This is an optimization exercise on Yosys and OpenROAD, whose aim is small area and a short achievable clock period, not a production implementation. At most, simulation tests tie the RTL to the original design; equivalence was not proved. Some runs may be left out. An edit can pass the tests and still lose a function that they never use. For runs 2, 3 and 8 to 10, only the layout was checked, not whether the RTL still works. Power is estimated from default activity; no workload was simulated.

## design/flow/config.mk

```make
export PLATFORM = sky130hd
export DESIGN_NAME = DLX_top
export DESIGN_NICKNAME = DLX_top
export VERILOG_FILES = /design/flow/design.v
export SDC_FILE = /design/flow/constraint.sdc
export NUM_CORES = 4
export LEC_CHECK = 0
export CAP_MARGIN = 20
export CORE_MARGIN = 2
export CORE_UTILIZATION = 40
export SLEW_MARGIN = 20
```

## design/flow/constraint.sdc

```tcl
create_clock -name core_clock -period 4.5 [get_ports {clk}]
set_input_delay 0.9000 -clock core_clock [delete_from_list [all_inputs] [get_ports {clk}]]
set_output_delay 0.9000 -clock core_clock [all_outputs]
set_load 0.01 [all_outputs]
```

## design/flow/design.v

```verilog
`timescale 1ns / 1ps
module stage1(
input logic clk, rst,
output logic [31:0] aluin1, aluin2,
output logic [2:0] operation_q, opselect_q,
output logic [4:0] shift_number,
output logic enable_arith, enable_shift,
input logic enable_ex,
input logic [31:0] src1, src2, imm,
input logic [6:0] control_in,
input logic [31:0] mem_data_read_in,
output logic mem_data_wr_en,
output logic [31:0] mem_data_write_out
    );
logic [2:0] operation, opselect;
logic immp_regn;
always_comb begin
    {operation, immp_regn, opselect} = control_in;
    mem_data_write_out = src2;
    if((opselect == 3'b100) && immp_regn)
        mem_data_wr_en  = 1;
    else
        mem_data_wr_en = 0;  
end    
always_ff@(posedge clk) begin
    if(rst)begin
        aluin1 <= 32'b0;
        aluin2 <= 32'b0;
        operation_q <= 3'b0;
        opselect_q <= 3'b0;
        shift_number <= 5'b0;
        enable_arith <= 1'b0;
        enable_shift <= 1'b0;
    end
    else if(enable_ex == 0) begin
        aluin1 <= aluin1;
        aluin2 <= aluin2;
        operation_q <= operation_q;
        opselect_q <= opselect_q;
        shift_number <= 5'b0;
        enable_arith <= 1'b0;
        enable_shift <= 1'b0;
    end
    else begin
        aluin1 <= src1;
        case({opselect, immp_regn})
            {3'b001, 1'b0}: aluin2 <= src2;
            {3'b001, 1'b1}: aluin2 <= imm;
            {3'b101, 1'b0}: aluin2 <= aluin2;
            {3'b101, 1'b1}: aluin2 <= mem_data_read_in;
            default: aluin2 <= aluin2;
        endcase
        operation_q <= operation;
        opselect_q <= opselect;
        case({opselect, imm[2]})
            {3'b000, 1'b0}: shift_number <= imm[10:6];
            {3'b000, 1'b1}: shift_number <= src2[4:0];  
            default: shift_number <= 0;
        endcase
        case({opselect, immp_regn})
            {3'b001, 1'b0}: enable_arith <= 1'b1;
            {3'b001, 1'b1}: enable_arith <= 1'b1;
            {3'b101, 1'b0}: enable_arith <= 1'b0;
            {3'b101, 1'b1}: enable_arith <= 1'b1;
            default: enable_arith <= 1'b0;
        endcase
        if(opselect == 3'b000)
            enable_shift <= 1'b1;
        else
            enable_shift <= 1'b0;
    end
end
endmodule
`timescale 1ns / 1ps
module stage2(
input logic clk, rst,
input logic [31:0] aluin1, aluin2,
input logic [2:0] operation, opselect,
input logic [4:0] shift_number,
input logic enable_arith, enable_shift,
output logic [31:0]aluout,
output logic carry
);
logic [15:0] h_add;
logic h_carry;
always_ff@(posedge clk) begin
    if(rst) begin
        aluout <= 32'b0;
        carry <= 1'b0;
    end
    else if(enable_shift) begin
        case(operation)
            3'b000: aluout <= aluin1 << shift_number;
            3'b001: aluout <= aluin1 << shift_number; 
            3'b010: aluout <= aluin1 >> shift_number;
            3'b011: aluout <= $signed(aluin1) >>> shift_number;
            default: aluout <= aluout;
        endcase
    end
    else if(enable_arith)begin
        case({opselect, operation})
            {3'b001, 3'b000}:
                {carry, aluout} <= $signed(aluin1) + $signed(aluin2);
            {3'b001, 3'b001}: begin
                {h_carry, h_add} = aluin1[15:0] + aluin2[15:0];
                carry <= h_carry;
                aluout <= $signed(h_add);
                end
            {3'b001, 3'b010}:
                {carry, aluout} <= $signed(aluin2) - $signed(aluin1);
            {3'b001, 3'b011}: begin
                carry <= 1'b0;
                aluout <= ~aluin2;
            end
            {3'b001, 3'b100}:
                aluout <= aluin1 & aluin2;
            {3'b001, 3'b101}:
                aluout <= aluin1 | aluin2;
            {3'b001, 3'b110}:
                aluout <= aluin1 ^ aluin2;
            {3'b001, 3'b111}: begin
                aluout <= {aluin2[15:0], 16'b0};
                carry <= 0;
            end
            {3'b101, 3'b000}: begin
                aluout <= $signed(aluin2[7:0]);
                carry <= 1'b0;
            end 
            {3'b101, 3'b100}: begin
                aluout <= {24'b0, aluin2[7:0]};
                carry <= 1'b0;
            end 
            {3'b101, 3'b001}: begin
                aluout <= $signed(aluin2[15:0]);
                carry <= 1'b0;
            end 
            {3'b101, 3'b101}: begin
                aluout <= {16'b0, aluin2[15 :0]};
                carry <= 1'b0;
            end    
            {3'b101, 3'b010}: begin
                aluout <= aluin2;
                carry <= 1'b0;
            end 
            {3'b101, 3'b110}: begin
                aluout <= aluin2;
                carry <= 1'b0;
            end   
            {3'b101, 3'b111}: begin
                aluout <= aluin2;
                carry <= 1'b0;
            end  
            default: begin
                aluout <= aluout;
                carry <= carry;
            end 
        endcase         
    end
    else begin
        aluout <= aluout;
        carry <= carry;
    end
end
endmodule
`timescale 1ns / 1ps
module DLX_top(
input logic clk, rst,
input logic enable_ex,
input logic [31:0] src1, src2, imm,
input logic [6:0] control_in,
input logic [31:0] mem_data_read_in,
output logic mem_data_wr_en,
output logic [31:0] mem_data_write_out,
output logic [31:0]aluout,
output logic carry
);
logic [31:0] aluin1, aluin2;
logic [2:0] operation, opselect;
logic [4:0] shift_number;
logic enable_arith, enable_shift;
stage1 s1(clk, rst, aluin1, aluin2, operation, opselect, shift_number, enable_arith, enable_shift, enable_ex, src1, src2, imm, control_in, mem_data_read_in, mem_data_wr_en, mem_data_write_out);
stage2 uut(clk, rst, aluin1, aluin2, operation, opselect, shift_number, enable_arith, enable_shift, aluout, carry);
endmodule
```

## design/flow/run.sh

```bash
#!/bin/bash
# synth_recipe.tcl (not shown) runs the flow's synth.tcl, then flattens the netlist and writes it again
# the make line also repeats each setting of config.mk as NAME=value (left out here)
make -C /OpenROAD-flow-scripts/flow DESIGN_CONFIG=/design/flow/config.mk WORK_HOME=/design/flow/orfs CLKGATE_MAP_FILE= SYNTH_SCRIPT=/design/flow/synth_recipe.tcl finish
```

### Placement view, run 1

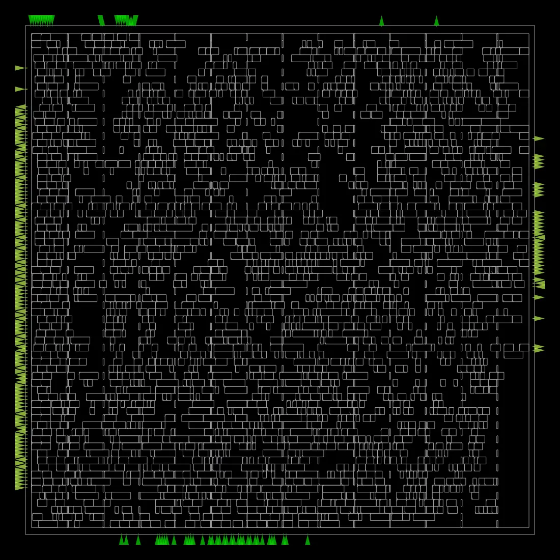
Rows: 70
Std-Cell Core Area: 0.0365 mm^2
sequential cell area share: 12.6%

### Finished layout with every layer on, run 1

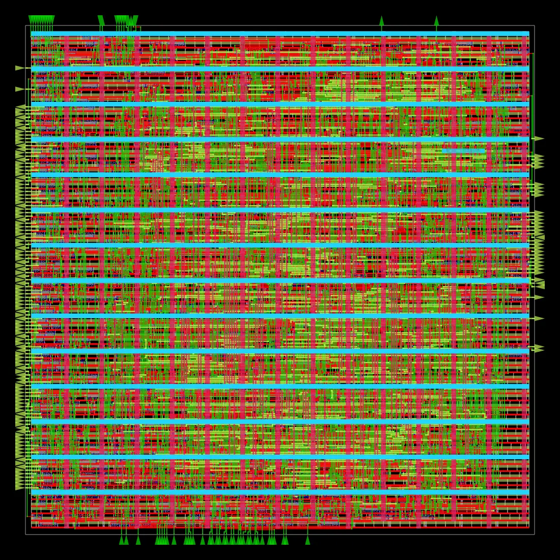
Finished Layout Cells: 2588
Die Span Y: 196 um
die area: 0.0385 mm^2
Post-Route WL: 76.5 mm

### Gate-type map, run 1

(3 px per um)
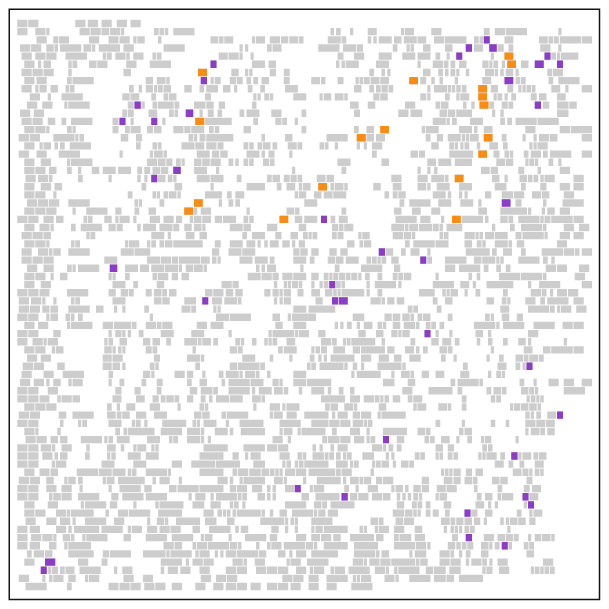
- purple: and/or cells (cells 40; most used and2_1; where spread over the die)
- orange: xor and xnor cells (cells 18; most used xnor2_1)

### Wiring heat map, run 1

(2 px per um) The die is cut into 39 by 39 equal tiles; dark purple is low, yellow is high, scaled to the fullest tile. Values are wire area over tile area, all layers added.
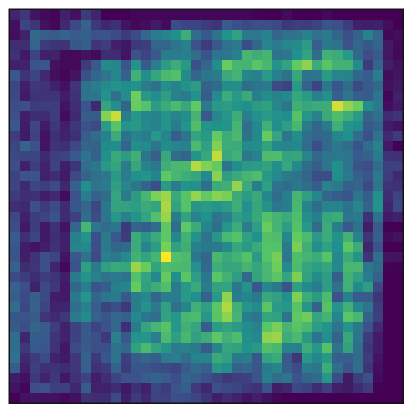
- nearly empty tiles: 5.2%
- fullest tile: 0.95
- tiles over half the peak: 28%
- densest ninth of the die: center
- mean over tiles: 0.35
GR Util All Layers: 39.1%
WL/cell: 29.6 um
DR vias: 17300

==> results.cfg, run 1 <==
[power]
powerDensity_mw_per_mm2 = 190
p_total_uw = 3330
total_leakage_power_uw = 0.00683
irDropWorstVdd_uv = 180

[routing]
drc_errors = 0
drt-initial-drc-count = 2290
drt-met1-wl_mm = 31.1
antenna_left = 0
viasPerCell = 6.67
met3WireLength_mm = 8.17
top_layer = met5
drt-pass1-iter-count = 6
wl_met2_mm = 32.0

[yosys]
synth_area_leaders = dfxtp_1 (15%), mux2i_1 (10%), ha_1 (8.1%)
avgSynthCellArea_um2 = 7.41
syn_nets = 2231
synth_common_cells = nor2_1 (296), a21oi_1 (171), mux2i_1 (147), nand2_1 (126)
ys_ff_latch = 110
yosysMostFrequentCell = nor2_1
synth_top_area_share_pct = 14.9
synth-edff-count = 0
synthCells = 1995
synth_ff_type = dfxtp_1
synth_cell_types = 90
netlist_area_mm2 = 0.0148
async_flop_share_pct = 0
synth_largest_area_cell = dfxtp_1
yosysSeqAreaShare_pct = 14.9
yosysWarnings = 2

[timing]
drv_slew = 0
post-route-min-period_ps = 4160
worst_pin_slew_ps = 1030
maxSlewHeadroom_pct = 30.6
fin_setup_tns_ps = 0
finalCritPeriodShare_pct = 92.3
setup_viol = 0
rsz0062_at_grt = false
setup_ws_ps = 345
hold_violations = 0
fmax_mhz = 241
skew_ps = 21.5
fin_hold_ws_ps = 450

[placed_design]
gp_congestion = 1.05
pre_cts_ws_ps = 510
io_buffers = 203
post-dp-hpwl_mm = 60.3
placed_cell_area_mm2 = 0.0172
dp.cells = 2572

[final_layout]
postLayoutCellArea_mm2 = 0.0175
nets = 2351
top_regs = s1.aluin1 (32), s1.aluin2 (32), uut.aluout (32)
area_growth_pct = 18.5
final_common_cell = nor2_1
final_cell_mix = nor2_1 (296), clkdlybuf4s50_1 (200), a21oi_1 (171), mux2i_1 (147), nand2_1 (126)
layout-drive-gt1-share_pct = 10.5
final_core_util_pct = 48.0
antenna_cells = 0

[worst_setup_path]
crit_path_end_kind = flip-flop
crit_buf_inv = 2
crit_fanout = 14
critPathMaxStageDelay_ps = 590
cp_top_family = compound AO/OA/AOI/OAI gates
start_kind = flip-flop
worstSetupPathType = reg2reg
crit_arrival_ps = 4430
worstPathCellList = inv_1 -> ha_1 -> nand4_1 -> nor3_2 -> a221oi_2 -> o41ai_4 -> xnor2_1 -> a21oi_2 -> buf_4 -> o211ai_1 -> a221oi_1 -> o21ai_1
worstPathRequired_ps = 4780
crit_path_top_delay_cell = ha_1

[clock_network]
postCtsSetupBuffers = 0
holdBufCountCts = 0
cts_tree = done
clockRootBuffer = clkbuf_16
cts_buffer_depth = 2
worstSkewPairLatency_ps = 410
numCtsBuffers = 9
h-tree-depth = 3
clock-sinks = 110
path_clk_slew_ps = 100
postCtsResizedCells = 0

[global_routing]
grt_pass1_vias = 16000
antenna_found_initial = 3
grtUsageMet2_pct = 58.7
grt_use_met1_pct = 52.1
grt_pass1_wl_mm = 111
grt-ovfl-total = 0
top_usage_layer = met2
use_met3_pct = 7.98
grt_max_degree = 71

[flow_run]
drv_cap = 0

[worst_hold_path]
hold_class = reg2reg

[die]
initial_core_util_pct = 40.5
die_x_um = 196
io_pins = 204

[status]
status = no timing/DRC/antenna violations
==> run 1: where the power goes <==
part	internal (uW)	switching (uW)	total, uW	leakage (uW)
sequential	1010	72.5	1080	0.000899
clock	398	509	907	0.000149
combinational	526	822	1350	0.00578
==> run 1: cells by family after synthesis <==
logic type                 Yosys count  synth area share [%]
AOI/OAI and AO/OA                  640                  29.9
xor gates and xnor gates            18                  1.07
adders and majority gates           98                  8.39
buffers and inverters              303                  9.31
DFF                                110                  14.9
muxes                              208                  17.6
and+or+nand+nor                    618                  18.7
==> run 1: cell type report <==
class | count | area [um^2]
Clock buffer | 9 | 225
Clock inverter | 7 | 77.6
Fill cell | 3741 | 19000
Inverter | 112 | 420
Multi-Input combinational cell | 1582 | 11200
Sequential cell | 110 | 2210
Tap cell | 468 | 586
Timing Repair Buffer | 300 | 2770
==> run 1: final timing paths <==
check | end | cells past startpoint | slack [ps] | from
setup / recovery | uut.aluout[21] | 12 | 340 | s1.aluin1[8]
hold / removal | uut.aluout[24] | 2 | 450 | uut.aluout[24]
setup reg to reg | uut.aluout[21] | 12 | 340 | s1.aluin1[8]
hold reg to reg | uut.aluout[24] | 2 | 450 | uut.aluout[24]
### Ports around the boundary, run 1

(2 px per um) Pins as bars across the die edge, other pins in gray.
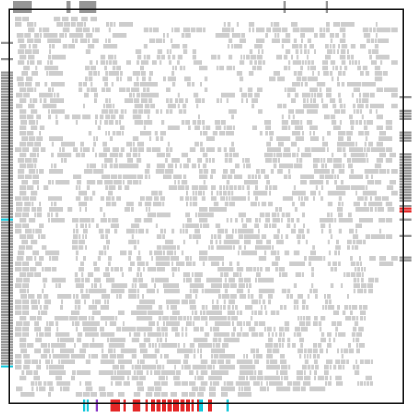

==> run 1 -> run 2 <==
==> design/flow/design.v (replaced) <==
`timescale 1ns / 1ps
module stage1(
input logic clk, rst,
input logic enable_ex,
input logic [31:0] src1, src2, imm,
input logic [6:0] control_in,
input logic [31:0] mem_data_read_in,
input logic [31:0] aluout_d,
input logic carry_d,
output logic mem_data_wr_en,
output logic [31:0] mem_data_write_out,
output logic [31:0] res_q,
output logic carry_q
    );
logic [2:0] operation, opselect;
logic immp_regn;
assign {operation, immp_regn, opselect} = control_in;
assign mem_data_write_out = src2;
assign mem_data_wr_en = (opselect == 3'b100) && immp_regn;
logic [31:0] a, b, m, x;
assign a = src1;
assign b = immp_regn ? imm : src2;
assign m = mem_data_read_in;
logic sub;
assign sub = (operation == 3'b010);
assign x = sub ? ~a : a;
logic [15:0] sum_lo, sum_hi;
logic c16, c32;
assign {c16, sum_lo} = {1'b0, x[15:0]} + {1'b0, b[15:0]} + {16'b0, sub};
assign {c32, sum_hi} = {1'b0, x[31:16]} + {1'b0, b[31:16]} + {16'b0, c16};
logic [4:0] n;
assign n = imm[2] ? src2[4:0] : imm[10:6];
logic left;
assign left = ~operation[1];
logic [31:0] a_rev, sh_in, sh_out, sh_rev;
for (genvar i = 0; i < 32; i++) begin : g_rev
    assign a_rev[i] = a[31-i];
    assign sh_rev[i] = sh_out[31-i];
end
assign sh_in = left ? a_rev : a;
logic fill;
assign fill = operation[0] & operation[1] & a[31];
assign sh_out = $signed({fill, sh_in}) >>> n;
logic arith, memrd, shift;
assign arith = (opselect == 3'b001);
assign memrd = (opselect == 3'b101) && immp_regn;
assign shift = (opselect == 3'b000);
logic [31:0] res;
logic res_c, upd_a, upd_c;
always_comb begin
    res = 32'b0;
    res_c = 1'b0;
    upd_a = 1'b0;
    upd_c = 1'b0;
    if (arith) begin
        upd_a = 1'b1;
        case (operation)
            3'b000, 3'b010: begin res = {sum_hi, sum_lo}; res_c = x[31] ^ b[31] ^ c32; upd_c = 1'b1; end
            3'b001:      begin res = {{16{sum_lo[15]}}, sum_lo}; res_c = c16; upd_c = 1'b1; end
            3'b011:       begin res = ~b; upd_c = 1'b1; end
            3'b100:       res = a & b;
            3'b101:        res = a | b;
            3'b110:       res = a ^ b;
            default:    begin res = {b[15:0], 16'b0}; upd_c = 1'b1; end
        endcase
    end else if (memrd) begin
        upd_a = (operation != 3'b011);
        upd_c = upd_a;
        case (operation)
            3'b000:  res = {{24{m[7]}}, m[7:0]};
            3'b100: res = {24'b0, m[7:0]};
            3'b001:  res = {{16{m[15]}}, m[15:0]};
            3'b101: res = {16'b0, m[15:0]};
            default:    res = m;
        endcase
    end else if (shift) begin
        upd_a = ~operation[2];
        res = left ? sh_rev : sh_out;
    end
    if (!enable_ex || rst) begin
        upd_a = 1'b0;
        upd_c = 1'b0;
    end
end
always_ff@(posedge clk) begin
    res_q <= upd_a ? res : aluout_d;
    carry_q <= upd_c ? res_c : carry_d;
end
endmodule
`timescale 1ns / 1ps
module stage2(
input logic clk, rst,
input logic [31:0] res_q,
input logic carry_q,
output logic [31:0] aluout_d,
output logic carry_d,
output logic [31:0] aluout,
output logic carry
);
assign aluout_d = rst ? 32'b0 : res_q;
assign carry_d  = rst ? 1'b0 : carry_q;
always_ff@(posedge clk) begin
    aluout <= aluout_d;
    carry <= carry_d;
end
endmodule
`timescale 1ns / 1ps
module DLX_top(
input logic clk, rst,
input logic enable_ex,
input logic [31:0] src1, src2, imm,
input logic [6:0] control_in,
input logic [31:0] mem_data_read_in,
output logic mem_data_wr_en,
output logic [31:0] mem_data_write_out,
output logic [31:0]aluout,
output logic carry
);
logic [31:0] res_q, aluout_d;
logic        carry_q, carry_d;
stage1 s1(clk, rst, enable_ex, src1, src2, imm, control_in, mem_data_read_in,
          aluout_d, carry_d, mem_data_wr_en, mem_data_write_out, res_q, carry_q);
stage2 uut(clk, rst, res_q, carry_q, aluout_d, carry_d, aluout, carry);
endmodule
### Ports around the boundary, run 2

(3 px per um) Pins as bars across the die edge, other pins in gray.
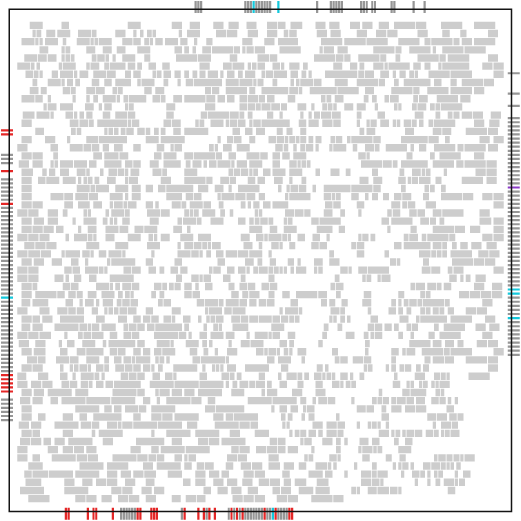
- red: `src1` (pins 32; direction input; edge 23 south, 9 west)
- cyan: `control_in` (pins 7; direction input; edge 3 east, 2 north, 1 west, 1 south)
- purple: `enable_ex` (pins 1; direction input; edge east)
# port buffers: 203
Die W: 167 um
Die Span Y: 167 um

### Placement view, run 2

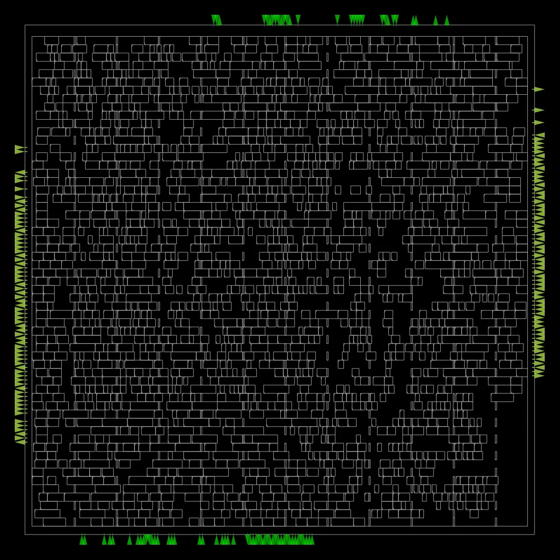
Core Util, Final: 57.6%
Tapcells: 335
sequential cell area share: 8.81%

==> results.cfg, run 2 <==
[yosys]
netlist_area_mm2 = 0.0106
synth_top_area_share_pct = 12.4
yosysSeqAreaShare_pct = 12.4
synth_ff_type = dfxtp_1
synth-edff-count = 0
synth_area_leaders = dfxtp_1 (12%), ha_1 (11%), mux2i_1 (8.2%)
synthCells = 1357
async_flop_share_pct = 0
synth_cell_types = 83
yosysWarnings = 2
yosysMostFrequentCell = a21oi_1

[clock_network]
cts_tree = done
numCtsBuffers = 9
worstSkewPairLatency_ps = 340
cts_buffer_depth = 2

[final_layout]
dominant-cell-class = multi-input combinational cells
regArea_mm2 = 0.00132
multiInputGateArea_mm2 = 0.00862
clkbuf_count = 9
layout-drive-gt1-share_pct = 23.6
top_regs = s1.res_q (32), uut.aluout (32)
num-multi-input-gates = 1080
multi_input_area_share_pct = 57.4

[worst_hold_path]
hold_start = s1.res_q[21]
hold_depth = 1
hold_class = reg2reg
hold_end = uut.aluout[21]

[worst_setup_path]
crit_buf_inv = 4
start_kind = primary input
cp.depth = 25
r2r_cells = 4
critPathMaxStageDelay_ps = 360
ff2ff_setup_slack_ps = 3210
crit_path_top_delay_cell = fa_2
crit_arrival_ps = 5620
reg2reg_to = s1.carry_q
crit_path_end_kind = flip-flop
cp_top_family = compound AO/OA/AOI/OAI gates

[power]
pwr.group.clock_uw = 725
power_frac_seq_pct = 18.3
p_total_uw = 3370
pwr-share-clk_pct = 21.5
p_switching_uw = 1420
pg_comb_uw = 2030

[routing]
wl_met2_mm = 25.1
viasPerCell = 6.28
antenna_left = 0
met3WireLength_mm = 5.33
drc_errors = 0
routed_wl_mm = 55.3
top_layer = met4
avgRoutedWirePerCell_um = 27.2

[global_routing]
antenna_found_initial = 1
grt_max_degree = 61

[timing]
drv_slew = 0
hold_violations = 0
setup_ws_ps = -887
post-route-min-period_ps = 5390
setup_viol = 16
fmax_mhz = 186
skew_ps = 9.68

[placed_design]
dp.cells = 1991

[status]
status = finished with violations
violatedChecks = negative setup slack

[flow_run]
drv_cap = 0

[die]
die-area_mm2 = 0.0279
-- run 2: cell families (layout without fill, tap and decap cells) --
group / count (synthesis) / count (layout) / share of synthesized area, %
and+or+nand+nor: 343 / 343 / 14.9
adders and majority gates: 97 / 97 / 11.6
DFF: 66 / 66 / 12.4
other: 0 / 1 / 0
AOI/OAI and AO/OA: 446 / 446 / 28.3
muxes: 147 / 147 / 19.3
buffers and inverters: 211 / 554 / 9.47
xor gates and xnor gates: 47 / 47 / 3.88
-- run 2: metrics by stage --
stage | area (um^2) | setup TNS (ps) | worst slack, ps | utilization (%) | hold slack (ps)
6_report | 15000 | -10510 | -887 | 57.6 | 464
5_1_grt | 15000 | -13840 | -1130 | 57.6 | 480
4_1_cts | 14800 | -9030 | -845 | 56.9 | 464
3_5_place_dp | 14200 | -19320 | -1450 | 54.7 | 457
3_3_place_gp | 14200 | -18600 | -1400 | 54.7 | 459
2_1_floorplan | 10700 | -9560 | -1120 | - | 411
-- run 2: repair_timing --
| action | CTS | global route |
|---|---|---|
| pin swaps | 16 | 36 |
| hold buffers | 0 | 0 |
| gates resized for setup | 32 | 28 |
| setup endpoints to repair | 17 | 18 |
| buffers inserted | 27 | 9 |
| gates cloned | 0 | 1 |
### Placed cells, one color a class, run 2

(3 px per um) Fill, decap, tap and diode cells in gray.
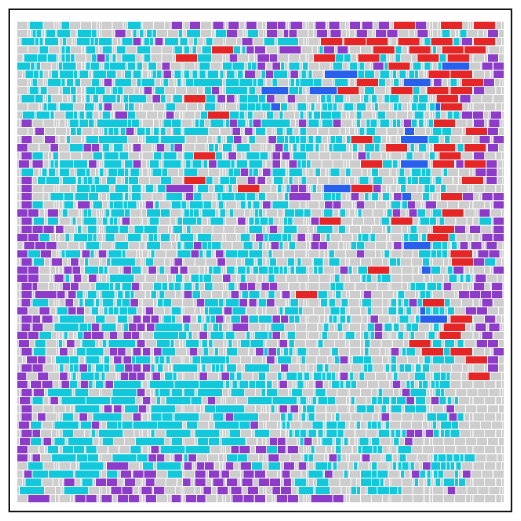

==> run 2 -> run 3 <==
==> design/flow/design.v (replaced) <==
`timescale 1ns / 1ps
module stage1(
input logic clk, rst,
input logic enable_ex,
input logic [31:0] src1, src2, imm,
input logic [6:0] control_in,
input logic [31:0] mem_data_read_in,
output logic mem_data_wr_en,
output logic [31:0] mem_data_write_out,
output logic [31:0] p_q, g_q,
output logic cin_q, hadd_q, upd_a_q,
output logic [1:0] cmode_q       
    );
logic [2:0] operation, opselect;
logic immp_regn;
assign {operation, immp_regn, opselect} = control_in;
assign mem_data_write_out = src2;
assign mem_data_wr_en = (opselect == 3'b100) && immp_regn;
logic [31:0] a, b, m;
assign a = src1;
assign b = immp_regn ? imm : src2;
assign m = mem_data_read_in;
logic [4:0] n;
assign n = imm[2] ? src2[4:0] : imm[10:6];
logic left;
assign left = ~operation[1];
logic [31:0] a_rev, sh_in, sh_out, sh_rev;
for (genvar i = 0; i < 32; i++) begin : g_rev
    assign a_rev[i] = a[31-i];
    assign sh_rev[i] = sh_out[31-i];
end
assign sh_in = left ? a_rev : a;
logic fill;
assign fill = operation[0] & operation[1] & a[31];
assign sh_out = $signed({fill, sh_in}) >>> n;
logic arith, memrd, shift;
assign arith = (opselect == 3'b001);
assign memrd = (opselect == 3'b101) && immp_regn;
assign shift = (opselect == 3'b000);
logic [31:0] p, g;
logic cin, hadd, upd_a;
logic [1:0] cmode;
always_comb begin
    p = 32'b0;
    g = 32'b0;
    cin = 1'b0;
    hadd = 1'b0;
    upd_a = 1'b0;
    cmode = 2'd0;
    if (arith) begin
        upd_a = 1'b1;
        case (operation)
            3'b000:  begin p = a ^ b; g = a & b; cmode = 2'd2; end
            3'b010:  begin p = ~a ^ b; g = ~a & b; cin = 1'b1; cmode = 2'd2; end
            3'b001: begin p = a ^ b; g = a & b; hadd = 1'b1; cmode = 2'd3; end
            3'b011:  begin p = ~b; cmode = 2'd1; end
            3'b100:  p = a & b;
            3'b101:   p = a | b;
            3'b110:  p = a ^ b;
            default: begin p = {b[15:0], 16'b0}; cmode = 2'd1; end
        endcase
    end else if (memrd) begin
        upd_a = (operation != 3'b011);
        cmode = upd_a ? 2'd1 : 2'd0;
        case (operation)
            3'b000:  p = {{24{m[7]}}, m[7:0]};
            3'b100: p = {24'b0, m[7:0]};
            3'b001:  p = {{16{m[15]}}, m[15:0]};
            3'b101: p = {16'b0, m[15:0]};
            default:    p = m;
        endcase
    end else if (shift) begin
        upd_a = ~operation[2];
        p = left ? sh_rev : sh_out;
    end
    if (!enable_ex || rst) begin
        upd_a = 1'b0;
        cmode = 2'd0;
    end
end
always_ff@(posedge clk) begin
    p_q <= p;
    g_q <= g;
    cin_q <= cin;
    hadd_q <= hadd;
    upd_a_q <= upd_a;
    cmode_q <= cmode;
end
endmodule
`timescale 1ns / 1ps
module stage2(
input logic clk, rst,
input logic [31:0] p, g,
input logic cin, hadd, upd_a,
input logic [1:0] cmode,
output logic [31:0] aluout,
output logic carry
);
logic [32:0] pp, gg, c;
always_comb begin
    pp = {p, 1'b0};
    gg = {g, cin};
    for (int l = 0; l < 6; l++)
        for (int i = 0; i < 33; i++)
            if ((i >> l) & 1) begin
                gg[i] = pp[i] ? gg[((i >> l) << l) - 1] : gg[i];
                pp[i] = pp[i] & pp[((i >> l) << l) - 1];
            end
    c = gg;
end
logic [31:0] sum, res;
assign sum = p ^ c[31:0];
assign res = hadd ? {{16{sum[15]}}, sum[15:0]} : sum;
logic cres;
always_comb begin
    case (cmode)
        2'd0: cres = carry;
        2'd1: cres = 1'b0;
        2'd2: cres = p[31] ^ c[32];
        default: cres = c[16];
    endcase
end
always_ff@(posedge clk) begin
    if (rst) begin
        aluout <= 32'b0;
        carry <= 1'b0;
    end else begin
        if (upd_a) aluout <= res;
        carry <= cres;
    end
end
endmodule
`timescale 1ns / 1ps
module DLX_top(
input logic clk, rst,
input logic enable_ex,
input logic [31:0] src1, src2, imm,
input logic [6:0] control_in,
input logic [31:0] mem_data_read_in,
output logic mem_data_wr_en,
output logic [31:0] mem_data_write_out,
output logic [31:0]aluout,
output logic carry
);
logic [31:0] p, g;
logic cin, hadd, upd_a;
logic [1:0] cmode;
stage1 s1(clk, rst, enable_ex, src1, src2, imm, control_in, mem_data_read_in,
          mem_data_wr_en, mem_data_write_out, p, g, cin, hadd, upd_a, cmode);
stage2 uut(clk, rst, p, g, cin, hadd, upd_a, cmode, aluout, carry);
endmodule
### Placed cells, one color a class, run 3

(3 px per um) Fill, decap, tap and diode cells in gray.
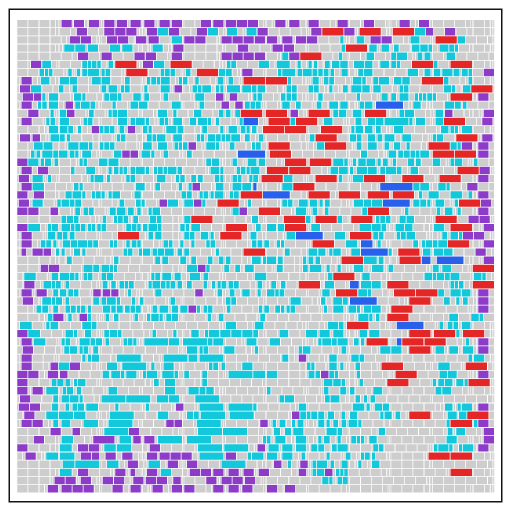
- purple: remaining buffers and delay cells (cells 252; share of their area 20%)
- red: registers (cells 102; share of their area 17%)
- blue: clock drivers and dummy loads (cells 16; share of their area 2.5%)
- cyan: remaining logic cells (cells 1126; share of their area 61%)

==> results.cfg, run 3 <==
[worst_setup_path]
ff2ff_setup_slack_ps = 1480
start_kind = primary input
worstSetupPathType = in2reg
worstPathRequired_ps = 4750
crit_fanout = 9

[clock_network]
clock-sinks = 102
worstSkewPairLatency_ps = 360
cts_tree = done
clockRootBuffer = clkbuf_16
cts_buffer_depth = 2
postCtsResizedCells = 0
holdBufCountCts = 0
path_clk_slew_ps = 80
numCtsBuffers = 9
h-tree-depth = 3

[routing]
met3WireLength_mm = 3.93
viasPerCell = 6.33
wl_met2_mm = 20.1
drt-pass1-iter-count = 10
antenna_left = 0
drt-met1-wl_mm = 19.3

[placed_design]
pre_cts_ws_ps = 317
placed_cell_area_mm2 = 0.0122
gp_congestion = 1.00

[timing]
hold_violations = 0
worst_pin_slew_ps = 799
setup_ws_ps = 583
finalCritPeriodShare_pct = 87.0
fmax_mhz = 255
fin_setup_tns_ps = 0
setup_viol = 0
skew_ps = 12.8
drv_slew = 0
maxSlewHeadroom_pct = 46.7
fin_hold_ws_ps = 484

[status]
status = no timing/DRC/antenna violations

[yosys]
synth_ff_type = dfxtp_1
yosysSeqAreaShare_pct = 20.0
synth_area_leaders = dfxtp_1 (20%), mux2i_1 (7.7%), nor2_1 (7.1%)
syn_nets = 1538
synth_common_cells = nor2_1 (192), a21oi_1 (128), clkbuf_1 (109), dfxtp_1 (102)
netlist_area_mm2 = 0.0102
synth-edff-count = 0
synth_cell_types = 77
synth_largest_area_cell = dfxtp_1
avgSynthCellArea_um2 = 7.29
synth_top_area_share_pct = 20.0

[die]
die_x_um = 164
io_pins = 204
die_h_um = 164
initial_core_util_pct = 40.6
rows = 58
core_area_mm2 = 0.0251

[global_routing]
use_met3_pct = 4.65
groute.usage.overall_pct = 33.1
grt-ovfl-total = 0
grtUsageMet2_pct = 51.8
grt_use_met1_pct = 46.0
grt_pass1_wl_mm = 66.2

[final_layout]
regArea_mm2 = 0.00204
area_growth_pct = 23.2
final_cell_mix = clkdlybuf4s50_1 (200), nor2_1 (191), a21oi_1 (128), dfxtp_1 (102)
multiInputGateArea_mm2 = 0.00732
postLayoutCellArea_mm2 = 0.0126
layout-drive-gt1-share_pct = 9.43
fin_cells = 1826
nets = 1631

[flow_run]
drv_cap = 0

[power]
irDropWorstVdd_uv = 224
powerDensity_mw_per_mm2 = 240
p_total_uw = 3010
### Wiring heat map, run 3

(2 px per um) The die is cut into 33 by 33 equal tiles; dark purple is low, yellow is high, scaled to the fullest tile. Values are wire area over tile area, all layers added.
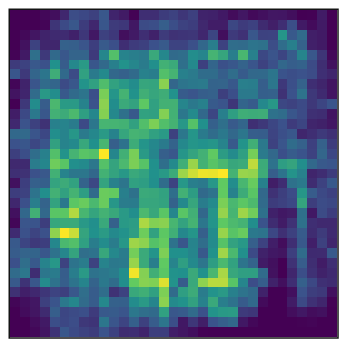
- densest ninth of the die: center
- emptiest ninth of the die: south-east
- mean over tiles: 0.28
- tiles over half the peak: 27%
- nearly empty tiles: 5.4%
- fullest tile: 0.80
WL/cell: 24.9 um
DR vias: 11600

[run 3: cell families after synthesis]
family	share of synthesized area [%]
AO/OA/AOI/OAI	30.7
buffers and inverters	8.59
flip-flops	20.0
XOR/XNOR	3.69
multiplexers	16.7
adder cells (fa/ha/maj)	0.442
AND/OR/NAND/NOR	19.8
[run 3: final timing paths]
| path | endpoint | depth (start not counted) | from |
|---|---|---|---|
| setup / recovery | s1.p_q[24] | 9 | imm[2] |
| hold / removal | uut.aluout[27] | 2 | uut.aluout[27] |
| setup reg to reg | uut.aluout[29] | 8 | s1.p_q[0] |
| hold reg to reg | uut.aluout[27] | 2 | uut.aluout[27] |
[run 3: layout make-up]
type / count / area share (%)
tap: 330 / 3.29
inverter: 20 / 0.598
clock inverter: 5 / 0.508
timing repair buffer: 252 / 19.1
sequential: 102 / 16.3
clock buffer: 11 / 1.93
multi-input combinational: 1106 / 58.3
[run 3: power breakdown]
group,total [uW],switching (uW),internal [uW]
sequential,998,55.5,943
clock,825,370,455
combinational,1190,691,496
[run 3: worst max-delay path, delay by kind of cell]
kind / cells / cell delay, ps
compound gates: 4 / 1030
buf+inv: 2 / 770
mux: 2 / 860
simple gates: 1 / 600
### Gate-type map, run 3

(4 px per um)
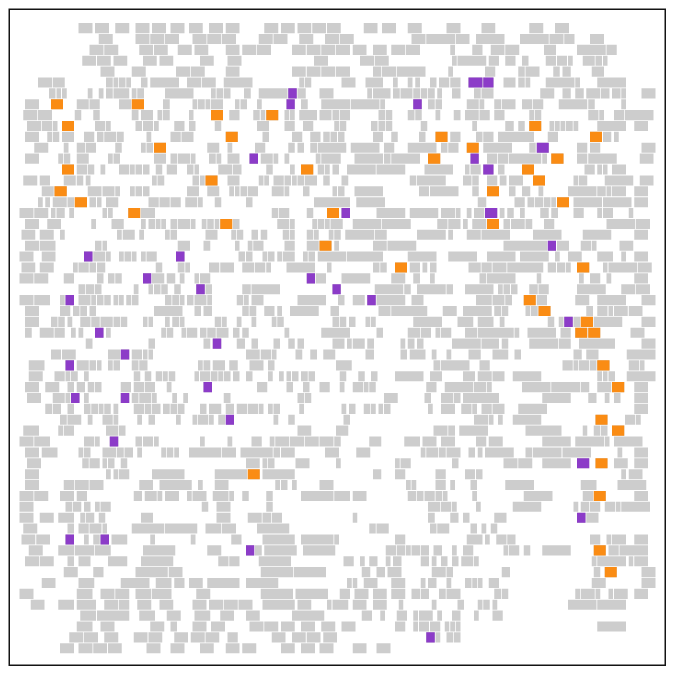

--- run 4 (changed files replaced; the others as in run 3) ---
==> design/flow/design.v <==
`timescale 1ns / 1ps
module stage1(
input logic clk, rst,
input logic enable_ex,
input logic [31:0] src1, src2, imm,
input logic [6:0] control_in,
input logic [31:0] mem_data_read_in,
output logic mem_data_wr_en,
output logic [31:0] mem_data_write_out,
output logic [31:0] p_q, g_q,
output logic [4:0] n_q,
output logic cin_q, hadd_q, fill_q, shr_q, shl_q, upd_a_q,
output logic [1:0] cmode_q       
    );
logic [2:0] operation, opselect;
logic immp_regn;
assign {operation, immp_regn, opselect} = control_in;
assign mem_data_write_out = src2;
assign mem_data_wr_en = (opselect == 3'b100) && immp_regn;
logic [31:0] a, a_rev;
for (genvar i = 0; i < 32; i++) begin : g_rev
    assign a_rev[i] = a[31-i];
end
assign a = src1;
logic arith, memrd, shift, issue;
assign issue = enable_ex & ~rst;
assign arith = (opselect == 3'b001);
assign memrd = (opselect == 3'b101) && immp_regn;
assign shift = (opselect == 3'b000);
logic [31:0] bm, b;
assign bm = memrd ? mem_data_read_in : immp_regn ? imm : src2;
logic lhg;
assign lhg = arith && (operation == 3'b111);
assign b = {lhg ? bm[15:0] : bm[31:16], bm[15:0]};
logic sub, shl_op;
assign sub = arith && (operation == 3'b010);
assign shl_op = shift & ~operation[1];
logic [31:0] x;
assign x = shl_op ? a_rev : a ^ {32{sub}};
logic [3:0] t_lo, t_mid, t_hi;
logic addop;
logic cin, hadd, fill, shr, shl, upd_a;
logic [1:0] cmode;
always_comb begin
    t_lo = 4'b0000;
    addop = 1'b0;
    cin = 1'b0;
    hadd = 1'b0;
    fill = 1'b0;
    shr = 1'b0;
    shl = 1'b0;
    upd_a = 1'b0;
    cmode = 2'd0;
    if (arith) begin
        upd_a = 1'b1;
        case (operation)
            3'b000:  begin t_lo = 4'b0110; addop = 1'b1; cmode = 2'd2; end
            3'b010:  begin t_lo = 4'b0110; addop = 1'b1; cin = 1'b1; cmode = 2'd2; end
            3'b001: begin t_lo = 4'b0110; addop = 1'b1; hadd = 1'b1; cmode = 2'd3; end
            3'b011:  begin t_lo = 4'b0101; cmode = 2'd1; end
            3'b100:  t_lo = 4'b1000;
            3'b101:   t_lo = 4'b1110;
            3'b110:  t_lo = 4'b0110;
            default: begin t_lo = 4'b0000; cmode = 2'd1; end
        endcase
    end else if (memrd) begin
        upd_a = (operation != 3'b011);
        cmode = upd_a ? 2'd1 : 2'd0;
        t_lo = 4'b1010;
    end else if (shift) begin
        upd_a = ~operation[2];
        shl = ~operation[1];
        shr = operation[1];
        fill = operation[0] & operation[1] & a[31];
        t_lo = 4'b1100;
    end
    t_mid = t_lo;
    t_hi = t_lo;
    if (lhg) t_hi = 4'b1010;
    if (memrd) begin
        if (operation[1:0] == 2'b00) t_mid = {4{~operation[2] & bm[7]}};
        if (operation[1] == 1'b0) t_hi = {4{~operation[2] & (operation[0] ? bm[15] : bm[7])}};
    end
    if (!issue) begin
        upd_a = 1'b0;
        cmode = 2'd0;
    end
end
logic [31:0] p, g;
for (genvar i = 0; i < 32; i++) begin : g_p
    if (i < 8) assign p[i] = t_lo[{x[i], b[i]}];
    else if (i < 16) assign p[i] = t_mid[{x[i], b[i]}];
    else assign p[i] = t_hi[{x[i], b[i]}];
end
assign g = addop ? x & b : 32'b0;
always_ff@(posedge clk) begin
    p_q <= p;
    g_q <= g;
    n_q <= imm[2] ? src2[4:0] : imm[10:6];
    cin_q <= cin;
    hadd_q <= hadd;
    fill_q <= fill;
    shr_q <= shr;
    shl_q <= shl;
    upd_a_q <= upd_a;
    cmode_q <= cmode;
end
endmodule
`timescale 1ns / 1ps
module stage2(
input logic clk, rst,
input logic [31:0] p, g,
input logic [4:0] n,
input logic cin, hadd, fill, shr, shl, upd_a,
input logic [1:0] cmode,
output logic [31:0] aluout,
output logic carry
);
logic [32:0] pp, gg, c;
always_comb begin
    pp = {p, 1'b0};
    gg = {g, cin};
    for (int l = 0; l < 6; l++)
        for (int i = 0; i < 33; i++)
            if ((i >> l) & 1) begin
                gg[i] = pp[i] ? gg[((i >> l) << l) - 1] : gg[i];
                pp[i] = pp[i] & pp[((i >> l) << l) - 1];
            end
    c = gg;
end
logic [31:0] sum, sh, sh_rev, res;
assign sum = p ^ c[31:0];
assign sh = $signed({fill, p}) >>> n;
for (genvar i = 0; i < 32; i++) begin : g_rev
    assign sh_rev[i] = sh[31-i];
end
always_comb begin
    if (shr) res = sh;
    else if (shl) res = sh_rev;
    else if (hadd) res = {{16{sum[15]}}, sum[15:0]};
    else res = sum;
end
logic cres;
always_comb begin
    case (cmode)
        2'd0: cres = carry;
        2'd1: cres = 1'b0;
        2'd2: cres = p[31] ^ c[32];
        default: cres = c[16];
    endcase
end
always_ff@(posedge clk) begin
    if (rst) begin
        aluout <= 32'b0;
        carry <= 1'b0;
    end else begin
        if (upd_a) aluout <= res;
        carry <= cres;
    end
end
endmodule
`timescale 1ns / 1ps
module DLX_top(
input logic clk, rst,
input logic enable_ex,
input logic [31:0] src1, src2, imm,
input logic [6:0] control_in,
input logic [31:0] mem_data_read_in,
output logic mem_data_wr_en,
output logic [31:0] mem_data_write_out,
output logic [31:0]aluout,
output logic carry
);
logic [31:0] p, g;
logic [4:0] n;
logic cin, hadd, fill, shr, shl, upd_a;
logic [1:0] cmode;
stage1 s1(clk, rst, enable_ex, src1, src2, imm, control_in, mem_data_read_in,
          mem_data_wr_en, mem_data_write_out,
          p, g, n, cin, hadd, fill, shr, shl, upd_a, cmode);
stage2 uut(clk, rst, p, g, n, cin, hadd, fill, shr, shl, upd_a, cmode, aluout, carry);
endmodule
### Gate-type map, run 4

(4 px per um)
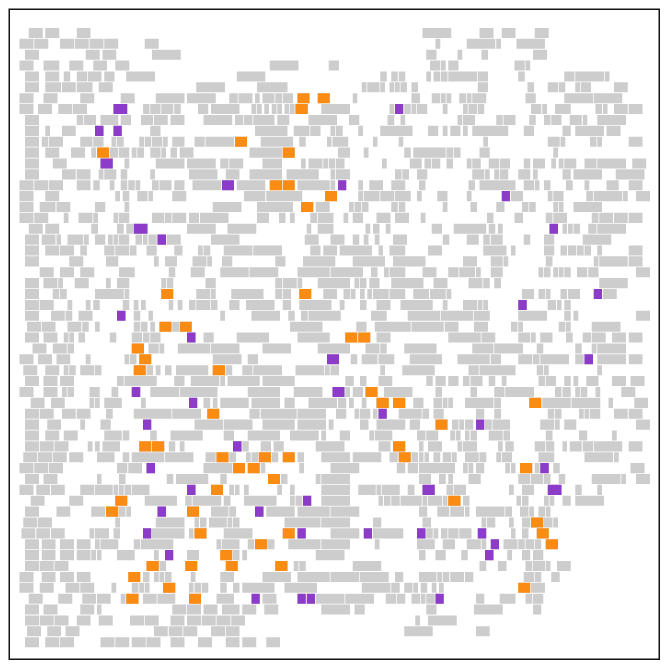
- purple: and/or cells (cells 44; most used and3_1)
- orange: xor and xnor cells (cells 58; most used xor2_1)

### Placed cells, one color a class, run 4

(4 px per um) Fill, decap, tap and diode cells in gray.
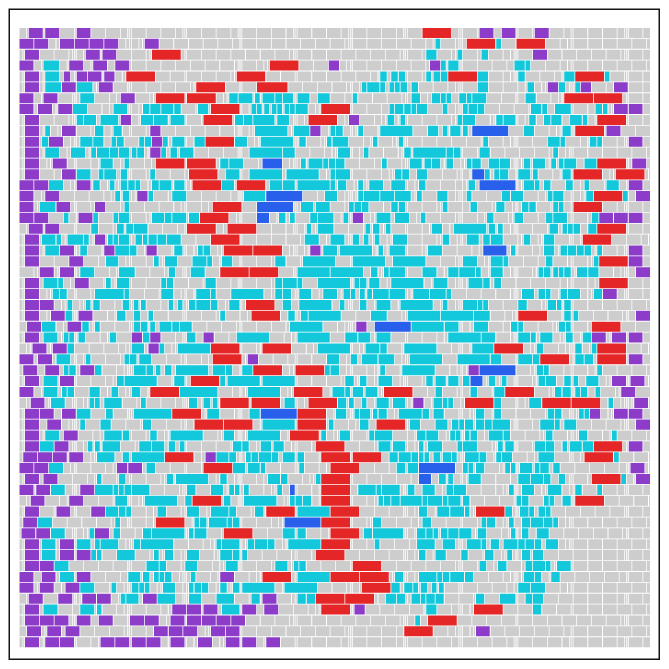
- cyan: remaining logic cells (cells 970; share of their area 60%)
- purple: remaining buffers and delay cells (cells 234; share of their area 19%)
- blue: clock drivers and dummy loads (cells 16; share of their area 2.5%)
- red: registers (cells 110; share of their area 19%)

==> results.cfg, run 4 <==
[routing]
wl_met2_mm = 17.8
drt-initial-drc-count = 819
vias = 9990
routed_wl_mm = 38.7
antenna_left = 0
top_layer = met4
avgRoutedWirePerCell_um = 23.4
drt-met1-wl_mm = 15.9
drc_errors = 0
drt-pass1-iter-count = 7
viasPerCell = 6.04

[final_layout]
top_regs = s1.g_q (32), s1.p_q (32), uut.aluout (32)
final_cell_mix = clkdlybuf4s50_1 (202), nand2_1 (140), dfxtp_1 (109), nor2_1 (101), o21ai_0 (86)
final_common_cell = clkdlybuf4s50_1
area_growth_pct = 22.4
nets = 1465
final_core_util_pct = 50.0
layout-drive-gt1-share_pct = 12.2
postLayoutCellArea_mm2 = 0.0122

[power]
irDropWorstVdd_uv = 229
pg_comb_uw = 1040
total_leakage_power_uw = 0.00455
power_frac_seq_pct = 38.4
intPower_uw = 1930
seq-power_uw = 1150
comb_power_share_pct = 34.7
pwr.group.clock_uw = 810
pwr-share-clk_pct = 26.9
p_sw_share_pct = 35.9
powerDensity_mw_per_mm2 = 246
p_switching_uw = 1080
maxPowerGroup = sequential cells

[global_routing]
grt_pass1_vias = 9455
use_met3_pct = 4.98
grt_use_met1_pct = 37.3
top_usage_layer = met2
antenna_found_initial = 1
grtUsageMet2_pct = 47.7
grt_max_degree = 66
grt-ovfl-total = 0
grt_pass1_wl_mm = 57.9

[worst_setup_path]
crit_path_top_delay_cell = clkdlybuf4s50_1
worstPathRequired_ps = 4740
critPathMaxStageDelay_ps = 660
crit_path_end_kind = flip-flop
cp_top_family = simple AND/OR/NAND/NOR gates
crit_buf_inv = 2
start_kind = primary input
crit_fanout = 20
crit_arrival_ps = 3860
worstPathCellList = clkdlybuf4s50_1 -> or3b_1 -> or3_1 -> buf_4 -> o21ai_1 -> mux4_2

[yosys]
synth_common_cells = nand2_1 (140), dfxtp_1 (110), nor2_1 (101), o21ai_0 (86), mux2i_1 (77)
yosysSeqAreaShare_pct = 22.0
synth_cell_types = 86
synth_area_leaders = dfxtp_1 (22%), mux4_2 (12%), mux2i_1 (7.7%)
synth_ff_type = dfxtp_1
synth-edff-count = 0
avgSynthCellArea_um2 = 8.20
synth_top_area_share_pct = 22.0
synth_largest_area_cell = dfxtp_1
yosysWarnings = 2
synthCells = 1220
ys_ff_latch = 110
syn_nets = 1360
yosysMostFrequentCell = nand2_1
async_flop_share_pct = 0

[die]
die_x_um = 162
io_pins = 204
die_h_um = 162
initial_core_util_pct = 40.9
core_area_mm2 = 0.0245
die-area_mm2 = 0.0263
rows = 57

[clock_network]
cts_buffer_depth = 2
postCtsSetupBuffers = 0
holdBufCountCts = 0
cts_tree = done
path_clk_slew_ps = 80
clock-sinks = 110
numCtsBuffers = 9
worstSkewPairLatency_ps = 370
clockRootBuffer = clkbuf_16
postCtsResizedCells = 0

[placed_design]
dp.cells = 1638
placed_cell_area_mm2 = 0.0119
io_buffers = 203
post-dp-hpwl_mm = 31.1
pre_cts_ws_ps = 531

[timing]
worst_pin_slew_ps = 960
fin_setup_tns_ps = 0
fin_hold_ws_ps = 454
finalCritPeriodShare_pct = 80.3
rsz0062_at_grt = false
skew_ps = 8.09
setup_viol = 0
drv_slew = 0
fmax_mhz = 277
setup_ws_ps = 888
post-route-min-period_ps = 3610
maxSlewHeadroom_pct = 36.0

[status]
status = no timing/DRC/antenna violations

[flow_run]
drv_cap = 0

[worst_hold_path]
hold_class = reg2reg
[run 4: cell types whose count changed in the layout (fill, tap and decap cells not counted), sizes merged, moves of 29 or more]
| cell | delta |
|---|---|
| a21oi | -56 |
| mux4 | +29 |
| nand2 | +40 |
| nor2 | -89 |
| nor3 | -39 |
| xor2 | +36 |
[run 4: layout make-up]
cell class | count | area, um^2
Tap cell | 324 | 405
Sequential cell | 110 | 2200
Timing Repair Buffer | 234 | 2260
Fill cell | 2411 | 12200
Clock inverter | 5 | 51.3
Clock buffer | 11 | 243
Multi-Input combinational cell | 943 | 6970
Antenna cell | 1 | 2.50
Inverter | 27 | 101
[run 4: final timing paths]
kind / to / depth (start not counted) / from / slack (ps)
worst max-delay path: s1.p_q[21] / 6 / control_in[0] / 890
worst min-delay path: uut.aluout[20] / 2 / uut.aluout[20] / 450
worst max register to register: uut.aluout[21] / 7 / s1.n_q[0] / 1130
worst min register to register: uut.aluout[20] / 2 / uut.aluout[20] / 450
[run 4: cells by family after synthesis]
group	count (synthesis)	share of synthesized area, %
mux	157	23.0
simple gates	387	18.5
buf+inv	167	8.34
fa+ha+maj	2	0.250
compound gates	339	22.8
flops	110	22.0
xor+xnor	58	5.08
### Placement view, run 4

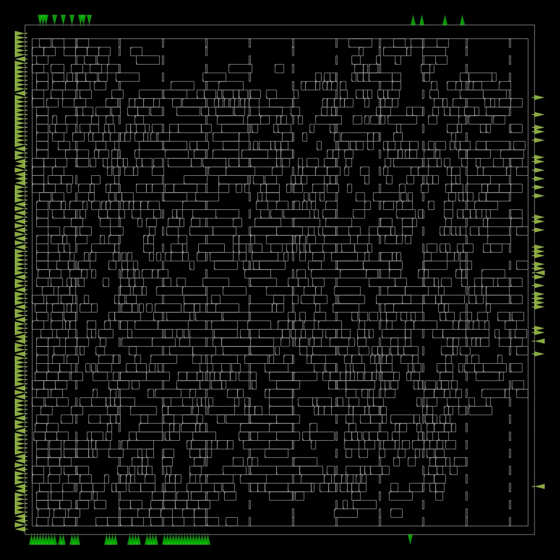

==> run 4 -> run 5 <==
==> design/flow/flow/run.sh (new file) <==
#!/bin/bash
# The standard layout, with plain buffers (not delay cells) on the ports.
set -euo pipefail
bash standard.sh "BUFFER_PORTS_ARGS=-buffer_cell sky130_fd_sc_hd__buf_1" finish > standard.log 2>&1
==> design/flow/standard.sh (new file) <==
#!/bin/bash
# synth_recipe.tcl (not shown) runs the flow's synth.tcl, then flattens the netlist and writes it again
# the make line also repeats each setting of config.mk as NAME=value (left out here)
make -C /OpenROAD-flow-scripts/flow DESIGN_CONFIG=/design/flow/config.mk WORK_HOME=/design/flow/orfs CLKGATE_MAP_FILE= SYNTH_SCRIPT=/design/flow/synth_recipe.tcl "${@:-finish}"
--- a/design/flow/config.mk
+++ b/design/flow/config.mk
@@ -10,2 +10,3 @@
 export CORE_UTILIZATION = 40
+export SETUP_SLACK_MARGIN = 1.0
 export SLEW_MARGIN = 20
removed: design/flow/run.sh
### Placement view, run 5

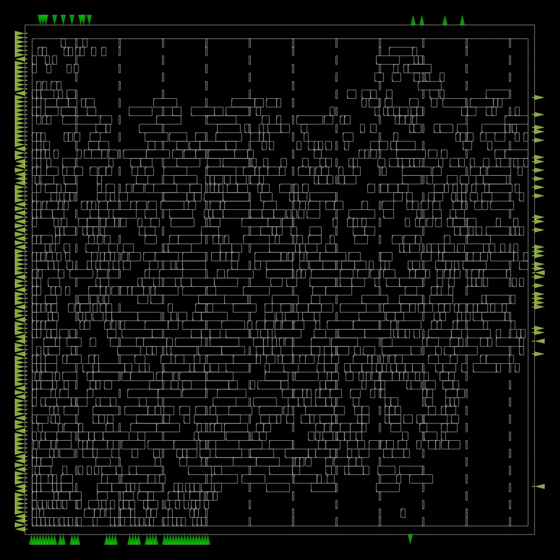
Std-Cell Core Area: 0.0245 mm^2
final sequential cell count: 110
Finished Layout Cells: 1653
Tapcells: 324

==> results.cfg, run 5 <==
[placed_design]
post-dp-hpwl_mm = 30.0
io_buffers = 203
placed_cell_area_mm2 = 0.0107
gp_congestion = 0.978
dp.cells = 1636

[timing]
skew_ps = 14.1
finalCritPeriodShare_pct = 75.2
maxSlewHeadroom_pct = 48.2
fin_setup_tns_ps = 0
setup_viol = 0
fmax_mhz = 296
fin_hold_ws_ps = 460
hold_violations = 0
worst_pin_slew_ps = 778
drv_slew = 0

[routing]
avgRoutedWirePerCell_um = 23.2
drc_errors = 0
antenna_left = 0
drt-initial-drc-count = 1309
vias = 9985
routed_wl_mm = 38.3

[yosys]
ys_ff_latch = 110
syn_nets = 1360
yosysSeqAreaShare_pct = 22.0
synth-edff-count = 0
synth_cell_types = 86
synth_top_family_by_area = multiplexers
synth_ff_type = dfxtp_1
yosysWarnings = 2
async_flop_share_pct = 0
synth-simple-area-share_pct = 18.5
synth_common_cells = nand2_1 (140), dfxtp_1 (110), nor2_1 (101), o21ai_0 (86), mux2i_1 (77)
synth_top_area_share_pct = 22.0
avgSynthCellArea_um2 = 8.20
synth_largest_area_cell = dfxtp_1
netlist_area_mm2 = 0.0100
synth_area_leaders = dfxtp_1 (22%), mux4_2 (12%), mux2i_1 (7.7%)
synthXorXnorAreaFrac_pct = 5.08
yosysMostFrequentCell = nand2_1

[final_layout]
layout-drive-gt1-share_pct = 12.2
antenna_cells = 0
fillers = 2475
top_regs = s1.g_q (32), s1.p_q (32), uut.aluout (32)
nets = 1464
postLayoutCellArea_mm2 = 0.0110
final_common_cell = buf_1
final_cell_mix = buf_1 (202), nand2_1 (140), dfxtp_1 (109), nor2_1 (101), o21ai_0 (86)
area_growth_pct = 10.0

[worst_setup_path]
crit_buf_inv = 2
startpoint = control_in[5]
crit_path_top_delay_cell = or3_1
worstPathRequired_ps = 4740
worstPathCellList = buf_1 -> nand2_1 -> or3_1 -> buf_4 -> o21ai_1 -> mux4_2
crit_path_end_kind = flip-flop
crit_arrival_ps = 3620
timing.rr.start = s1.n_q[1]
worstSetupPathType = in2reg
critPathMaxStageDelay_ps = 680
crit_fanout = 17
cp_top_family = simple AND/OR/NAND/NOR gates

[power]
total_leakage_power_uw = 0.00403
p_switching_uw = 1130
irDropWorstVdd_uv = 193
p_total_uw = 2950
pwr.group.clock_uw = 851
comb_power_share_pct = 32.3
intPower_uw = 1820
pwr-share-clk_pct = 28.9
pg_comb_uw = 952
powerDensity_mw_per_mm2 = 268

[global_routing]
grt_pass1_vias = 9346
antenna_found_initial = 1
grt_pass1_wl_mm = 57.3
groute.usage.overall_pct = 28.7

[clock_network]
clock-sinks = 110
cts_tree = done
clockRootBuffer = clkbuf_16
postCtsSetupBuffers = 0
postCtsResizedCells = 0
holdBufCountCts = 0
worstSkewPairLatency_ps = 380
numCtsBuffers = 9

[flow_run]
drv_cap = 0

[die]
die-area_mm2 = 0.0263
die_x_um = 162
io_pins = 204
rows = 57
die_h_um = 162

[status]
status = no timing/DRC/antenna violations

[worst_hold_path]
hold_start = uut.aluout[7]
hold_class = reg2reg
### Gate-type map, run 5

(4 px per um)
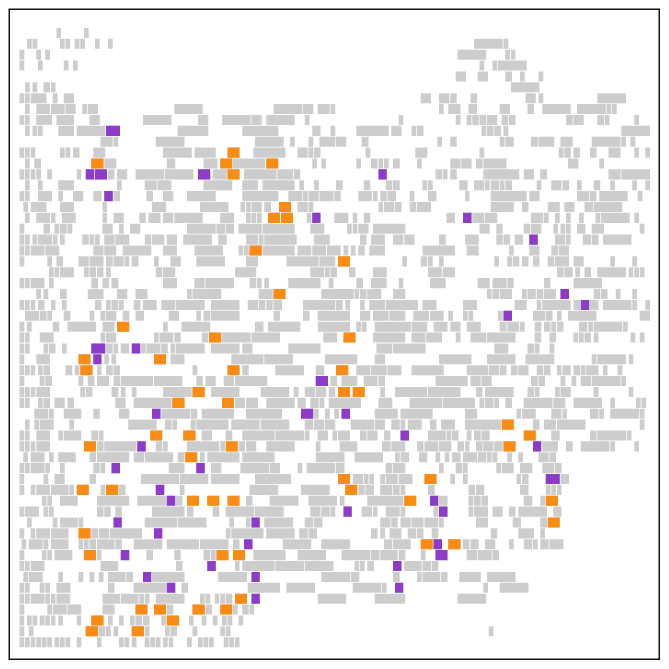
- orange: xor and xnor cells (cells 58; most used xor2_1)
- purple: and/or cells (cells 44; most used and3_1; where spread over the die)

## run 5: cell counts after synthesis
Identical to the previous run, type by type.
## run 5: worst reg2reg max path: cells and delay by family, from the launching register on
| kind | cells | cell delay (ps) |
|---|---|---|
| flops | 1 | 820 |
| simple gates | 1 | 100 |
| buf+inv | 1 | 400 |
| compound gates | 4 | 890 |
| mux | 2 | 950 |
## run 5: final cells by class
cell class / count / area (um^2) / area share, %
tap: 324 / 405 / 3.68
inverter: 27 / 101 / 0.921
clock buffer: 9 / 225 / 2.05
clock inverter: 7 / 93.8 / 0.853
timing repair buffer: 232 / 993 / 9.03
multi-input combinational: 944 / 6980 / 63.4
sequential: 110 / 2200 / 20.0
## run 5: worst paths after layout
path,end,slack [ps],cells after the start
worst max-delay path,s1.p_q[19],1120,6
worst max register to register,uut.aluout[10],1220,8
worst min register to register,uut.aluout[7],460,2
worst min-delay path,uut.aluout[7],460,2
## run 5: layer usage
metal	part of all wire [%]	track usage, %
met1	41	37.1
met2	47	48.0
met3	8.3	4.42
met4	4.2	11.5
met5	0	0
### Wiring heat map, run 5

(2 px per um) The die is cut into 32 by 32 equal tiles; dark purple is low, yellow is high, scaled to the fullest tile. Values are wire area over tile area, all layers added.
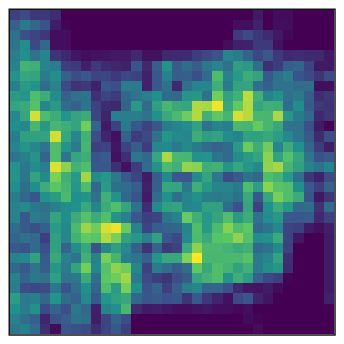

==> run 5 -> run 6 <==
--- a/design/flow/config.mk
+++ b/design/flow/config.mk
@@ -10,3 +10,3 @@
 export CORE_UTILIZATION = 40
-export SETUP_SLACK_MARGIN = 1.0
+export SETUP_SLACK_MARGIN = 0.5
 export SLEW_MARGIN = 20
### Wiring heat map, run 6

(2 px per um) The die is cut into 32 by 32 equal tiles; dark purple is low, yellow is high, scaled to the fullest tile. Values are wire area over tile area, all layers added.
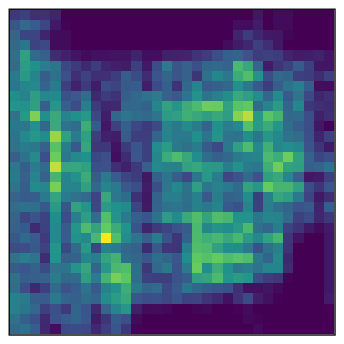
- nearly empty tiles: 16%
- fullest tile: 0.83
- mean over tiles: 0.24
WL/cell: 23.0 um
Post-Route WL: 38.0 mm
GR Util All Layers: 28.7%

### Placement view, run 6

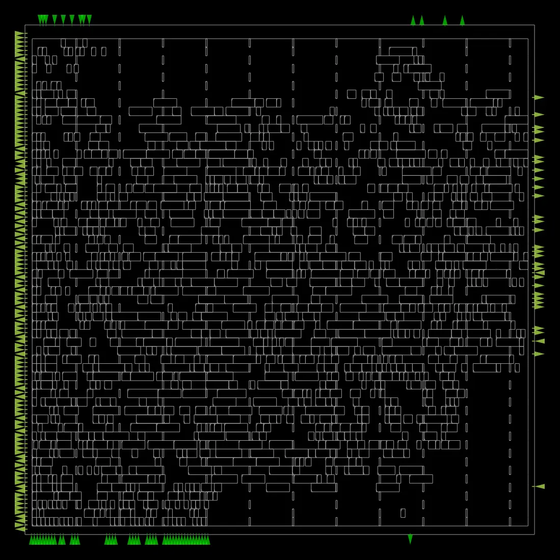
Rows: 57
Finished Layout Cells: 1652
Fillers: 2477
sequential cell area share: 20.0%

==> results.cfg, run 6 <==
[status]
status = no timing/DRC/antenna violations

[clock_network]
clock-sinks = 110
clockRootBuffer = clkbuf_16
holdBufCountCts = 0
postCtsResizedCells = 0
numCtsBuffers = 9
cts_tree = done
postCtsSetupBuffers = 0
cts_buffer_depth = 2

[yosys]
synth_common_cells = nand2_1 (140), dfxtp_1 (110), nor2_1 (101), o21ai_0 (86), mux2i_1 (77)
ys_ff_latch = 110
netlist_area_mm2 = 0.0100
yosysMostFrequentCell = nand2_1
syn_nets = 1360
yosysSeqAreaShare_pct = 22.0
synth_top_area_share_pct = 22.0
synth_area_leaders = dfxtp_1 (22%), mux4_2 (12%), mux2i_1 (7.7%)

[worst_setup_path]
start_kind = primary input
worstPathRequired_ps = 4760
critPathMaxStageDelay_ps = 520
cp.depth = 8
crit_path_top_delay_cell = or3b_1
crit_buf_inv = 1
worstPathCellList = buf_1 -> or3b_1 -> nor2_4 -> nand3b_4 -> xor2_1 -> o21ai_1 -> mux2i_1 -> a221oi_1
crit_path_end_kind = flip-flop
cp_top_family = simple AND/OR/NAND/NOR gates
startpoint = control_in[0]
worstSetupEndpoint = s1.p_q[4]

[global_routing]
grtUsageMet2_pct = 48.0
top_usage_layer = met2
grt_max_degree = 66
grt-ovfl-total = 0

[power]
p_total_uw = 2950
total_leakage_power_uw = 0.00402
pwr-share-clk_pct = 28.9
irDropWorstVdd_uv = 193

[worst_hold_path]
hold_depth = 2
hold_start = uut.aluout[7]
hold_class = reg2reg

[timing]
setup_ws_ps = 1110
rsz0062_at_grt = false
setup_viol = 0
skew_ps = 13.4
fin_setup_tns_ps = 0
finalCritPeriodShare_pct = 75.2
maxSlewHeadroom_pct = 48.4

[final_layout]
layout-drive-gt1-share_pct = 12.1
nets = 1463
top_regs = s1.g_q (32), s1.p_q (32), uut.aluout (32)
antenna_cells = 0

[routing]
viasPerCell = 6.05
drt-pass1-iter-count = 5
drt-met1-wl_mm = 15.7
met3WireLength_mm = 3.10
vias = 9992
wl_met2_mm = 17.7

[placed_design]
pre_cts_ws_ps = 740
gp_congestion = 0.978
io_buffers = 203
post-dp-hpwl_mm = 30.0

[die]
initial_core_util_pct = 40.9
die_x_um = 162
die_h_um = 162
die-area_mm2 = 0.0263
==> run 6: cells by family (layout without fill, tap and decap cells) <==
kind of cell    count (synthesis)  in the layout  synth area share, %
fa+ha+maj                       2              2                0.250
buf+inv                       167            275                 8.34
mux                           157            157                 23.0
compound gates                339            339                 22.8
flops                         110            110                 22.0
simple gates                  387            387                 18.5
xor+xnor                       58             58                 5.08
==> run 6: final cells by class <==
class	count	area, um^2
fillers	2477	13500
clock inverters	7	93.8
inverters	27	101
repair buffers	232	993
flip-flops and latches	110	2200
well taps	324	405
multi-input cells	943	6970
clock buffers	9	225
==> run 6: power groups by stage <==
stage | Combinational [uW] | Clock, uW | Sequential [uW]
after floorplan | 712 | 0 | 1070
after global placement | 930 | 0 | 1170
after detailed placement | 932 | 0 | 1160
after CTS | 936 | 859 | 1140
after global routing | 1020 | 886 | 1150
final | 951 | 852 | 1150
==> run 6: stage by stage <==
stage               utilization (%)  hold WS (ps)
finish                         44.9           461
global placement               43.6           441
floorplan                         -           472
CTS                            44.9           463
detailed placement             43.6           447
global route                   44.9           482
==> run 6 -> run 7 <==
--- a/design/flow/config.mk
+++ b/design/flow/config.mk
@@ -10,3 +10,2 @@
 export CORE_UTILIZATION = 40
-export SETUP_SLACK_MARGIN = 0.5
 export SLEW_MARGIN = 20
### Finished layout with every layer on, run 7

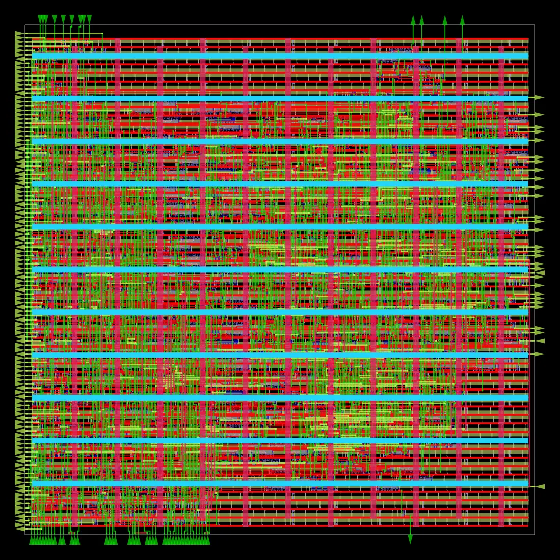
finished layout cell area: 0.0110 mm^2
die area: 0.0263 mm^2
Core Util, Final: 44.9%
Die Span Y: 162 um

==> results.cfg, run 7 <==
[status]
status = no timing/DRC/antenna violations

[clock_network]
cts_buffer_depth = 2
holdBufCountCts = 0
cts_tree = done
clock-sinks = 110
numCtsBuffers = 9
h-tree-depth = 3
postCtsSetupBuffers = 0
worstSkewPairLatency_ps = 380

[routing]
wl_met2_mm = 17.7
viasPerCell = 6.05
met3WireLength_mm = 3.10
routed_wl_mm = 38.0
avgRoutedWirePerCell_um = 23.0
drt-initial-drc-count = 1284
drt-pass1-iter-count = 5
drc_errors = 0
top_layer = met4
antenna_left = 0
drt-met1-wl_mm = 15.7

[timing]
skew_ps = 13.4
fin_setup_tns_ps = 0
finalCritPeriodShare_pct = 75.2
hold_violations = 0
setup_viol = 0
rsz0062_at_grt = false
worst_pin_slew_ps = 774
drv_slew = 0
fin_hold_ws_ps = 461
maxSlewHeadroom_pct = 48.4

[power]
comb_power_share_pct = 32.3
p_switching_uw = 1130
power_frac_seq_pct = 38.9
seq-power_uw = 1150
intPower_uw = 1820
pwr.group.clock_uw = 852
total_leakage_power_uw = 0.00402
p_total_uw = 2950
pg_comb_uw = 951
powerDensity_mw_per_mm2 = 268
p_sw_share_pct = 38.2
maxPowerGroup = sequential cells
irDropWorstVdd_uv = 193

[placed_design]
placed_cell_area_mm2 = 0.0107
post-dp-hpwl_mm = 30.0
io_buffers = 203
gp_congestion = 0.978

[yosys]
synth_cell_types = 86
synth.area.mux_share_pct = 23.0
synth_compound_area_share_pct = 22.8
synth_ff_type = dfxtp_1
yosysSeqAreaShare_pct = 22.0
synth_adder_area_share_pct = 0.250
synth_area_leaders = dfxtp_1 (22%), mux4_2 (12%), mux2i_1 (7.7%)
synth_common_cells = nand2_1 (140), dfxtp_1 (110), nor2_1 (101), o21ai_0 (86), mux2i_1 (77)
yosysWarnings = 2
async_flop_share_pct = 0
synth_top_area_share_pct = 22.0
synth_largest_area_cell = dfxtp_1
syn_nets = 1360
ys_ff_latch = 110
netlist_area_mm2 = 0.0100
yosysMostFrequentCell = nand2_1
synth-simple-area-share_pct = 18.5
synthXorXnorAreaFrac_pct = 5.08
synthCells = 1220
avgSynthCellArea_um2 = 8.20

[die]
initial_core_util_pct = 40.9
core_area_mm2 = 0.0245
die_x_um = 162
io_pins = 204
rows = 57

[global_routing]
grt_max_degree = 66
grt_pass1_vias = 9346
use_met3_pct = 4.42
groute.usage.overall_pct = 28.7
grt-ovfl-total = 0
antenna_found_initial = 1
top_usage_layer = met2
grt_use_met1_pct = 37.1
grtUsageMet2_pct = 48.0

[worst_hold_path]
hold_class = reg2reg

[final_layout]
layout-drive-gt1-share_pct = 12.1
fillers = 2477
final_common_cell = buf_1
antenna_cells = 0
top_regs = s1.g_q (32), s1.p_q (32), uut.aluout (32)
nets = 1463
area_growth_pct = 9.92

[worst_setup_path]
worstSetupPathType = in2reg
crit_arrival_ps = 3650
worstPathRequired_ps = 4760
start_kind = primary input
ff2ff_setup_slack_ps = 1230
crit_fanout = 33
crit_path_end_kind = flip-flop
### Placed cells, one color a class, run 7

(4 px per um) Fill, decap, tap and diode cells in gray.
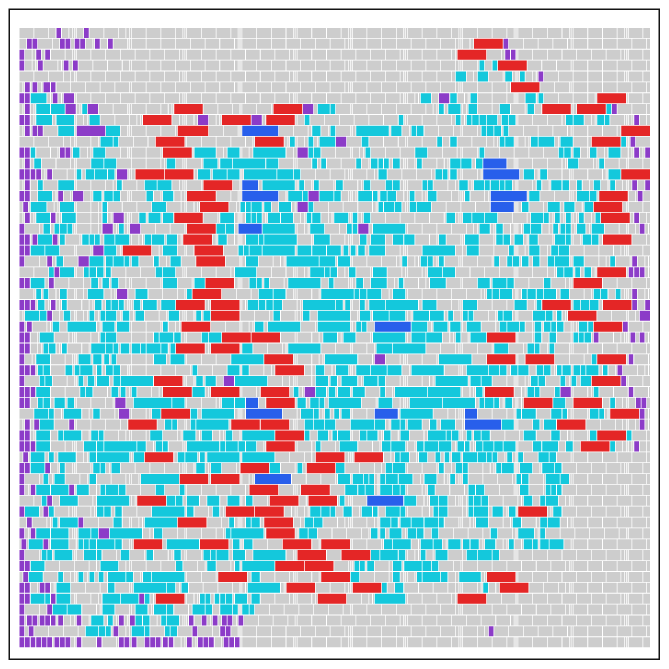
- cyan: remaining logic cells (cells 970; share of their area 67%)
- purple: remaining buffers and delay cells (cells 232; share of their area 9.4%)
- red: registers (cells 110; share of their area 21%)
- blue: clock drivers and dummy loads (cells 16; share of their area 3.0%)

run 7: cell counts after synthesis:
Identical to the previous run, type by type.
run 7: critical path, stage by stage:
cell	delay, ps
buf_1	300
or3b_1	520
nor2_4	160
nand3b_4	470
xor2_1	310
o21ai_1	490
mux2i_1	150
a221oi_1	320
run 7: worst paths after layout:
check | to | cells after the start | start
setup reg to reg | uut.aluout[27] | 9 | s1.n_q[0]
setup / recovery | s1.p_q[4] | 8 | control_in[0]
hold reg to reg | uut.aluout[7] | 2 | uut.aluout[7]
hold / removal | uut.aluout[7] | 2 | uut.aluout[7]
run 7: layout make-up:
cell class | count | area [um^2] | area share, %
Timing Repair Buffer | 232 | 993 | 9.04
Inverter | 27 | 101 | 0.922
Clock inverter | 7 | 93.8 | 0.854
Tap cell | 324 | 405 | 3.69
Multi-Input combinational cell | 943 | 6970 | 63.4
Sequential cell | 110 | 2200 | 20.0
Clock buffer | 9 | 225 | 2.05
run 7: kinds of logic after synthesis:
family	after synthesis
simple gates	387
flops	110
buf+inv	167
compound gates	339
xor+xnor	58
fa+ha+maj	2
mux	157
### Gate-type map, run 7

(4 px per um)
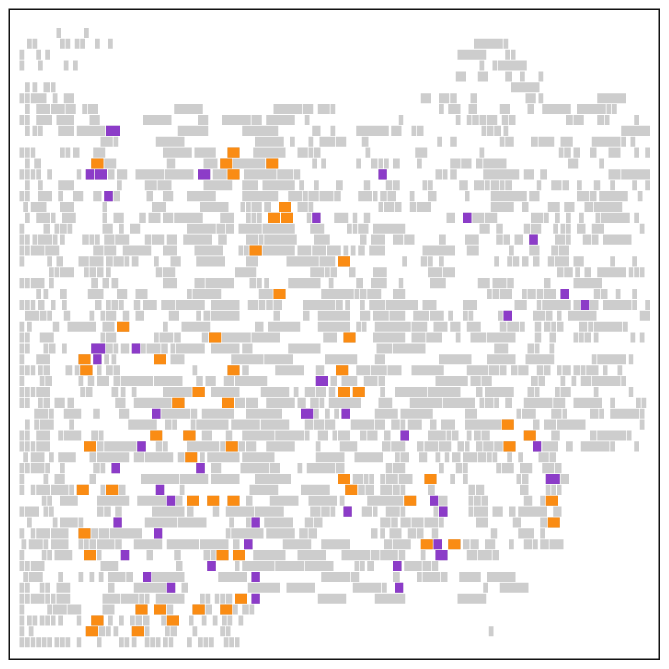

==> run 7 -> run 8 <==
--- a/design/flow/design.v
+++ b/design/flow/design.v
@@ -34,7 +34,6 @@
 assign b = {lhg ? bm[15:0] : bm[31:16], bm[15:0]};
-logic sub, shl_op;
-assign sub = arith && (operation == 3'b010);
+logic shl_op;
 assign shl_op = shift & ~operation[1];
 logic [31:0] x;
-assign x = shl_op ? a_rev : a ^ {32{sub}};
+assign x = shl_op ? a_rev : a ^ {32{operation[1]}};
 logic [3:0] t_lo, t_mid, t_hi;
@@ -57,3 +56,3 @@
             3'b000:  begin t_lo = 4'b0110; addop = 1'b1; cmode = 2'd2; end
-            3'b010:  begin t_lo = 4'b0110; addop = 1'b1; cin = 1'b1; cmode = 2'd2; end
+            3'b010:  begin t_lo = 4'b0110; addop = 1'b1; cin = 1'b1; cmode = 2'd2; end   
             3'b001: begin t_lo = 4'b0110; addop = 1'b1; hadd = 1'b1; cmode = 2'd3; end
@@ -62,3 +61,3 @@
             3'b101:   t_lo = 4'b1110;
-            3'b110:  t_lo = 4'b0110;
+            3'b110:  t_lo = 4'b1001;                    
             default: begin t_lo = 4'b0000; cmode = 2'd1; end
@@ -74,3 +73,3 @@
         fill = operation[0] & operation[1] & a[31];
-        t_lo = 4'b1100;
+        t_lo = operation[1] ? 4'b0011 : 4'b1100;  
     end
@@ -132,3 +131,15 @@
 assign sum = p ^ c[31:0];
-assign sh = $signed({fill, p}) >>> n;
+logic [3:0] s0, s1;
+assign s0 = 4'b1 << n[1:0];
+assign s1 = 4'b1 << n[3:2];
+logic [34:0] e0;
+logic [43:0] e1;
+logic [31:0] l0, l1;
+assign e0 = {{3{fill}}, p};
+always_comb for (int i = 0; i < 32; i++)
+    l0[i] = (s0[0] & e0[i]) | (s0[1] & e0[i+1]) | (s0[2] & e0[i+2]) | (s0[3] & e0[i+3]);
+assign e1 = {{12{fill}}, l0};
+always_comb for (int i = 0; i < 32; i++)
+    l1[i] = (s1[0] & e1[i]) | (s1[1] & e1[i+4]) | (s1[2] & e1[i+8]) | (s1[3] & e1[i+12]);
+assign sh = n[4] ? {{16{fill}}, l1[31:16]} : l1;
 for (genvar i = 0; i < 32; i++) begin : g_rev
--- a/design/flow/config.mk
+++ b/design/flow/config.mk
@@ -10,2 +10,3 @@
 export CORE_UTILIZATION = 40
+export SETUP_SLACK_MARGIN = 2.0
 export SLEW_MARGIN = 20
### Gate-type map, run 8

(4 px per um)
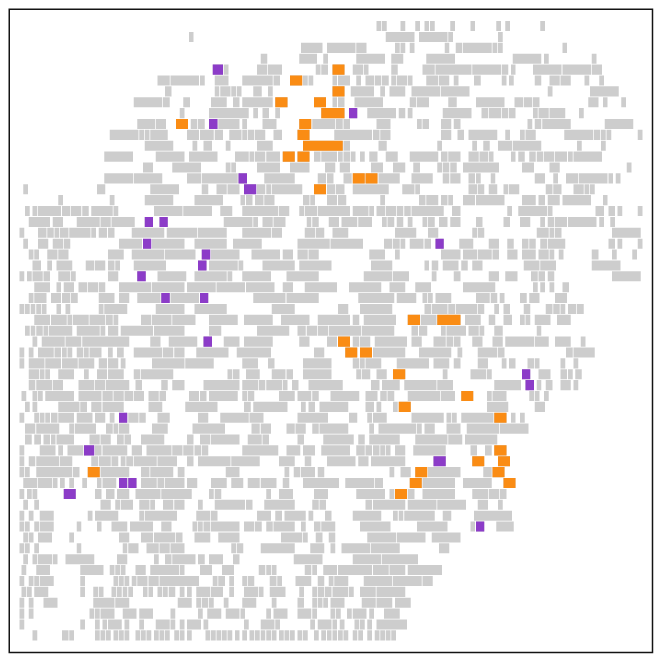
- orange: xor and xnor cells (cells 33; most used xor2_1)
- purple: and/or cells (cells 24; most used and3_1)

==> results.cfg, run 8 <==
[power]
total_leakage_power_uw = 0.00432
p_sw_share_pct = 37.9
intPower_uw = 1940
seq-power_uw = 1170
pwr-share-clk_pct = 24.9

[routing]
viasPerCell = 5.95
drt-initial-drc-count = 925
vias = 9733
drt-met1-wl_mm = 15.3
met3WireLength_mm = 2.09

[final_layout]
seq_cell_count = 110
multiInputGateArea_mm2 = 0.00750
postLayoutCellArea_mm2 = 0.0119
clock_area_share_pct = 2.37
n_all_inverters = 21
regArea_mm2 = 0.00224

[die]
die-area_mm2 = 0.0257
die_h_um = 160

[yosys]
synthCells = 1165
yosysSeqAreaShare_pct = 22.5
synth_largest_area_cell = dfxtp_1
yosysMostFrequentCell = nand2_1
synth_ff_type = dfxtp_1
netlist_area_mm2 = 0.00979
synth_area_leaders = dfxtp_1 (23%), mux4_2 (9.4%), mux2i_1 (7.5%)
yosysWarnings = 2
synth_cell_types = 86
ys_ff_latch = 110

[global_routing]
groute.usage.overall_pct = 27.3
grt_max_degree = 41
grt_pass1_wl_mm = 54.0
grtUsageMet2_pct = 43.6
grt_pass1_vias = 9182
grt-ovfl-total = 0

[timing]
fin_hold_ws_ps = 456
skew_ps = 9.20
drv_slew = 0

[worst_setup_path]
worstPathCellList = buf_12 -> buf_12 -> mux4_2 -> mux2_2 -> mux2i_2 -> o21ai_1 -> a21o_1 -> nor3b_1 -> mux2_1 -> nor2_1
crit_path_top_delay_cell = mux4_2
startpoint = s1.n_q[0]
timing.rr.start = s1.n_q[0]
crit_fanout = 8
start_kind = flip-flop
crit_top_cell = buf_12

[clock_network]
holdBufCountCts = 0
cts_tree = done
postCtsSetupBuffers = 19
h-tree-depth = 3

[placed_design]
placed_cell_area_mm2 = 0.0105
gp_congestion = 0.980
io_buffers = 203

[status]
status = no timing/DRC/antenna violations
### Placed cells, one color a class, run 8

(4 px per um) Fill, decap, tap and diode cells in gray.
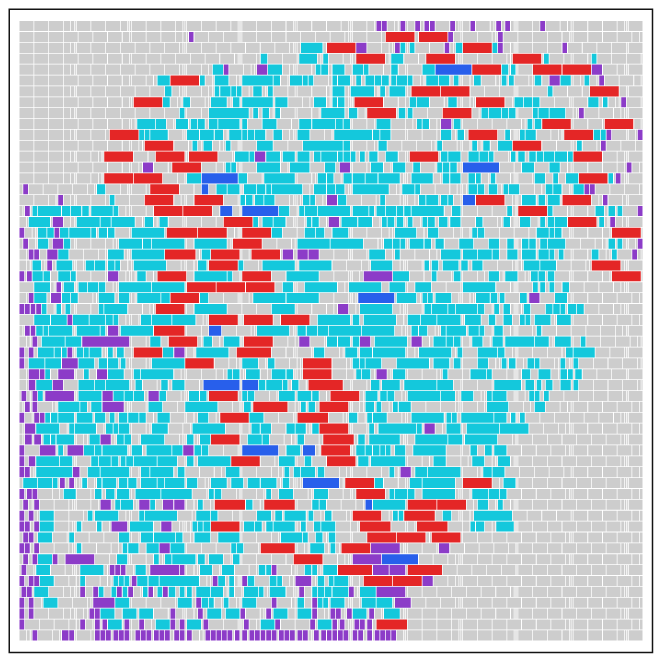
- purple: remaining buffers and delay cells (cells 264; share of their area 12%)
- cyan: remaining logic cells (cells 921; share of their area 66%)
- red: registers (cells 110; share of their area 19%)
- blue: clock drivers and dummy loads (cells 16; share of their area 2.4%)

## run 8: cell types whose count changed in the layout (fill, tap and decap cells not counted), moves of 21 or more
cell	change
o21ai_0	-33
nand2_1	-29
o211ai_1	+29
xor2_1	-29
mux2_2	+27
o21ai_4	+21
## run 8: per-stage QoR
step | setup slack [ps] | power [uW] | utilization, % | cells
3_3_place_gp | 1060 | 2170 | 43.3 | 1576
2_1_floorplan | 1810 | 1890 | - | 1165
3_5_place_dp | 1010 | 2180 | 43.3 | 1576
6_report | 1950 | 3130 | 49.2 | 1635
5_1_grt | 1870 | 3260 | 49.2 | 1635
4_1_cts | 1960 | 3020 | 46.7 | 1613
## run 8: worst paths after layout
kind	slack [ps]	endpoint
worst max register to register	1950	uut.aluout[22]
worst min register to register	460	uut.aluout[5]
worst min-delay path	460	uut.aluout[5]
worst max-delay path	1950	uut.aluout[22]
## run 8: kinds of logic after synthesis
kind of cell    after synthesis  share of synthesized area (%)
compound gates              335                           22.2
simple gates                335                           16.5
mux                         190                           26.7
buf+inv                     160                           8.83
flops                       110                           22.5
xor+xnor                     33                           3.03
fa+ha+maj                     2                          0.256
### Wiring heat map, run 8

(2 px per um) The die is cut into 32 by 32 equal tiles; dark purple is low, yellow is high, scaled to the fullest tile. Values are wire area over tile area, all layers added.
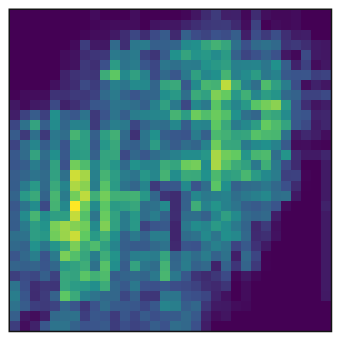

==> run 8 -> run 9 <==
--- a/design/flow/config.mk
+++ b/design/flow/config.mk
@@ -9,3 +9,3 @@
 export CORE_MARGIN = 2
-export CORE_UTILIZATION = 40
+export CORE_UTILIZATION = 60
 export SETUP_SLACK_MARGIN = 2.0
### Wiring heat map, run 9

(3 px per um) The die is cut into 26 by 26 equal tiles; dark purple is low, yellow is high, scaled to the fullest tile. Values are wire area over tile area, all layers added.
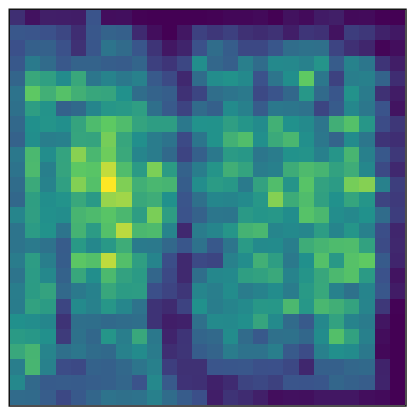
- fullest tile: 0.93
- tiles over half the peak: 29%
- mean over tiles: 0.36
WL/cell: 23.4 um
GR Util All Layers: 38.2%
DR vias: 10100
Post-Route WL: 35.8 mm

### Placement view, run 9

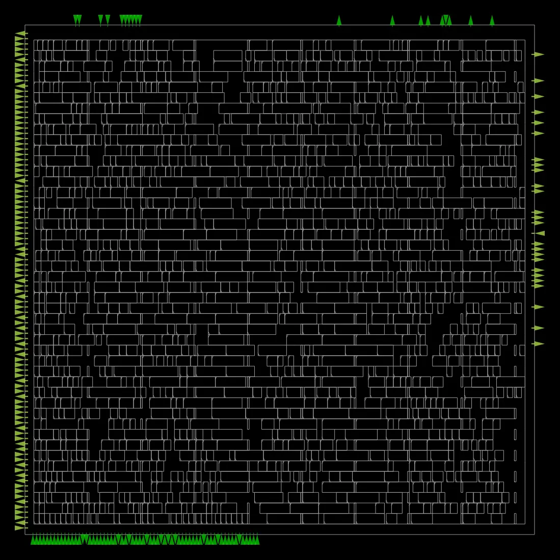
Std-Cell Core Area: 0.0159 mm^2
Finished Layout Cells: 1531
Core Util, Final: 73.6%

==> results.cfg, run 9 <==
[power]
pg_comb_uw = 1160
p_sw_share_pct = 37.3
intPower_uw = 1960
maxPowerGroup = sequential cells
pwr.group.clock_uw = 786
comb_power_share_pct = 37.3
total_leakage_power_uw = 0.00436

[final_layout]
top_regs = s1.g_q (32), s1.p_q (32), uut.aluout (32)
seq_cell_count = 110
nets = 1450
postLayoutCellArea_mm2 = 0.0117
clock_area_share_pct = 2.43
multiInputGateArea_mm2 = 0.00733
num-multi-input-gates = 899
final_cell_mix = buf_1 (196), nand2_1 (112), dfxtp_1 (88), nor2_1 (85), a21oi_1 (76)
fillers = 1251
final-nonclk-buf-share_pct = 12.7
final_common_cell = buf_1
n_all_inverters = 21
layout-drive-gt1-share_pct = 24.3
regArea_mm2 = 0.00224

[worst_setup_path]
reg2reg_to = uut.aluout[22]
worstPathRequired_ps = 4770
worstPathCellList = buf_2 -> nor4_2 -> a21oi_1 -> o21ai_1 -> buf_4 -> nor2b_2 -> mux2_2 -> nor2_1 -> a21oi_1
crit_buf_inv = 2
cp_top_family = simple AND/OR/NAND/NOR gates
timing.rr.start = s1.n_q[0]
crit_fanout = 10
crit_path_end_kind = flip-flop
worstSetupPathType = in2reg
crit_path_top_delay_cell = nor4_2
startpoint = control_in[2]
cp.depth = 9

[routing]
drc_errors = 0
drt-pass1-iter-count = 5
viasPerCell = 6.60
antenna_left = 0

[worst_hold_path]
hold_class = reg2reg

[yosys]
synth_area_leaders = dfxtp_1 (23%), mux4_2 (9.4%), mux2i_1 (7.5%)
yosysSeqAreaShare_pct = 22.5
ys_ff_latch = 110
synthCells = 1165
synth_ff_type = dfxtp_1
synth_cell_types = 86
synth_common_cells = nand2_1 (112), dfxtp_1 (110), o21ai_0 (102), nor2_1 (88), a21oi_1 (77)
synth-edff-count = 0
yosysMostFrequentCell = nand2_1
synth_largest_area_cell = dfxtp_1
netlist_area_mm2 = 0.00979
async_flop_share_pct = 0

[timing]
maxSlewHeadroom_pct = 35.3
worst_pin_slew_ps = 964
post-route-min-period_ps = 2580
setup_viol = 0
setup_ws_ps = 1920
drv_slew = 0
rsz0062_at_grt = true
hold_violations = 0

[global_routing]
top_usage_layer = met2
use_met3_pct = 5.32
grt_pass1_vias = 8928
antenna_found_initial = 0
grtUsageMet2_pct = 61.7

[clock_network]
clockRootBuffer = clkbuf_16
h-tree-depth = 3
clock-sinks = 110
worstSkewPairLatency_ps = 360
cts_tree = done
path_clk_slew_ps = 70
cts_buffer_depth = 2

[flow_run]
drv_cap = 0

[die]
die_x_um = 132
die_h_um = 132
taps = 216
io_pins = 204

[placed_design]
io_buffers = 203
gp_congestion = 1.01
post-dp-hpwl_mm = 26.3
pre_cts_ws_ps = 983

[status]
status = no timing/DRC/antenna violations
run 9: routing by layer:
metal | up-vias | routed length, um
met2 | 707 | 16400
met4 | 0 | 3050
li1 | 4586 | -
met5 | - | 0
met1 | 4669 | 13000
met3 | 147 | 3330
run 9: cell families (layout without fill, tap and decap cells):
family	Yosys count	after routing	synth area share (%)
XOR/XNOR	33	33	3.03
buffers and inverters	160	306	8.83
multiplexers	190	190	26.7
adder cells (fa/ha/maj)	2	2	0.256
flip-flops	110	110	22.5
AND/OR/NAND/NOR	335	336	16.5
AO/OA/AOI/OAI	335	338	22.2
run 9: worst min-delay path by stage:
| stage | to | slack [ps] | cells after the start |
|---|---|---|---|
| floorplan | uut.aluout[5] | 470 | 2 |
| global placement | uut.aluout[1] | 440 | 2 |
| detailed placement | uut.aluout[1] | 440 | 2 |
| CTS | uut.aluout[5] | 450 | 2 |
| global route | uut.aluout[13] | 480 | 1 |
| finish | uut.aluout[5] | 450 | 2 |
run 9: repair_timing:
action | CTS | global route
buffers inserted | 17 | 24
gates resized for setup | 79 | 86
pin swaps | 6 | 18
cloned | 3 | 7
setup endpoints to repair | 87 | 58
### Gate-type map, run 9

(4 px per um)
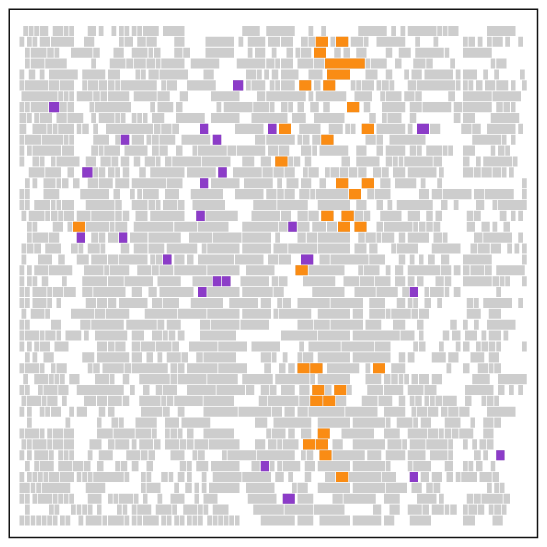

==> run 9 -> run 10 <==
--- a/design/flow/config.mk
+++ b/design/flow/config.mk
@@ -9,4 +9,4 @@
 export CORE_MARGIN = 2
-export CORE_UTILIZATION = 60
-export SETUP_SLACK_MARGIN = 2.0
+export CORE_UTILIZATION = 40
+export SETUP_SLACK_MARGIN = 2.5
 export SLEW_MARGIN = 20
### Gate-type map, run 10

(4 px per um)
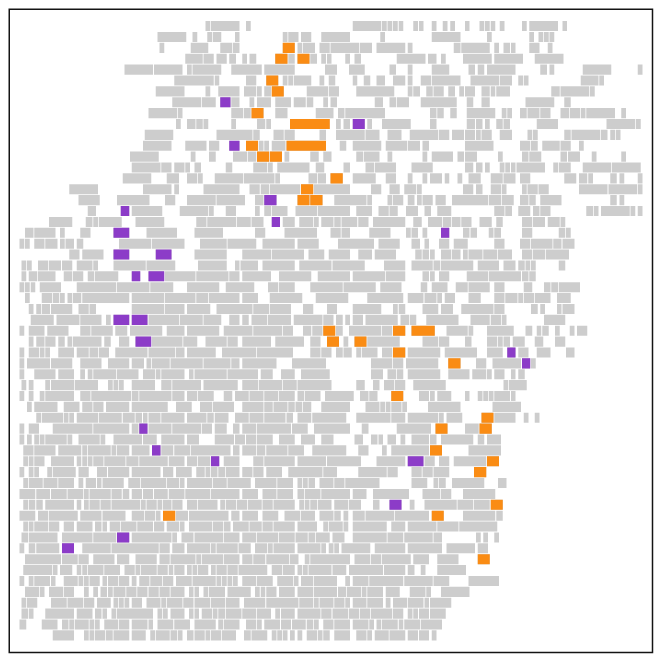
- purple: and/or cells (cells 24; most used and3_4)
- orange: xor and xnor cells (cells 33; most used xor2_1)
fraction of area in multi-input gates: 56.8%
commonest non-fill, non-tap cell in the layout: buf_1
Finished Layout Cells: 1775

==> results.cfg, run 10 <==
[yosys]
synthCells = 1165
yosysWarnings = 2
yosysSeqAreaShare_pct = 22.5
synth-edff-count = 0
yosysMostFrequentCell = nand2_1
async_flop_share_pct = 0
synth_top_area_share_pct = 22.5
synth_area_leaders = dfxtp_1 (23%), mux4_2 (9.4%), mux2i_1 (7.5%)
avgSynthCellArea_um2 = 8.40

[placed_design]
post-dp-hpwl_mm = 26.7

[global_routing]
grt_pass1_wl_mm = 58.4
grt-ovfl-total = 0

[routing]
met3WireLength_mm = 2.55
top_layer = met4
wl_met2_mm = 19.4
drt-pass1-iter-count = 6
vias = 10800
drt-met1-wl_mm = 15.9

[die]
die-area_mm2 = 0.0257
io_pins = 204

[power]
comb_power_share_pct = 44.3
p_switching_uw = 1310
pg_comb_uw = 1540

[final_layout]
dominant-cell-class = multi-input combinational cells
multiInputGateArea_mm2 = 0.00836
nets = 1586
final-nonclk-buf-share_pct = 22.4
clkbuf_count = 9
final_cell_mix = buf_1 (146), buf_4 (120), nand2_1 (105), dfxtp_1 (82), buf_6 (76)

[timing]
fmax_mhz = 393
maxSlewHeadroom_pct = 32.8
skew_ps = 15.5
hold_violations = 0

[worst_setup_path]
r2r_cells = 10
critPathMaxStageDelay_ps = 540
worstPathCellList = buf_12 -> buf_8 -> mux4_2 -> mux2_4 -> nand3b_1 -> o21ai_1 -> a211o_1 -> o21ai_2 -> a31oi_1 -> a32o_1
cp.depth = 10
worstSetupEndpoint = uut.aluout[25]
crit_arrival_ps = 2810

[worst_hold_path]
hold_depth = 2

[clock_network]
clockRootBuffer = clkbuf_16
worstSkewPairLatency_ps = 370

[status]
status = no timing/DRC/antenna violations
### Ports around the boundary, run 10

(3 px per um) Pins as bars across the die edge, other pins in gray.
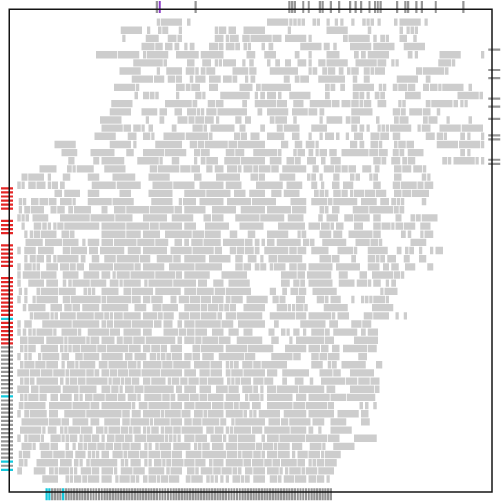
- purple: `enable_ex` (pins 1; direction input; edge north)
- red: `src1` (pins 32; direction input; edge west)
- cyan: `control_in` (pins 7; direction input; edge 4 west, 3 south)
Die Span Y: 160 um
Die W: 160 um

## run 10: metrics by stage
stage | setup WS (ps) | hold WS [ps] | utilization (%) | instance area [um^2]
2_1_floorplan | 1810 | 471 | - | 10400
4_1_cts | 1980 | 454 | 56.6 | 13700
6_report | 1960 | 445 | 60.9 | 14700
3_5_place_dp | 874 | 444 | 44.6 | 10800
5_1_grt | 1870 | 494 | 60.9 | 14700
3_3_place_gp | 949 | 435 | 44.6 | 10800
## run 10: repair_timing
item	CTS	global route
pin swaps	67	54
endpoints found under the setup margin	133	130
hold buffers	0	0
cloned	12	4
setup buffers	123	45
resized for setup	359	158
## run 10: logic make-up (layout without fill, tap and decap cells)
| group | after synthesis | in the layout | synth area share (%) |
|---|---|---|---|
| mux | 190 | 190 | 26.7 |
| flops | 110 | 110 | 22.5 |
| compound gates | 335 | 338 | 22.2 |
| fa+ha+maj | 2 | 2 | 0.256 |
| simple gates | 335 | 336 | 16.5 |
| buf+inv | 160 | 442 | 8.83 |
| xor+xnor | 33 | 33 | 3.03 |
### Finished layout with every layer on, run 10

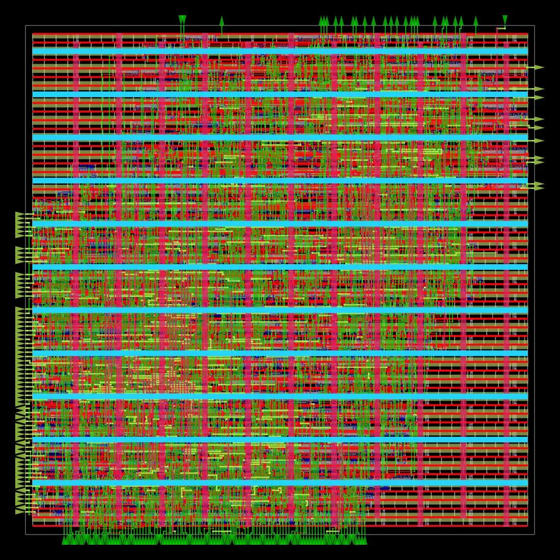

--- run 11 (changed files replaced; the others as in run 10) ---
==> design/flow/design.v <==
`timescale 1ns / 1ps
module stage1(
input logic clk, rst,
input logic enable_ex,
input logic [31:0] src1, src2, imm,
input logic [6:0] control_in,
input logic [31:0] mem_data_read_in,
output logic mem_data_wr_en,
output logic [31:0] mem_data_write_out,
output logic [31:0] p_q, g_q,
output logic [8:0] n_q,         
output logic cin_q, hadd_q, fill_q, shr_q, shl_q, upd_a_q,
output logic [1:0] cmode_q       
    );
logic [2:0] operation, opselect;
logic immp_regn;
assign {operation, immp_regn, opselect} = control_in;
assign mem_data_write_out = src2;
assign mem_data_wr_en = (opselect == 3'b100) && immp_regn;
logic [31:0] a, a_rev;
for (genvar i = 0; i < 32; i++) begin : g_rev
    assign a_rev[i] = a[31-i];
end
assign a = src1;
logic arith, memrd, shift, issue;
assign issue = enable_ex & ~rst;
assign arith = (opselect == 3'b001);
assign memrd = (opselect == 3'b101) && immp_regn;
assign shift = (opselect == 3'b000);
logic [31:0] bm, b;
assign bm = memrd ? mem_data_read_in : immp_regn ? imm : src2;
logic lhg;
assign lhg = arith && (operation == 3'b111);
assign b = {lhg ? bm[15:0] : bm[31:16], bm[15:0]};
logic shl_op;
assign shl_op = shift & ~operation[1];
logic [31:0] x;
assign x = shl_op ? a_rev : a ^ {32{operation[1]}};
logic [3:0] t_lo, t_mid, t_hi;
logic addop;
logic cin, hadd, fill, shr, shl, upd, upd_a;
logic [1:0] cm, cmode;
always_comb begin
    t_lo = 4'b0000;
    addop = 1'b0;
    cin = 1'b0;
    hadd = 1'b0;
    fill = 1'b0;
    shr = 1'b0;
    shl = 1'b0;
    upd = 1'b0;
    cm = 2'd0;
    if (arith) begin
        upd = 1'b1;
        case (operation)
            3'b000:  begin t_lo = 4'b0110; addop = 1'b1; cm = 2'd2; end
            3'b010:  begin t_lo = 4'b0110; addop = 1'b1; cin = 1'b1; cm = 2'd2; end   
            3'b001: begin t_lo = 4'b0110; addop = 1'b1; hadd = 1'b1; cm = 2'd3; end
            3'b011:  begin t_lo = 4'b0101; cm = 2'd1; end
            3'b100:  t_lo = 4'b1000;
            3'b101:   t_lo = 4'b1110;
            3'b110:  t_lo = 4'b1001;                    
            default: begin t_lo = 4'b0000; cm = 2'd1; end
        endcase
    end else if (memrd) begin
        upd = (operation != 3'b011);
        cm = (operation != 3'b011) ? 2'd1 : 2'd0;
        t_lo = 4'b1010;
    end else if (shift) begin
        upd = ~operation[2];
        shl = ~operation[1];
        shr = operation[1];
        fill = operation[0] & operation[1] & a[31];
        t_lo = operation[1] ? 4'b0011 : 4'b1100;  
    end
end
assign upd_a = upd & issue;
assign cmode = issue ? cm : 2'd0;
always_comb begin
    t_mid = t_lo;
    t_hi = t_lo;
    if (lhg) t_hi = 4'b1010;
    if (memrd) begin
        if (operation[1:0] == 2'b00) t_mid = {4{~operation[2] & mem_data_read_in[7]}};
        if (operation[1] == 1'b0) t_hi = {4{~operation[2] & (operation[0] ? mem_data_read_in[15] : mem_data_read_in[7])}};
    end
end
logic [31:0] p, g;
for (genvar i = 0; i < 32; i++) begin : g_p
    if (i < 8) assign p[i] = t_lo[{x[i], b[i]}];
    else if (i < 16) assign p[i] = t_mid[{x[i], b[i]}];
    else assign p[i] = t_hi[{x[i], b[i]}];
end
assign g = addop ? x & b : 32'b0;
logic [4:0] n;
assign n = imm[2] ? src2[4:0] : imm[10:6];
always_ff@(posedge clk) begin
    p_q <= p;
    g_q <= g;
    n_q <= {n[4], 4'b1 << n[3:2], 4'b1 << n[1:0]};
    cin_q <= cin;
    hadd_q <= hadd;
    fill_q <= fill;
    shr_q <= shr;
    shl_q <= shl;
    upd_a_q <= upd_a;
    cmode_q <= cmode;
end
endmodule
`timescale 1ns / 1ps
module stage2(
input logic clk, rst,
input logic [31:0] p, g,
input logic [8:0] n,             
input logic cin, hadd, fill, shr, shl, upd_a,
input logic [1:0] cmode,
output logic [31:0] aluout,
output logic carry
);
function automatic logic [65:0] sk_level(input logic [32:0] p_in, g_in, input int l);
    logic [32:0] p_out, g_out;
    for (int i = 0; i < 33; i++) begin
        if ((i >> l) & 1) begin
            g_out[i] = p_in[i] ? g_in[((i >> l) << l) - 1] : g_in[i];
            p_out[i] = p_in[i] & p_in[((i >> l) << l) - 1];
        end else begin
            g_out[i] = g_in[i];
            p_out[i] = p_in[i];
        end
    end
    sk_level = {g_out, p_out};
endfunction
logic [32:0] pp0, pp1, pp2, pp3, pp4, pp5, gg0, gg1, gg2, gg3, gg4, gg5, gg6, pp6;
logic [32:0] c;
assign pp0 = {p, 1'b0};
assign gg0 = {g, cin};
assign {gg1, pp1} = sk_level(pp0, gg0, 0);
assign {gg2, pp2} = sk_level(pp1, gg1, 1);
assign {gg3, pp3} = sk_level(pp2, gg2, 2);
assign {gg4, pp4} = sk_level(pp3, gg3, 3);
assign {gg5, pp5} = sk_level(pp4, gg4, 4);
assign {gg6, pp6} = sk_level(pp5, gg5, 5);
assign c = gg6;
logic [31:0] sum, sh, sh_rev, res;
assign sum = p ^ c[31:0];
logic [3:0] s0, s1;
assign s0 = n[3:0];
assign s1 = n[7:4];
logic [34:0] e0;
logic [43:0] e1;
logic [31:0] l0, l1;
assign e0 = {{3{fill}}, p};
for (genvar i = 0; i < 32; i++) begin : g_l0
    assign l0[i] = (s0[0] & e0[i]) | (s0[1] & e0[i+1]) | (s0[2] & e0[i+2]) | (s0[3] & e0[i+3]);
end
assign e1 = {{12{fill}}, l0};
for (genvar i = 0; i < 32; i++) begin : g_l1
    assign l1[i] = (s1[0] & e1[i]) | (s1[1] & e1[i+4]) | (s1[2] & e1[i+8]) | (s1[3] & e1[i+12]);
end
assign sh = n[8] ? {{16{fill}}, l1[31:16]} : l1;
for (genvar i = 0; i < 32; i++) begin : g_rev
    assign sh_rev[i] = sh[31-i];
end
always_comb begin
    if (shr) res = sh;
    else if (shl) res = sh_rev;
    else if (hadd) res = {{16{sum[15]}}, sum[15:0]};
    else res = sum;
end
logic cres;
always_comb begin
    case (cmode)
        2'd0: cres = carry;
        2'd1: cres = 1'b0;
        2'd2: cres = p[31] ^ c[32];
        default: cres = c[16];
    endcase
end
always_ff@(posedge clk) begin
    if (rst) begin
        aluout <= 32'b0;
        carry <= 1'b0;
    end else begin
        if (upd_a) aluout <= res;
        carry <= cres;
    end
end
endmodule
`timescale 1ns / 1ps
module DLX_top(
input logic clk, rst,
input logic enable_ex,
input logic [31:0] src1, src2, imm,
input logic [6:0] control_in,
input logic [31:0] mem_data_read_in,
output logic mem_data_wr_en,
output logic [31:0] mem_data_write_out,
output logic [31:0]aluout,
output logic carry
);
logic [31:0] p, g;
logic [8:0] n;
logic cin, hadd, fill, shr, shl, upd_a;
logic [1:0] cmode;
stage1 s1(clk, rst, enable_ex, src1, src2, imm, control_in, mem_data_read_in,
          mem_data_wr_en, mem_data_write_out,
          p, g, n, cin, hadd, fill, shr, shl, upd_a, cmode);
stage2 uut(clk, rst, p, g, n, cin, hadd, fill, shr, shl, upd_a, cmode, aluout, carry);
endmodule
==> design/flow/config.mk <==
export PLATFORM = sky130hd
export DESIGN_NAME = DLX_top
export DESIGN_NICKNAME = DLX_top
export VERILOG_FILES = /design/flow/design.v
export SDC_FILE = /design/flow/constraint.sdc
export NUM_CORES = 4
export LEC_CHECK = 0
export CAP_MARGIN = 20
export CORE_MARGIN = 2
export CORE_UTILIZATION = 40
export SETUP_SLACK_MARGIN = 1.7
export SLEW_MARGIN = 20
### Finished layout with every layer on, run 11

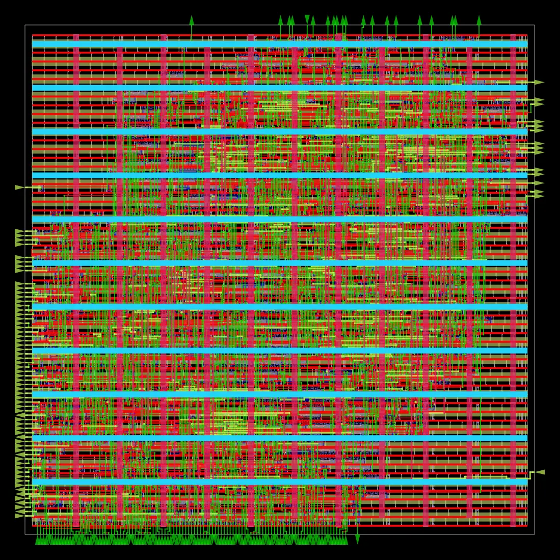
Rows: 56
Die W: 158 um
io pins: 204
die area: 0.0250 mm^2

==> results.cfg, run 11 <==
[status]
status = no timing/DRC/antenna violations

[timing]
rsz0062_at_grt = true
drv_slew = 0
fin_setup_tns_ps = 0
hold_violations = 0
setup_viol = 0
finalCritPeriodShare_pct = 59.7
fmax_mhz = 373
worst_pin_slew_ps = 1090

[clock_network]
path_clk_slew_ps = 60
clockRootBuffer = clkbuf_16
h-tree-depth = 4
numCtsBuffers = 17
postCtsResizedCells = 24
holdBufCountCts = 0
postCtsSetupBuffers = 2

[die]
core_area_mm2 = 0.0234
taps = 319

[routing]
drt-initial-drc-count = 1052
drt-pass1-iter-count = 6
vias = 10300
drc_errors = 0
antenna_left = 0
avgRoutedWirePerCell_um = 21.5

[final_layout]
final_common_cell = buf_1
antenna_cells = 0
multi_input_area_share_pct = 59.9
fillers = 2401
n_all_inverters = 27
final-nonclk-buf-share_pct = 8.97
nets = 1491
clock_area_share_pct = 5.35
regArea_mm2 = 0.00230
dominant-cell-class = multi-input combinational cells
clkbuf_count = 19
layout-drive-gt1-share_pct = 11.5
num-multi-input-gates = 965
final_cell_mix = buf_1 (200), nand2_1 (156), o21ai_0 (110), dfxtp_1 (102), nor2_1 (87)

[power]
pwr-share-clk_pct = 38.0
powerDensity_mw_per_mm2 = 317
power_frac_seq_pct = 36.4
irDropWorstVdd_uv = 275
pg_comb_uw = 882
pwr.group.clock_uw = 1310
intPower_uw = 2250
p_sw_share_pct = 34.7
p_total_uw = 3440
seq-power_uw = 1250
maxPowerGroup = clock

[worst_setup_path]
crit_path_end_kind = flip-flop
timing.rr.start = s1.p_q[5]
crit_arrival_ps = 2980
startpoint = control_in[1]
reg2reg_to = uut.aluout[19]
crit_path_top_delay_cell = mux4_2
ff2ff_setup_slack_ps = 1840
critPathMaxStageDelay_ps = 560
worstPathRequired_ps = 4790
r2r_cells = 8

[yosys]
synth-edff-count = 0
syn_nets = 1392
netlist_area_mm2 = 0.00951
synthCells = 1252
synthXorXnorAreaFrac_pct = 2.12
ys_ff_latch = 114
synth-simple-area-share_pct = 18.2
synth_compound_area_share_pct = 31.6
synth_cell_types = 75
synth_largest_area_cell = dfxtp_1
synth.area.mux_share_pct = 15.5
yosysWarnings = 2
avgSynthCellArea_um2 = 7.60

[global_routing]
grt_pass1_vias = 9349
grt_max_degree = 44
antenna_found_initial = 0
grt-ovfl-total = 0
grt_pass1_wl_mm = 54.4

[worst_hold_path]
hold_depth = 2
hold_start = uut.aluout[15]

[placed_design]
io_buffers = 203
gp_congestion = 1.05
post-dp-hpwl_mm = 28.3

[flow_run]
drv_cap = 0
### Ports around the boundary, run 11

(3 px per um) Pins as bars across the die edge, other pins in gray.
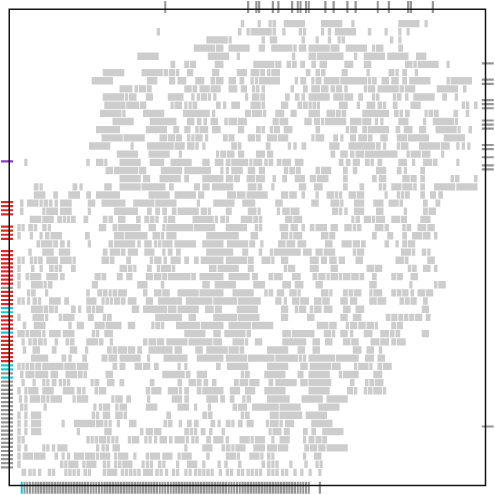
- cyan: `control_in` (pins 7; direction input; edge 6 west, 1 south)
- purple: `enable_ex` (pins 1; direction input; edge west)
- red: `src1` (pins 32; direction input; edge west)
Die Span Y: 158 um

==> run 11: changes by cell type after synthesis, sizes merged, moves of 17 or more <==
cell / change
a21oi: -22
a22oi: +70
nand2: +44
mux2: -26
a22o: +20
nand3: +17
mux4: -31
==> run 11: through the flow <==
stage / hold slack (ps) / worst slack (ps) / utilization [%] / std cells / instance area [um^2]
2_1_floorplan: 486 / 1710 / - / 1252 / 9530
3_3_place_gp: 448 / 937 / 43.4 / 1648 / 10200
3_5_place_dp: 457 / 878 / 43.4 / 1648 / 10200
4_1_cts: 465 / 1610 / 46.0 / 1682 / 10800
5_1_grt: 493 / 1650 / 46.4 / 1683 / 10900
6_report: 461 / 1820 / 46.4 / 1683 / 10900
==> run 11: worst max-delay path by stage <==
stage	end	slack, ps	cells after the start
floorplan	s1.p_q[25]	1710	7
global placement	s1.p_q[30]	940	7
detailed placement	s1.p_q[30]	880	7
CTS	s1.p_q[8]	1610	9
global route	s1.p_q[30]	1650	8
finish	s1.p_q[30]	1820	7
==> run 11: layer usage <==
layer  track usage [%]  part of all wire [%]  vias to the layer above
li1                  -                     -                     4833
met1              38.0                    43                     4857
met2              45.8                    45                      539
met3              4.74                   7.7                       84
met4              13.1                   4.8                        0
met5                 0                     0                        -
### Placed cells, one color a class, run 11

(4 px per um) Fill, decap, tap and diode cells in gray.
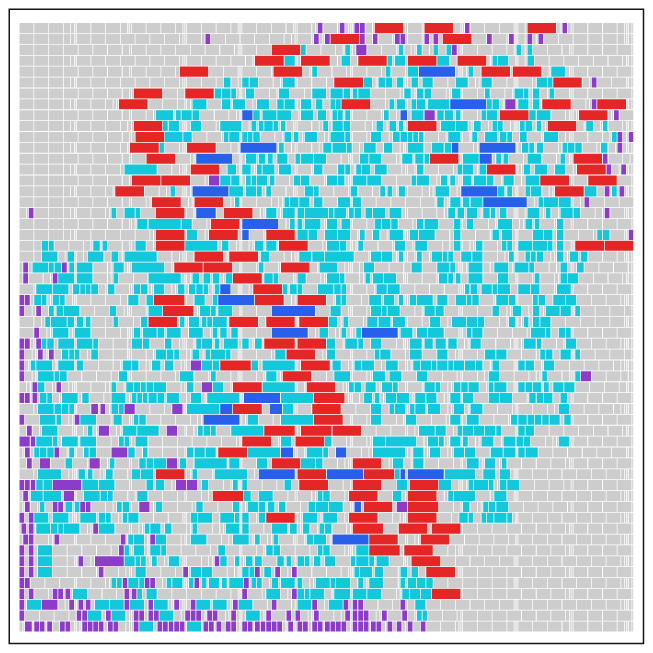

==> run 11 -> run 12 <==
--- a/design/flow/config.mk
+++ b/design/flow/config.mk
@@ -10,3 +10,4 @@
 export CORE_UTILIZATION = 40
-export SETUP_SLACK_MARGIN = 1.7
+export SETUP_SLACK_MARGIN = 2.0
 export SLEW_MARGIN = 20
+export TNS_END_PERCENT = 0
### Placed cells, one color a class, run 12

(4 px per um) Fill, decap, tap and diode cells in gray.
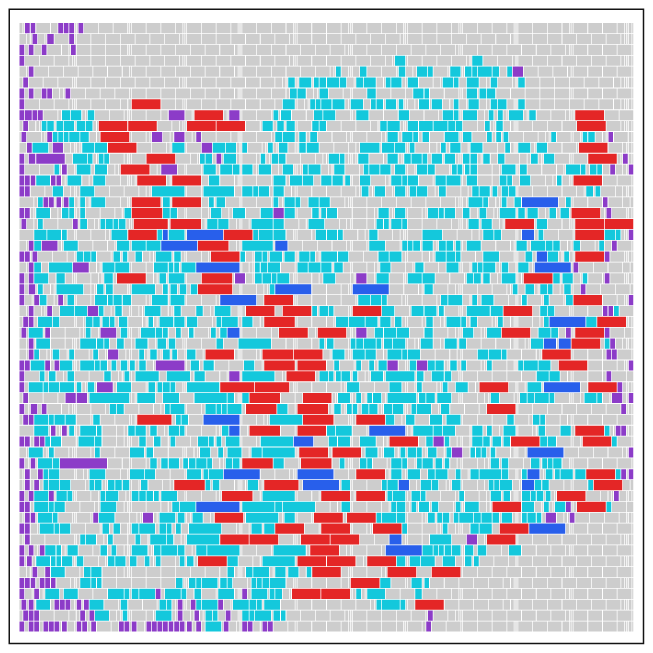
- blue: clock drivers and dummy loads (cells 32; share of their area 5.6%)
- purple: remaining buffers and delay cells (cells 235; share of their area 10%)
- red: registers (cells 114; share of their area 22%)
- cyan: remaining logic cells (cells 992; share of their area 63%)
Core Util, Final: 47.3%
finished layout cell area: 0.0111 mm^2

==> results.cfg, run 12 <==
[placed_design]
gp_congestion = 0.987
post-dp-hpwl_mm = 29.8
pre_cts_ws_ps = 1120
dp.cells = 1650
io_buffers = 203

[status]
status = no timing/DRC/antenna violations

[power]
powerDensity_mw_per_mm2 = 321
irDropWorstVdd_uv = 246
p_total_uw = 3550
p_sw_share_pct = 35.7
intPower_uw = 2280
pwr-share-clk_pct = 38.2
maxPowerGroup = clock
pwr.group.clock_uw = 1360

[global_routing]
grt_pass1_vias = 9612
grt_pass1_wl_mm = 57.9
groute.usage.overall_pct = 31.0
grt-ovfl-total = 0
grt_use_met1_pct = 38.6
grtUsageMet2_pct = 50.6
grt_max_degree = 56

[worst_setup_path]
cp.depth = 8
reg2reg_to = uut.aluout[19]
timing.rr.start = s1.p_q[3]
worstSetupPathType = in2reg
critPathMaxStageDelay_ps = 480
cp_top_family = multiplexers
start_kind = primary input
startpoint = control_in[3]
ff2ff_setup_slack_ps = 1920
worstSetupEndpoint = s1.p_q[25]
crit_buf_inv = 3

[routing]
met3WireLength_mm = 3.24
antenna_left = 0
drt-met1-wl_mm = 15.8
avgRoutedWirePerCell_um = 23.0
drt-initial-drc-count = 1172
drt-pass1-iter-count = 6
routed_wl_mm = 38.9

[final_layout]
final_cell_mix = buf_1 (198), nand2_1 (156), dfxtp_1 (92), o21ai_0 (88), nor2_1 (87)
layout-drive-gt1-share_pct = 13.6
nets = 1500
top_regs = s1.g_q (32), s1.p_q (32), uut.aluout (32)
multi_input_area_share_pct = 59.4
regArea_mm2 = 0.00232
clkbuf_count = 19
seq_cell_count = 114
dominant-cell-class = multi-input combinational cells
fin_cells = 1692
area_growth_pct = 16.5
clock_area_share_pct = 5.37
multiInputGateArea_mm2 = 0.00658
num-multi-input-gates = 965
antenna_cells = 0

[yosys]
synth_area_leaders = dfxtp_1 (24%), o21ai_0 (6.9%), mux2i_1 (6.7%)
synth_common_cells = nand2_1 (157), o21ai_0 (132), dfxtp_1 (114), nor2_1 (87), clkbuf_1 (81)
yosysWarnings = 2
synth_largest_area_cell = dfxtp_1
netlist_area_mm2 = 0.00951
synth-edff-count = 0
syn_nets = 1392

[die]
core_area_mm2 = 0.0234
die_h_um = 158
io_pins = 204
die_x_um = 158

[clock_network]
holdBufCountCts = 0
cts_tree = done
postCtsSetupBuffers = 2
cts_buffer_depth = 2

[timing]
fin_hold_ws_ps = 466
maxSlewHeadroom_pct = 36.2
post-route-min-period_ps = 2640
finalCritPeriodShare_pct = 58.7
fin_setup_tns_ps = 0

[worst_hold_path]
hold_class = reg2reg

[flow_run]
drv_cap = 0
### Wiring heat map, run 12

(2 px per um) The die is cut into 32 by 32 equal tiles; dark purple is low, yellow is high, scaled to the fullest tile. Values are wire area over tile area, all layers added.
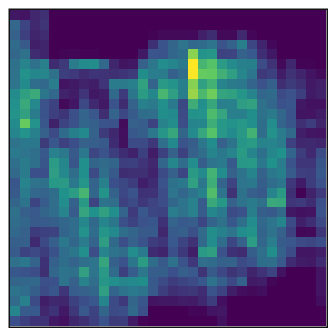
- fullest tile: 1.0
- mean over tiles: 0.26
- tiles over half the peak: 9.4%

[run 12: changes by cell type in the layout (fill, tap and decap cells not counted), sizes merged]
cell,delta
buf,+9
inv,+3
bufbuf,+1
clkbuf,-1
clkinv,-3
[run 12: worst min-delay path by stage]
stage / from / to / slack, ps / cells after the start
2_1_floorplan: uut.aluout[15] / uut.aluout[15] / 490 / 2
3_3_place_gp: uut.aluout[15] / uut.aluout[15] / 450 / 2
3_5_place_dp: uut.aluout[3] / uut.aluout[3] / 460 / 2
4_1_cts: uut.aluout[3] / uut.aluout[3] / 470 / 2
5_1_grt: uut.aluout[3] / uut.aluout[3] / 500 / 2
6_report: uut.aluout[3] / uut.aluout[3] / 470 / 2
[run 12: cells by family (layout without fill, tap and decap cells)]
| group | after synthesis | after routing | share of synthesized area [%] |
|---|---|---|---|
| buffers and inverters | 173 | 294 | 8.31 |
| multiplexers | 122 | 122 | 15.5 |
| AO/OA/AOI/OAI | 441 | 441 | 31.6 |
| adder cells (fa/ha/maj) | 2 | 2 | 0.263 |
| flip-flops | 114 | 114 | 24.0 |
| XOR/XNOR | 23 | 23 | 2.12 |
| AND/OR/NAND/NOR | 377 | 377 | 18.2 |
### Finished layout with every layer on, run 12

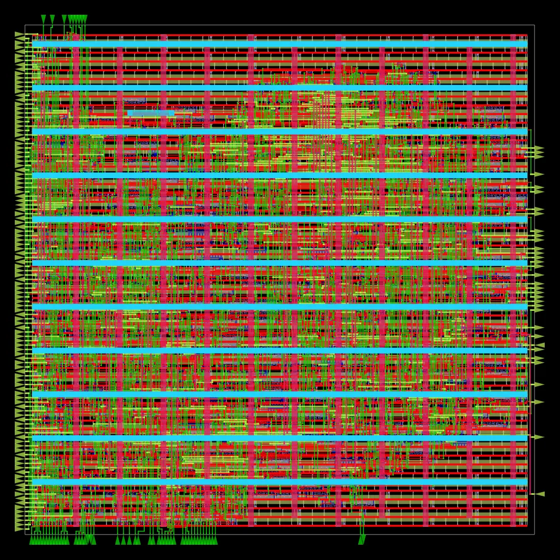

==> run 12 -> run 13 <==
--- a/design/flow/config.mk
+++ b/design/flow/config.mk
@@ -12,2 +12 @@
 export SLEW_MARGIN = 20
-export TNS_END_PERCENT = 0
### Finished layout with every layer on, run 13

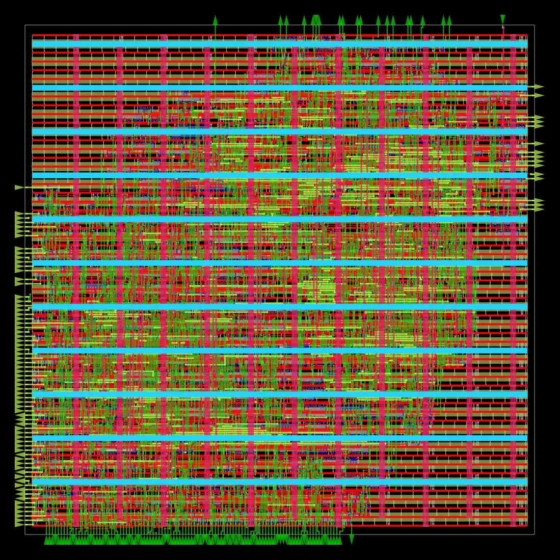
Post-Route WL: 36.8 mm
Finished Layout Cells: 1705
finished layout cell area: 0.0115 mm^2

==> results.cfg, run 13 <==
[worst_setup_path]
worstPathCellList = mux2i_4 -> o211ai_4 -> a22oi_4 -> o22ai_1 -> o21ai_1 -> or4b_1 -> a31o_2 -> a211oi_1
reg2reg_to = uut.aluout[14]
crit_path_top_delay_cell = or4b_1
critPathMaxStageDelay_ps = 500
crit_path_end_kind = flip-flop
ff2ff_setup_slack_ps = 1980
timing.rr.start = s1.p_q[0]
start_kind = flip-flop
crit_fanout = 7
worstPathRequired_ps = 4830

[yosys]
synth.area.mux_share_pct = 15.5
synth_area_leaders = dfxtp_1 (24%), o21ai_0 (6.9%), mux2i_1 (6.7%)
synth_ff_type = dfxtp_1
netlist_area_mm2 = 0.00951
async_flop_share_pct = 0
syn_nets = 1392
avgSynthCellArea_um2 = 7.60
synth_largest_area_cell = dfxtp_1
synthXorXnorAreaFrac_pct = 2.12
synth-simple-area-share_pct = 18.2

[final_layout]
antenna_cells = 1
top_regs = s1.g_q (32), s1.p_q (32), uut.aluout (32)
fillers = 2355

[die]
initial_core_util_pct = 40.6
die_h_um = 158
die-area_mm2 = 0.0250

[placed_design]
dp.cells = 1646
io_buffers = 203
post-dp-hpwl_mm = 27.3
gp_congestion = 0.955
placed_cell_area_mm2 = 0.0102

[power]
comb_power_share_pct = 26.6
seq-power_uw = 1240
intPower_uw = 2420
pwr.group.clock_uw = 1450
total_leakage_power_uw = 0.00421
p_switching_uw = 1240
p_sw_share_pct = 33.9
power_frac_seq_pct = 33.9
irDropWorstVdd_uv = 262
pwr-share-clk_pct = 39.6

[timing]
finalCritPeriodShare_pct = 56.0
hold_violations = 0
maxSlewHeadroom_pct = 34.9
rsz0062_at_grt = true
setup_viol = 0

[clock_network]
holdBufCountCts = 0
h-tree-depth = 4
clockRootBuffer = clkbuf_16

[worst_hold_path]
hold_class = reg2reg
hold_end = uut.aluout[15]

[global_routing]
grt_max_degree = 75
grt_pass1_vias = 9466

[status]
status = no timing/DRC/antenna violations

[routing]
top_layer = met4
### Placed cells, one color a class, run 13

(4 px per um) Fill, decap, tap and diode cells in gray.
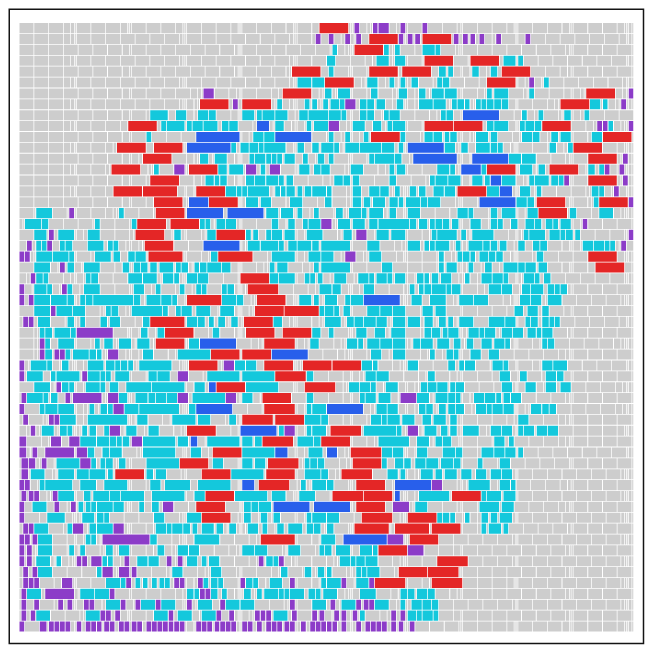
- red: registers (cells 114; share of their area 21%)
- purple: remaining buffers and delay cells (cells 245; share of their area 11%)
- cyan: remaining logic cells (cells 994; share of their area 62%)
- blue: clock drivers and dummy loads (cells 32; share of their area 5.7%)

-- run 13: cell counts after synthesis --
No cell type changed its count.
-- run 13: per-stage QoR --
| stage | setup slack [ps] | power, uW | util [%] |
|---|---|---|---|
| floorplan | 1940 | 1820 | - |
| global placement | 998 | 2110 | 43.5 |
| detailed placement | 885 | 2120 | 43.5 |
| CTS | 1990 | 3600 | 47.8 |
| global route | 1900 | 3780 | 49.0 |
| finish | 1980 | 3660 | 49.1 |
-- run 13: routing by layer --
| metal | GRT usage [%] | vias to the layer above |
|---|---|---|
| li1 | - | 4894 |
| met1 | 37.1 | 4919 |
| met2 | 44.6 | 649 |
| met3 | 5.50 | 109 |
| met4 | 16.2 | 0 |
| met5 | 0 | - |
-- run 13: worst min-delay path: cells and delay by family (launching register included) --
kind	cells	cell delay, ps
AO/OA/AOI/OAI	1	50
AND/OR/NAND/NOR	1	60
flip-flops	1	310
-- run 13: timing repair --
action / CTS / global route
buffers inserted: 15 / 7
cloned: 2 / 2
pin swaps: 9 / 11
endpoints found under the setup margin: 88 / 50
resized for setup: 85 / 54

==> notes/layouts.md <==
Pictures saved along the way, in no particular order.

Finished layout with every layer on.
picture 1
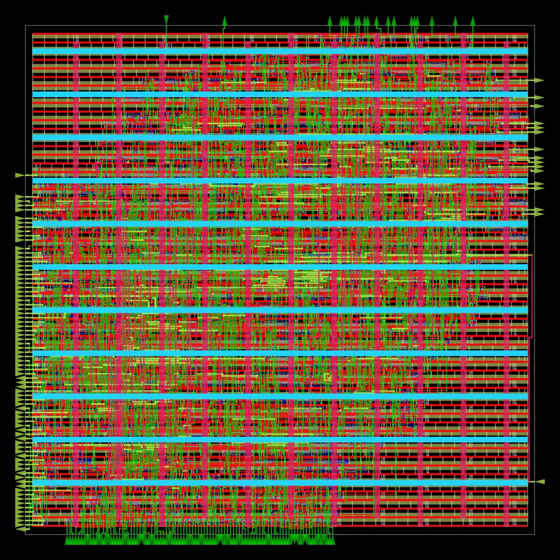
picture 2
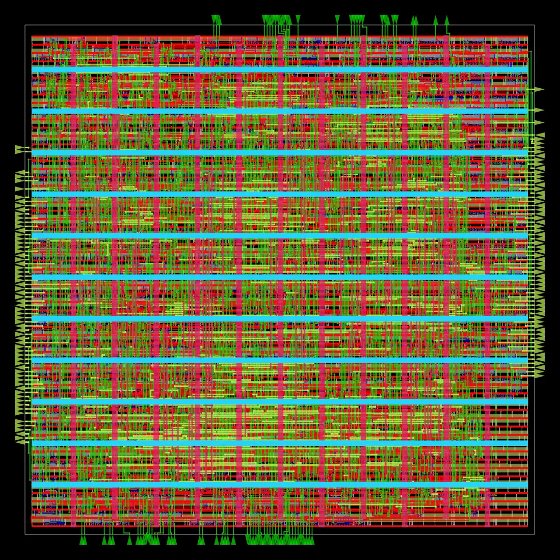
picture 3
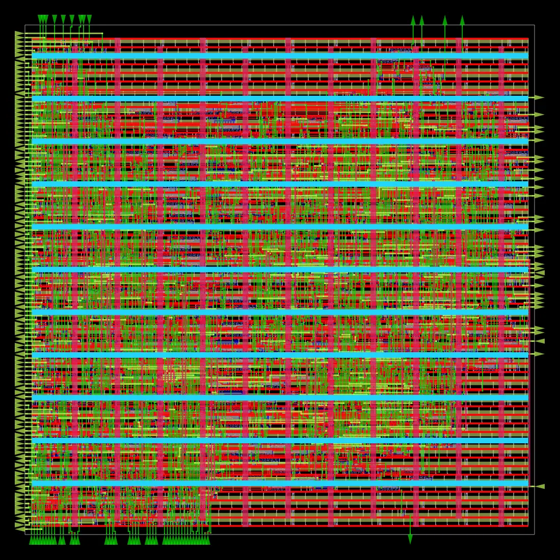
picture 4
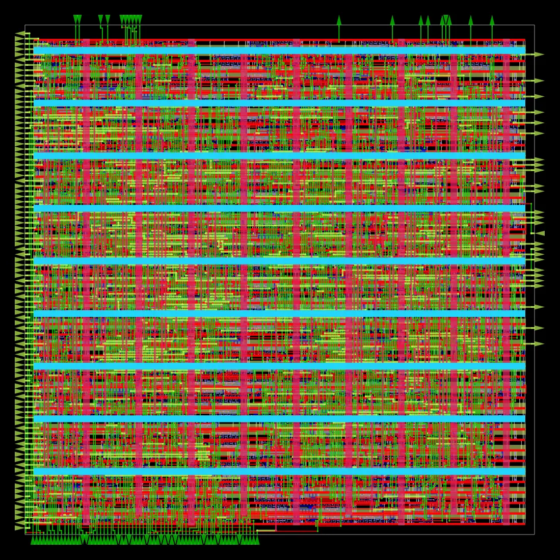
picture 5
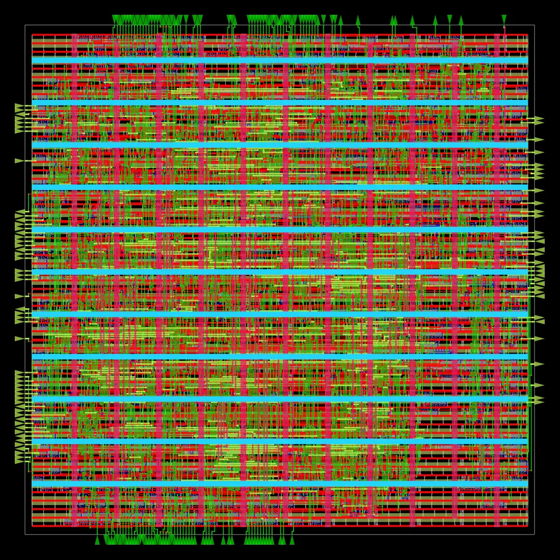
- most wire: picture 2
Picture 2 is run 2.
Picture 5 is run 3.
Picture 3 is run 5.
Picture 1 is run 8.
Picture 4 is run 9.


## Gallery

Gate-type map.
(4 px per um)
Plate I
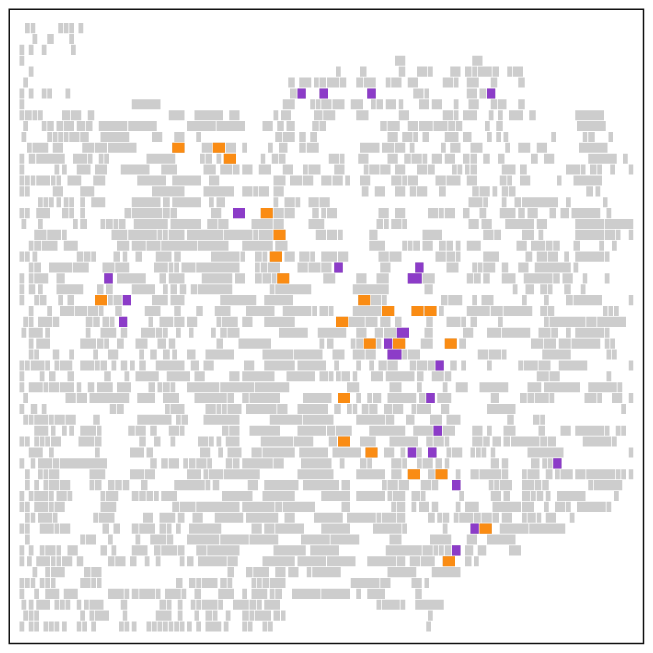
Plate II
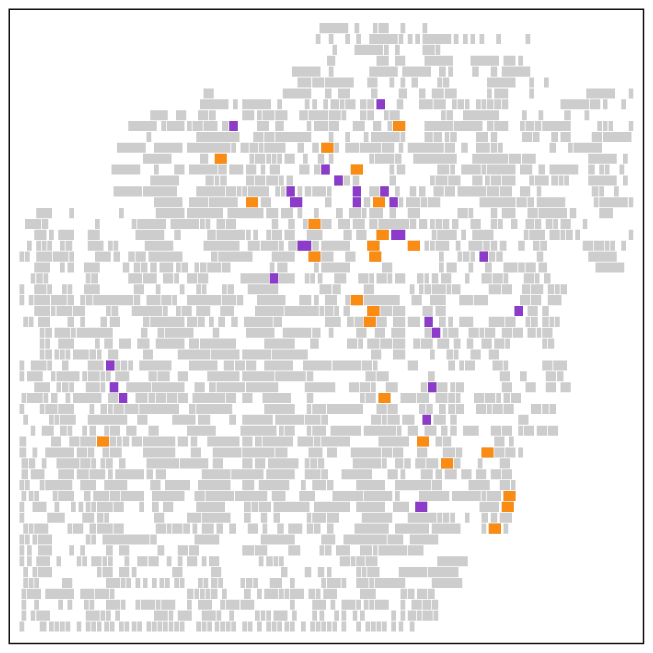
Plate III
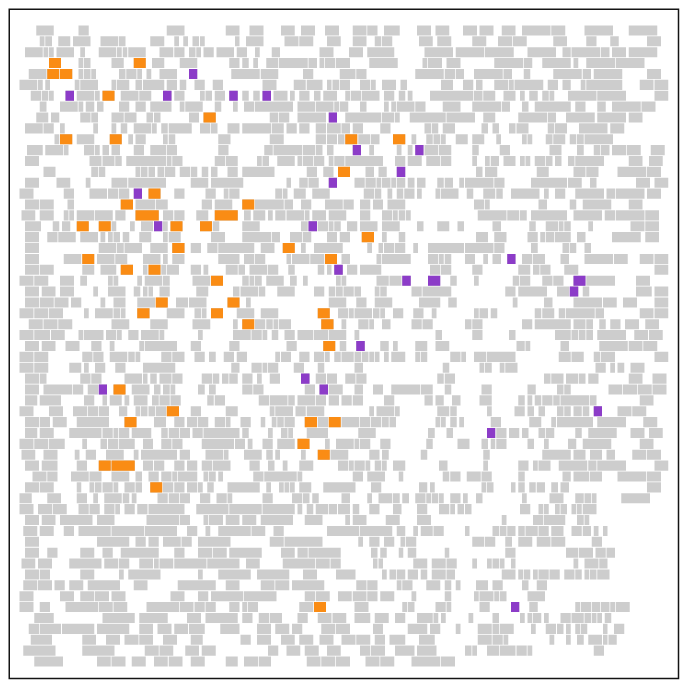
| from | picture |
|---|---|
| run 12 | Plate I |
| run 13 | Plate II |
| run 2 | Plate III |
Of these, most cells: Plate III

Key to Plate III:
- orange: xor and xnor cells (cells 47; most used xnor2_1)
- purple: and/or cells (cells 26; most used and3_1)

==> port drivers added, routing unchanged <==
In the flow no input, the clock included, has a driving cell. The finished layouts below were timed again as built, in two steps.
Step 1 (the two cells are an assumption about what drives the block):
set clk [get_ports {clk}]
set_driving_cell -lib_cell sky130_fd_sc_hd__clkbuf_16 $clk
set_driving_cell -lib_cell sky130_fd_sc_hd__buf_2 [delete_from_list [all_inputs] $clk]
Step 2, shift: input delay + t, output delay - t, t = (earliest + latest rising clock arrival at the registers) / 2. This alone moves slack from input paths to output paths.
a / b / c = no drivers / after step 1 / after step 2; a / b = the first two.
| run | t, ns | slack for setup (ns) | hold WS [ns] | worst slew at a driven data input, ns | pins driven straight from the clock port |
|---|---|---|---|---|---|
| run 1 | 0.459 | 0.345 / 0.345 / 0.345 | 0.450 / 0.450 / 0.450 | 0.07 | 1 |
| run 2 | 0.376 | -0.887 / -0.881 / -1.257 | 0.464 / 0.464 / 0.464 | 0.05 | 1 |
| run 3 | 0.397 | 0.583 / 0.606 / 0.209 | 0.484 / 0.484 / 0.484 | 0.05 | 1 |
| run 4 | 0.408 | 0.888 / 0.912 / 0.503 | 0.454 / 0.454 / 0.454 | 0.06 | 1 |
| run 5 | 0.416 | 1.118 / 1.133 / 0.716 | 0.460 / 0.460 / 0.460 | 0.04 | 1 |
| run 6 | 0.415 | 1.115 / 1.131 / 0.716 | 0.461 / 0.461 / 0.461 | 0.04 | 1 |
| run 7 | 0.415 | 1.115 / 1.131 / 0.716 | 0.461 / 0.461 / 0.461 | 0.04 | 1 |
| run 8 | 0.408 | 1.949 / 1.949 / 1.599 | 0.456 / 0.456 / 0.456 | 0.04 | 1 |
| run 9 | 0.391 | 1.922 / 1.929 / 1.538 | 0.452 / 0.452 / 0.452 | 0.07 | 1 |
| run 10 | 0.403 | 1.958 / 1.958 / 1.647 | 0.445 / 0.445 / 0.445 | 0.06 | 1 |
| run 11 | 0.463 | 1.816 / 1.825 / 1.377 | 0.461 / 0.461 / 0.461 | 0.05 | 1 |
| run 12 | 0.475 | 1.860 / 1.882 / 1.407 | 0.466 / 0.466 / 0.466 | 0.07 | 1 |
| run 13 | 0.465 | 1.980 / 1.980 / 1.557 | 0.466 / 0.466 / 0.466 | 0.04 | 1 |
For run 12, which loses most, drivers alone change the setup slack by +0.022 ns; drivers and shift together by -0.453 ns.
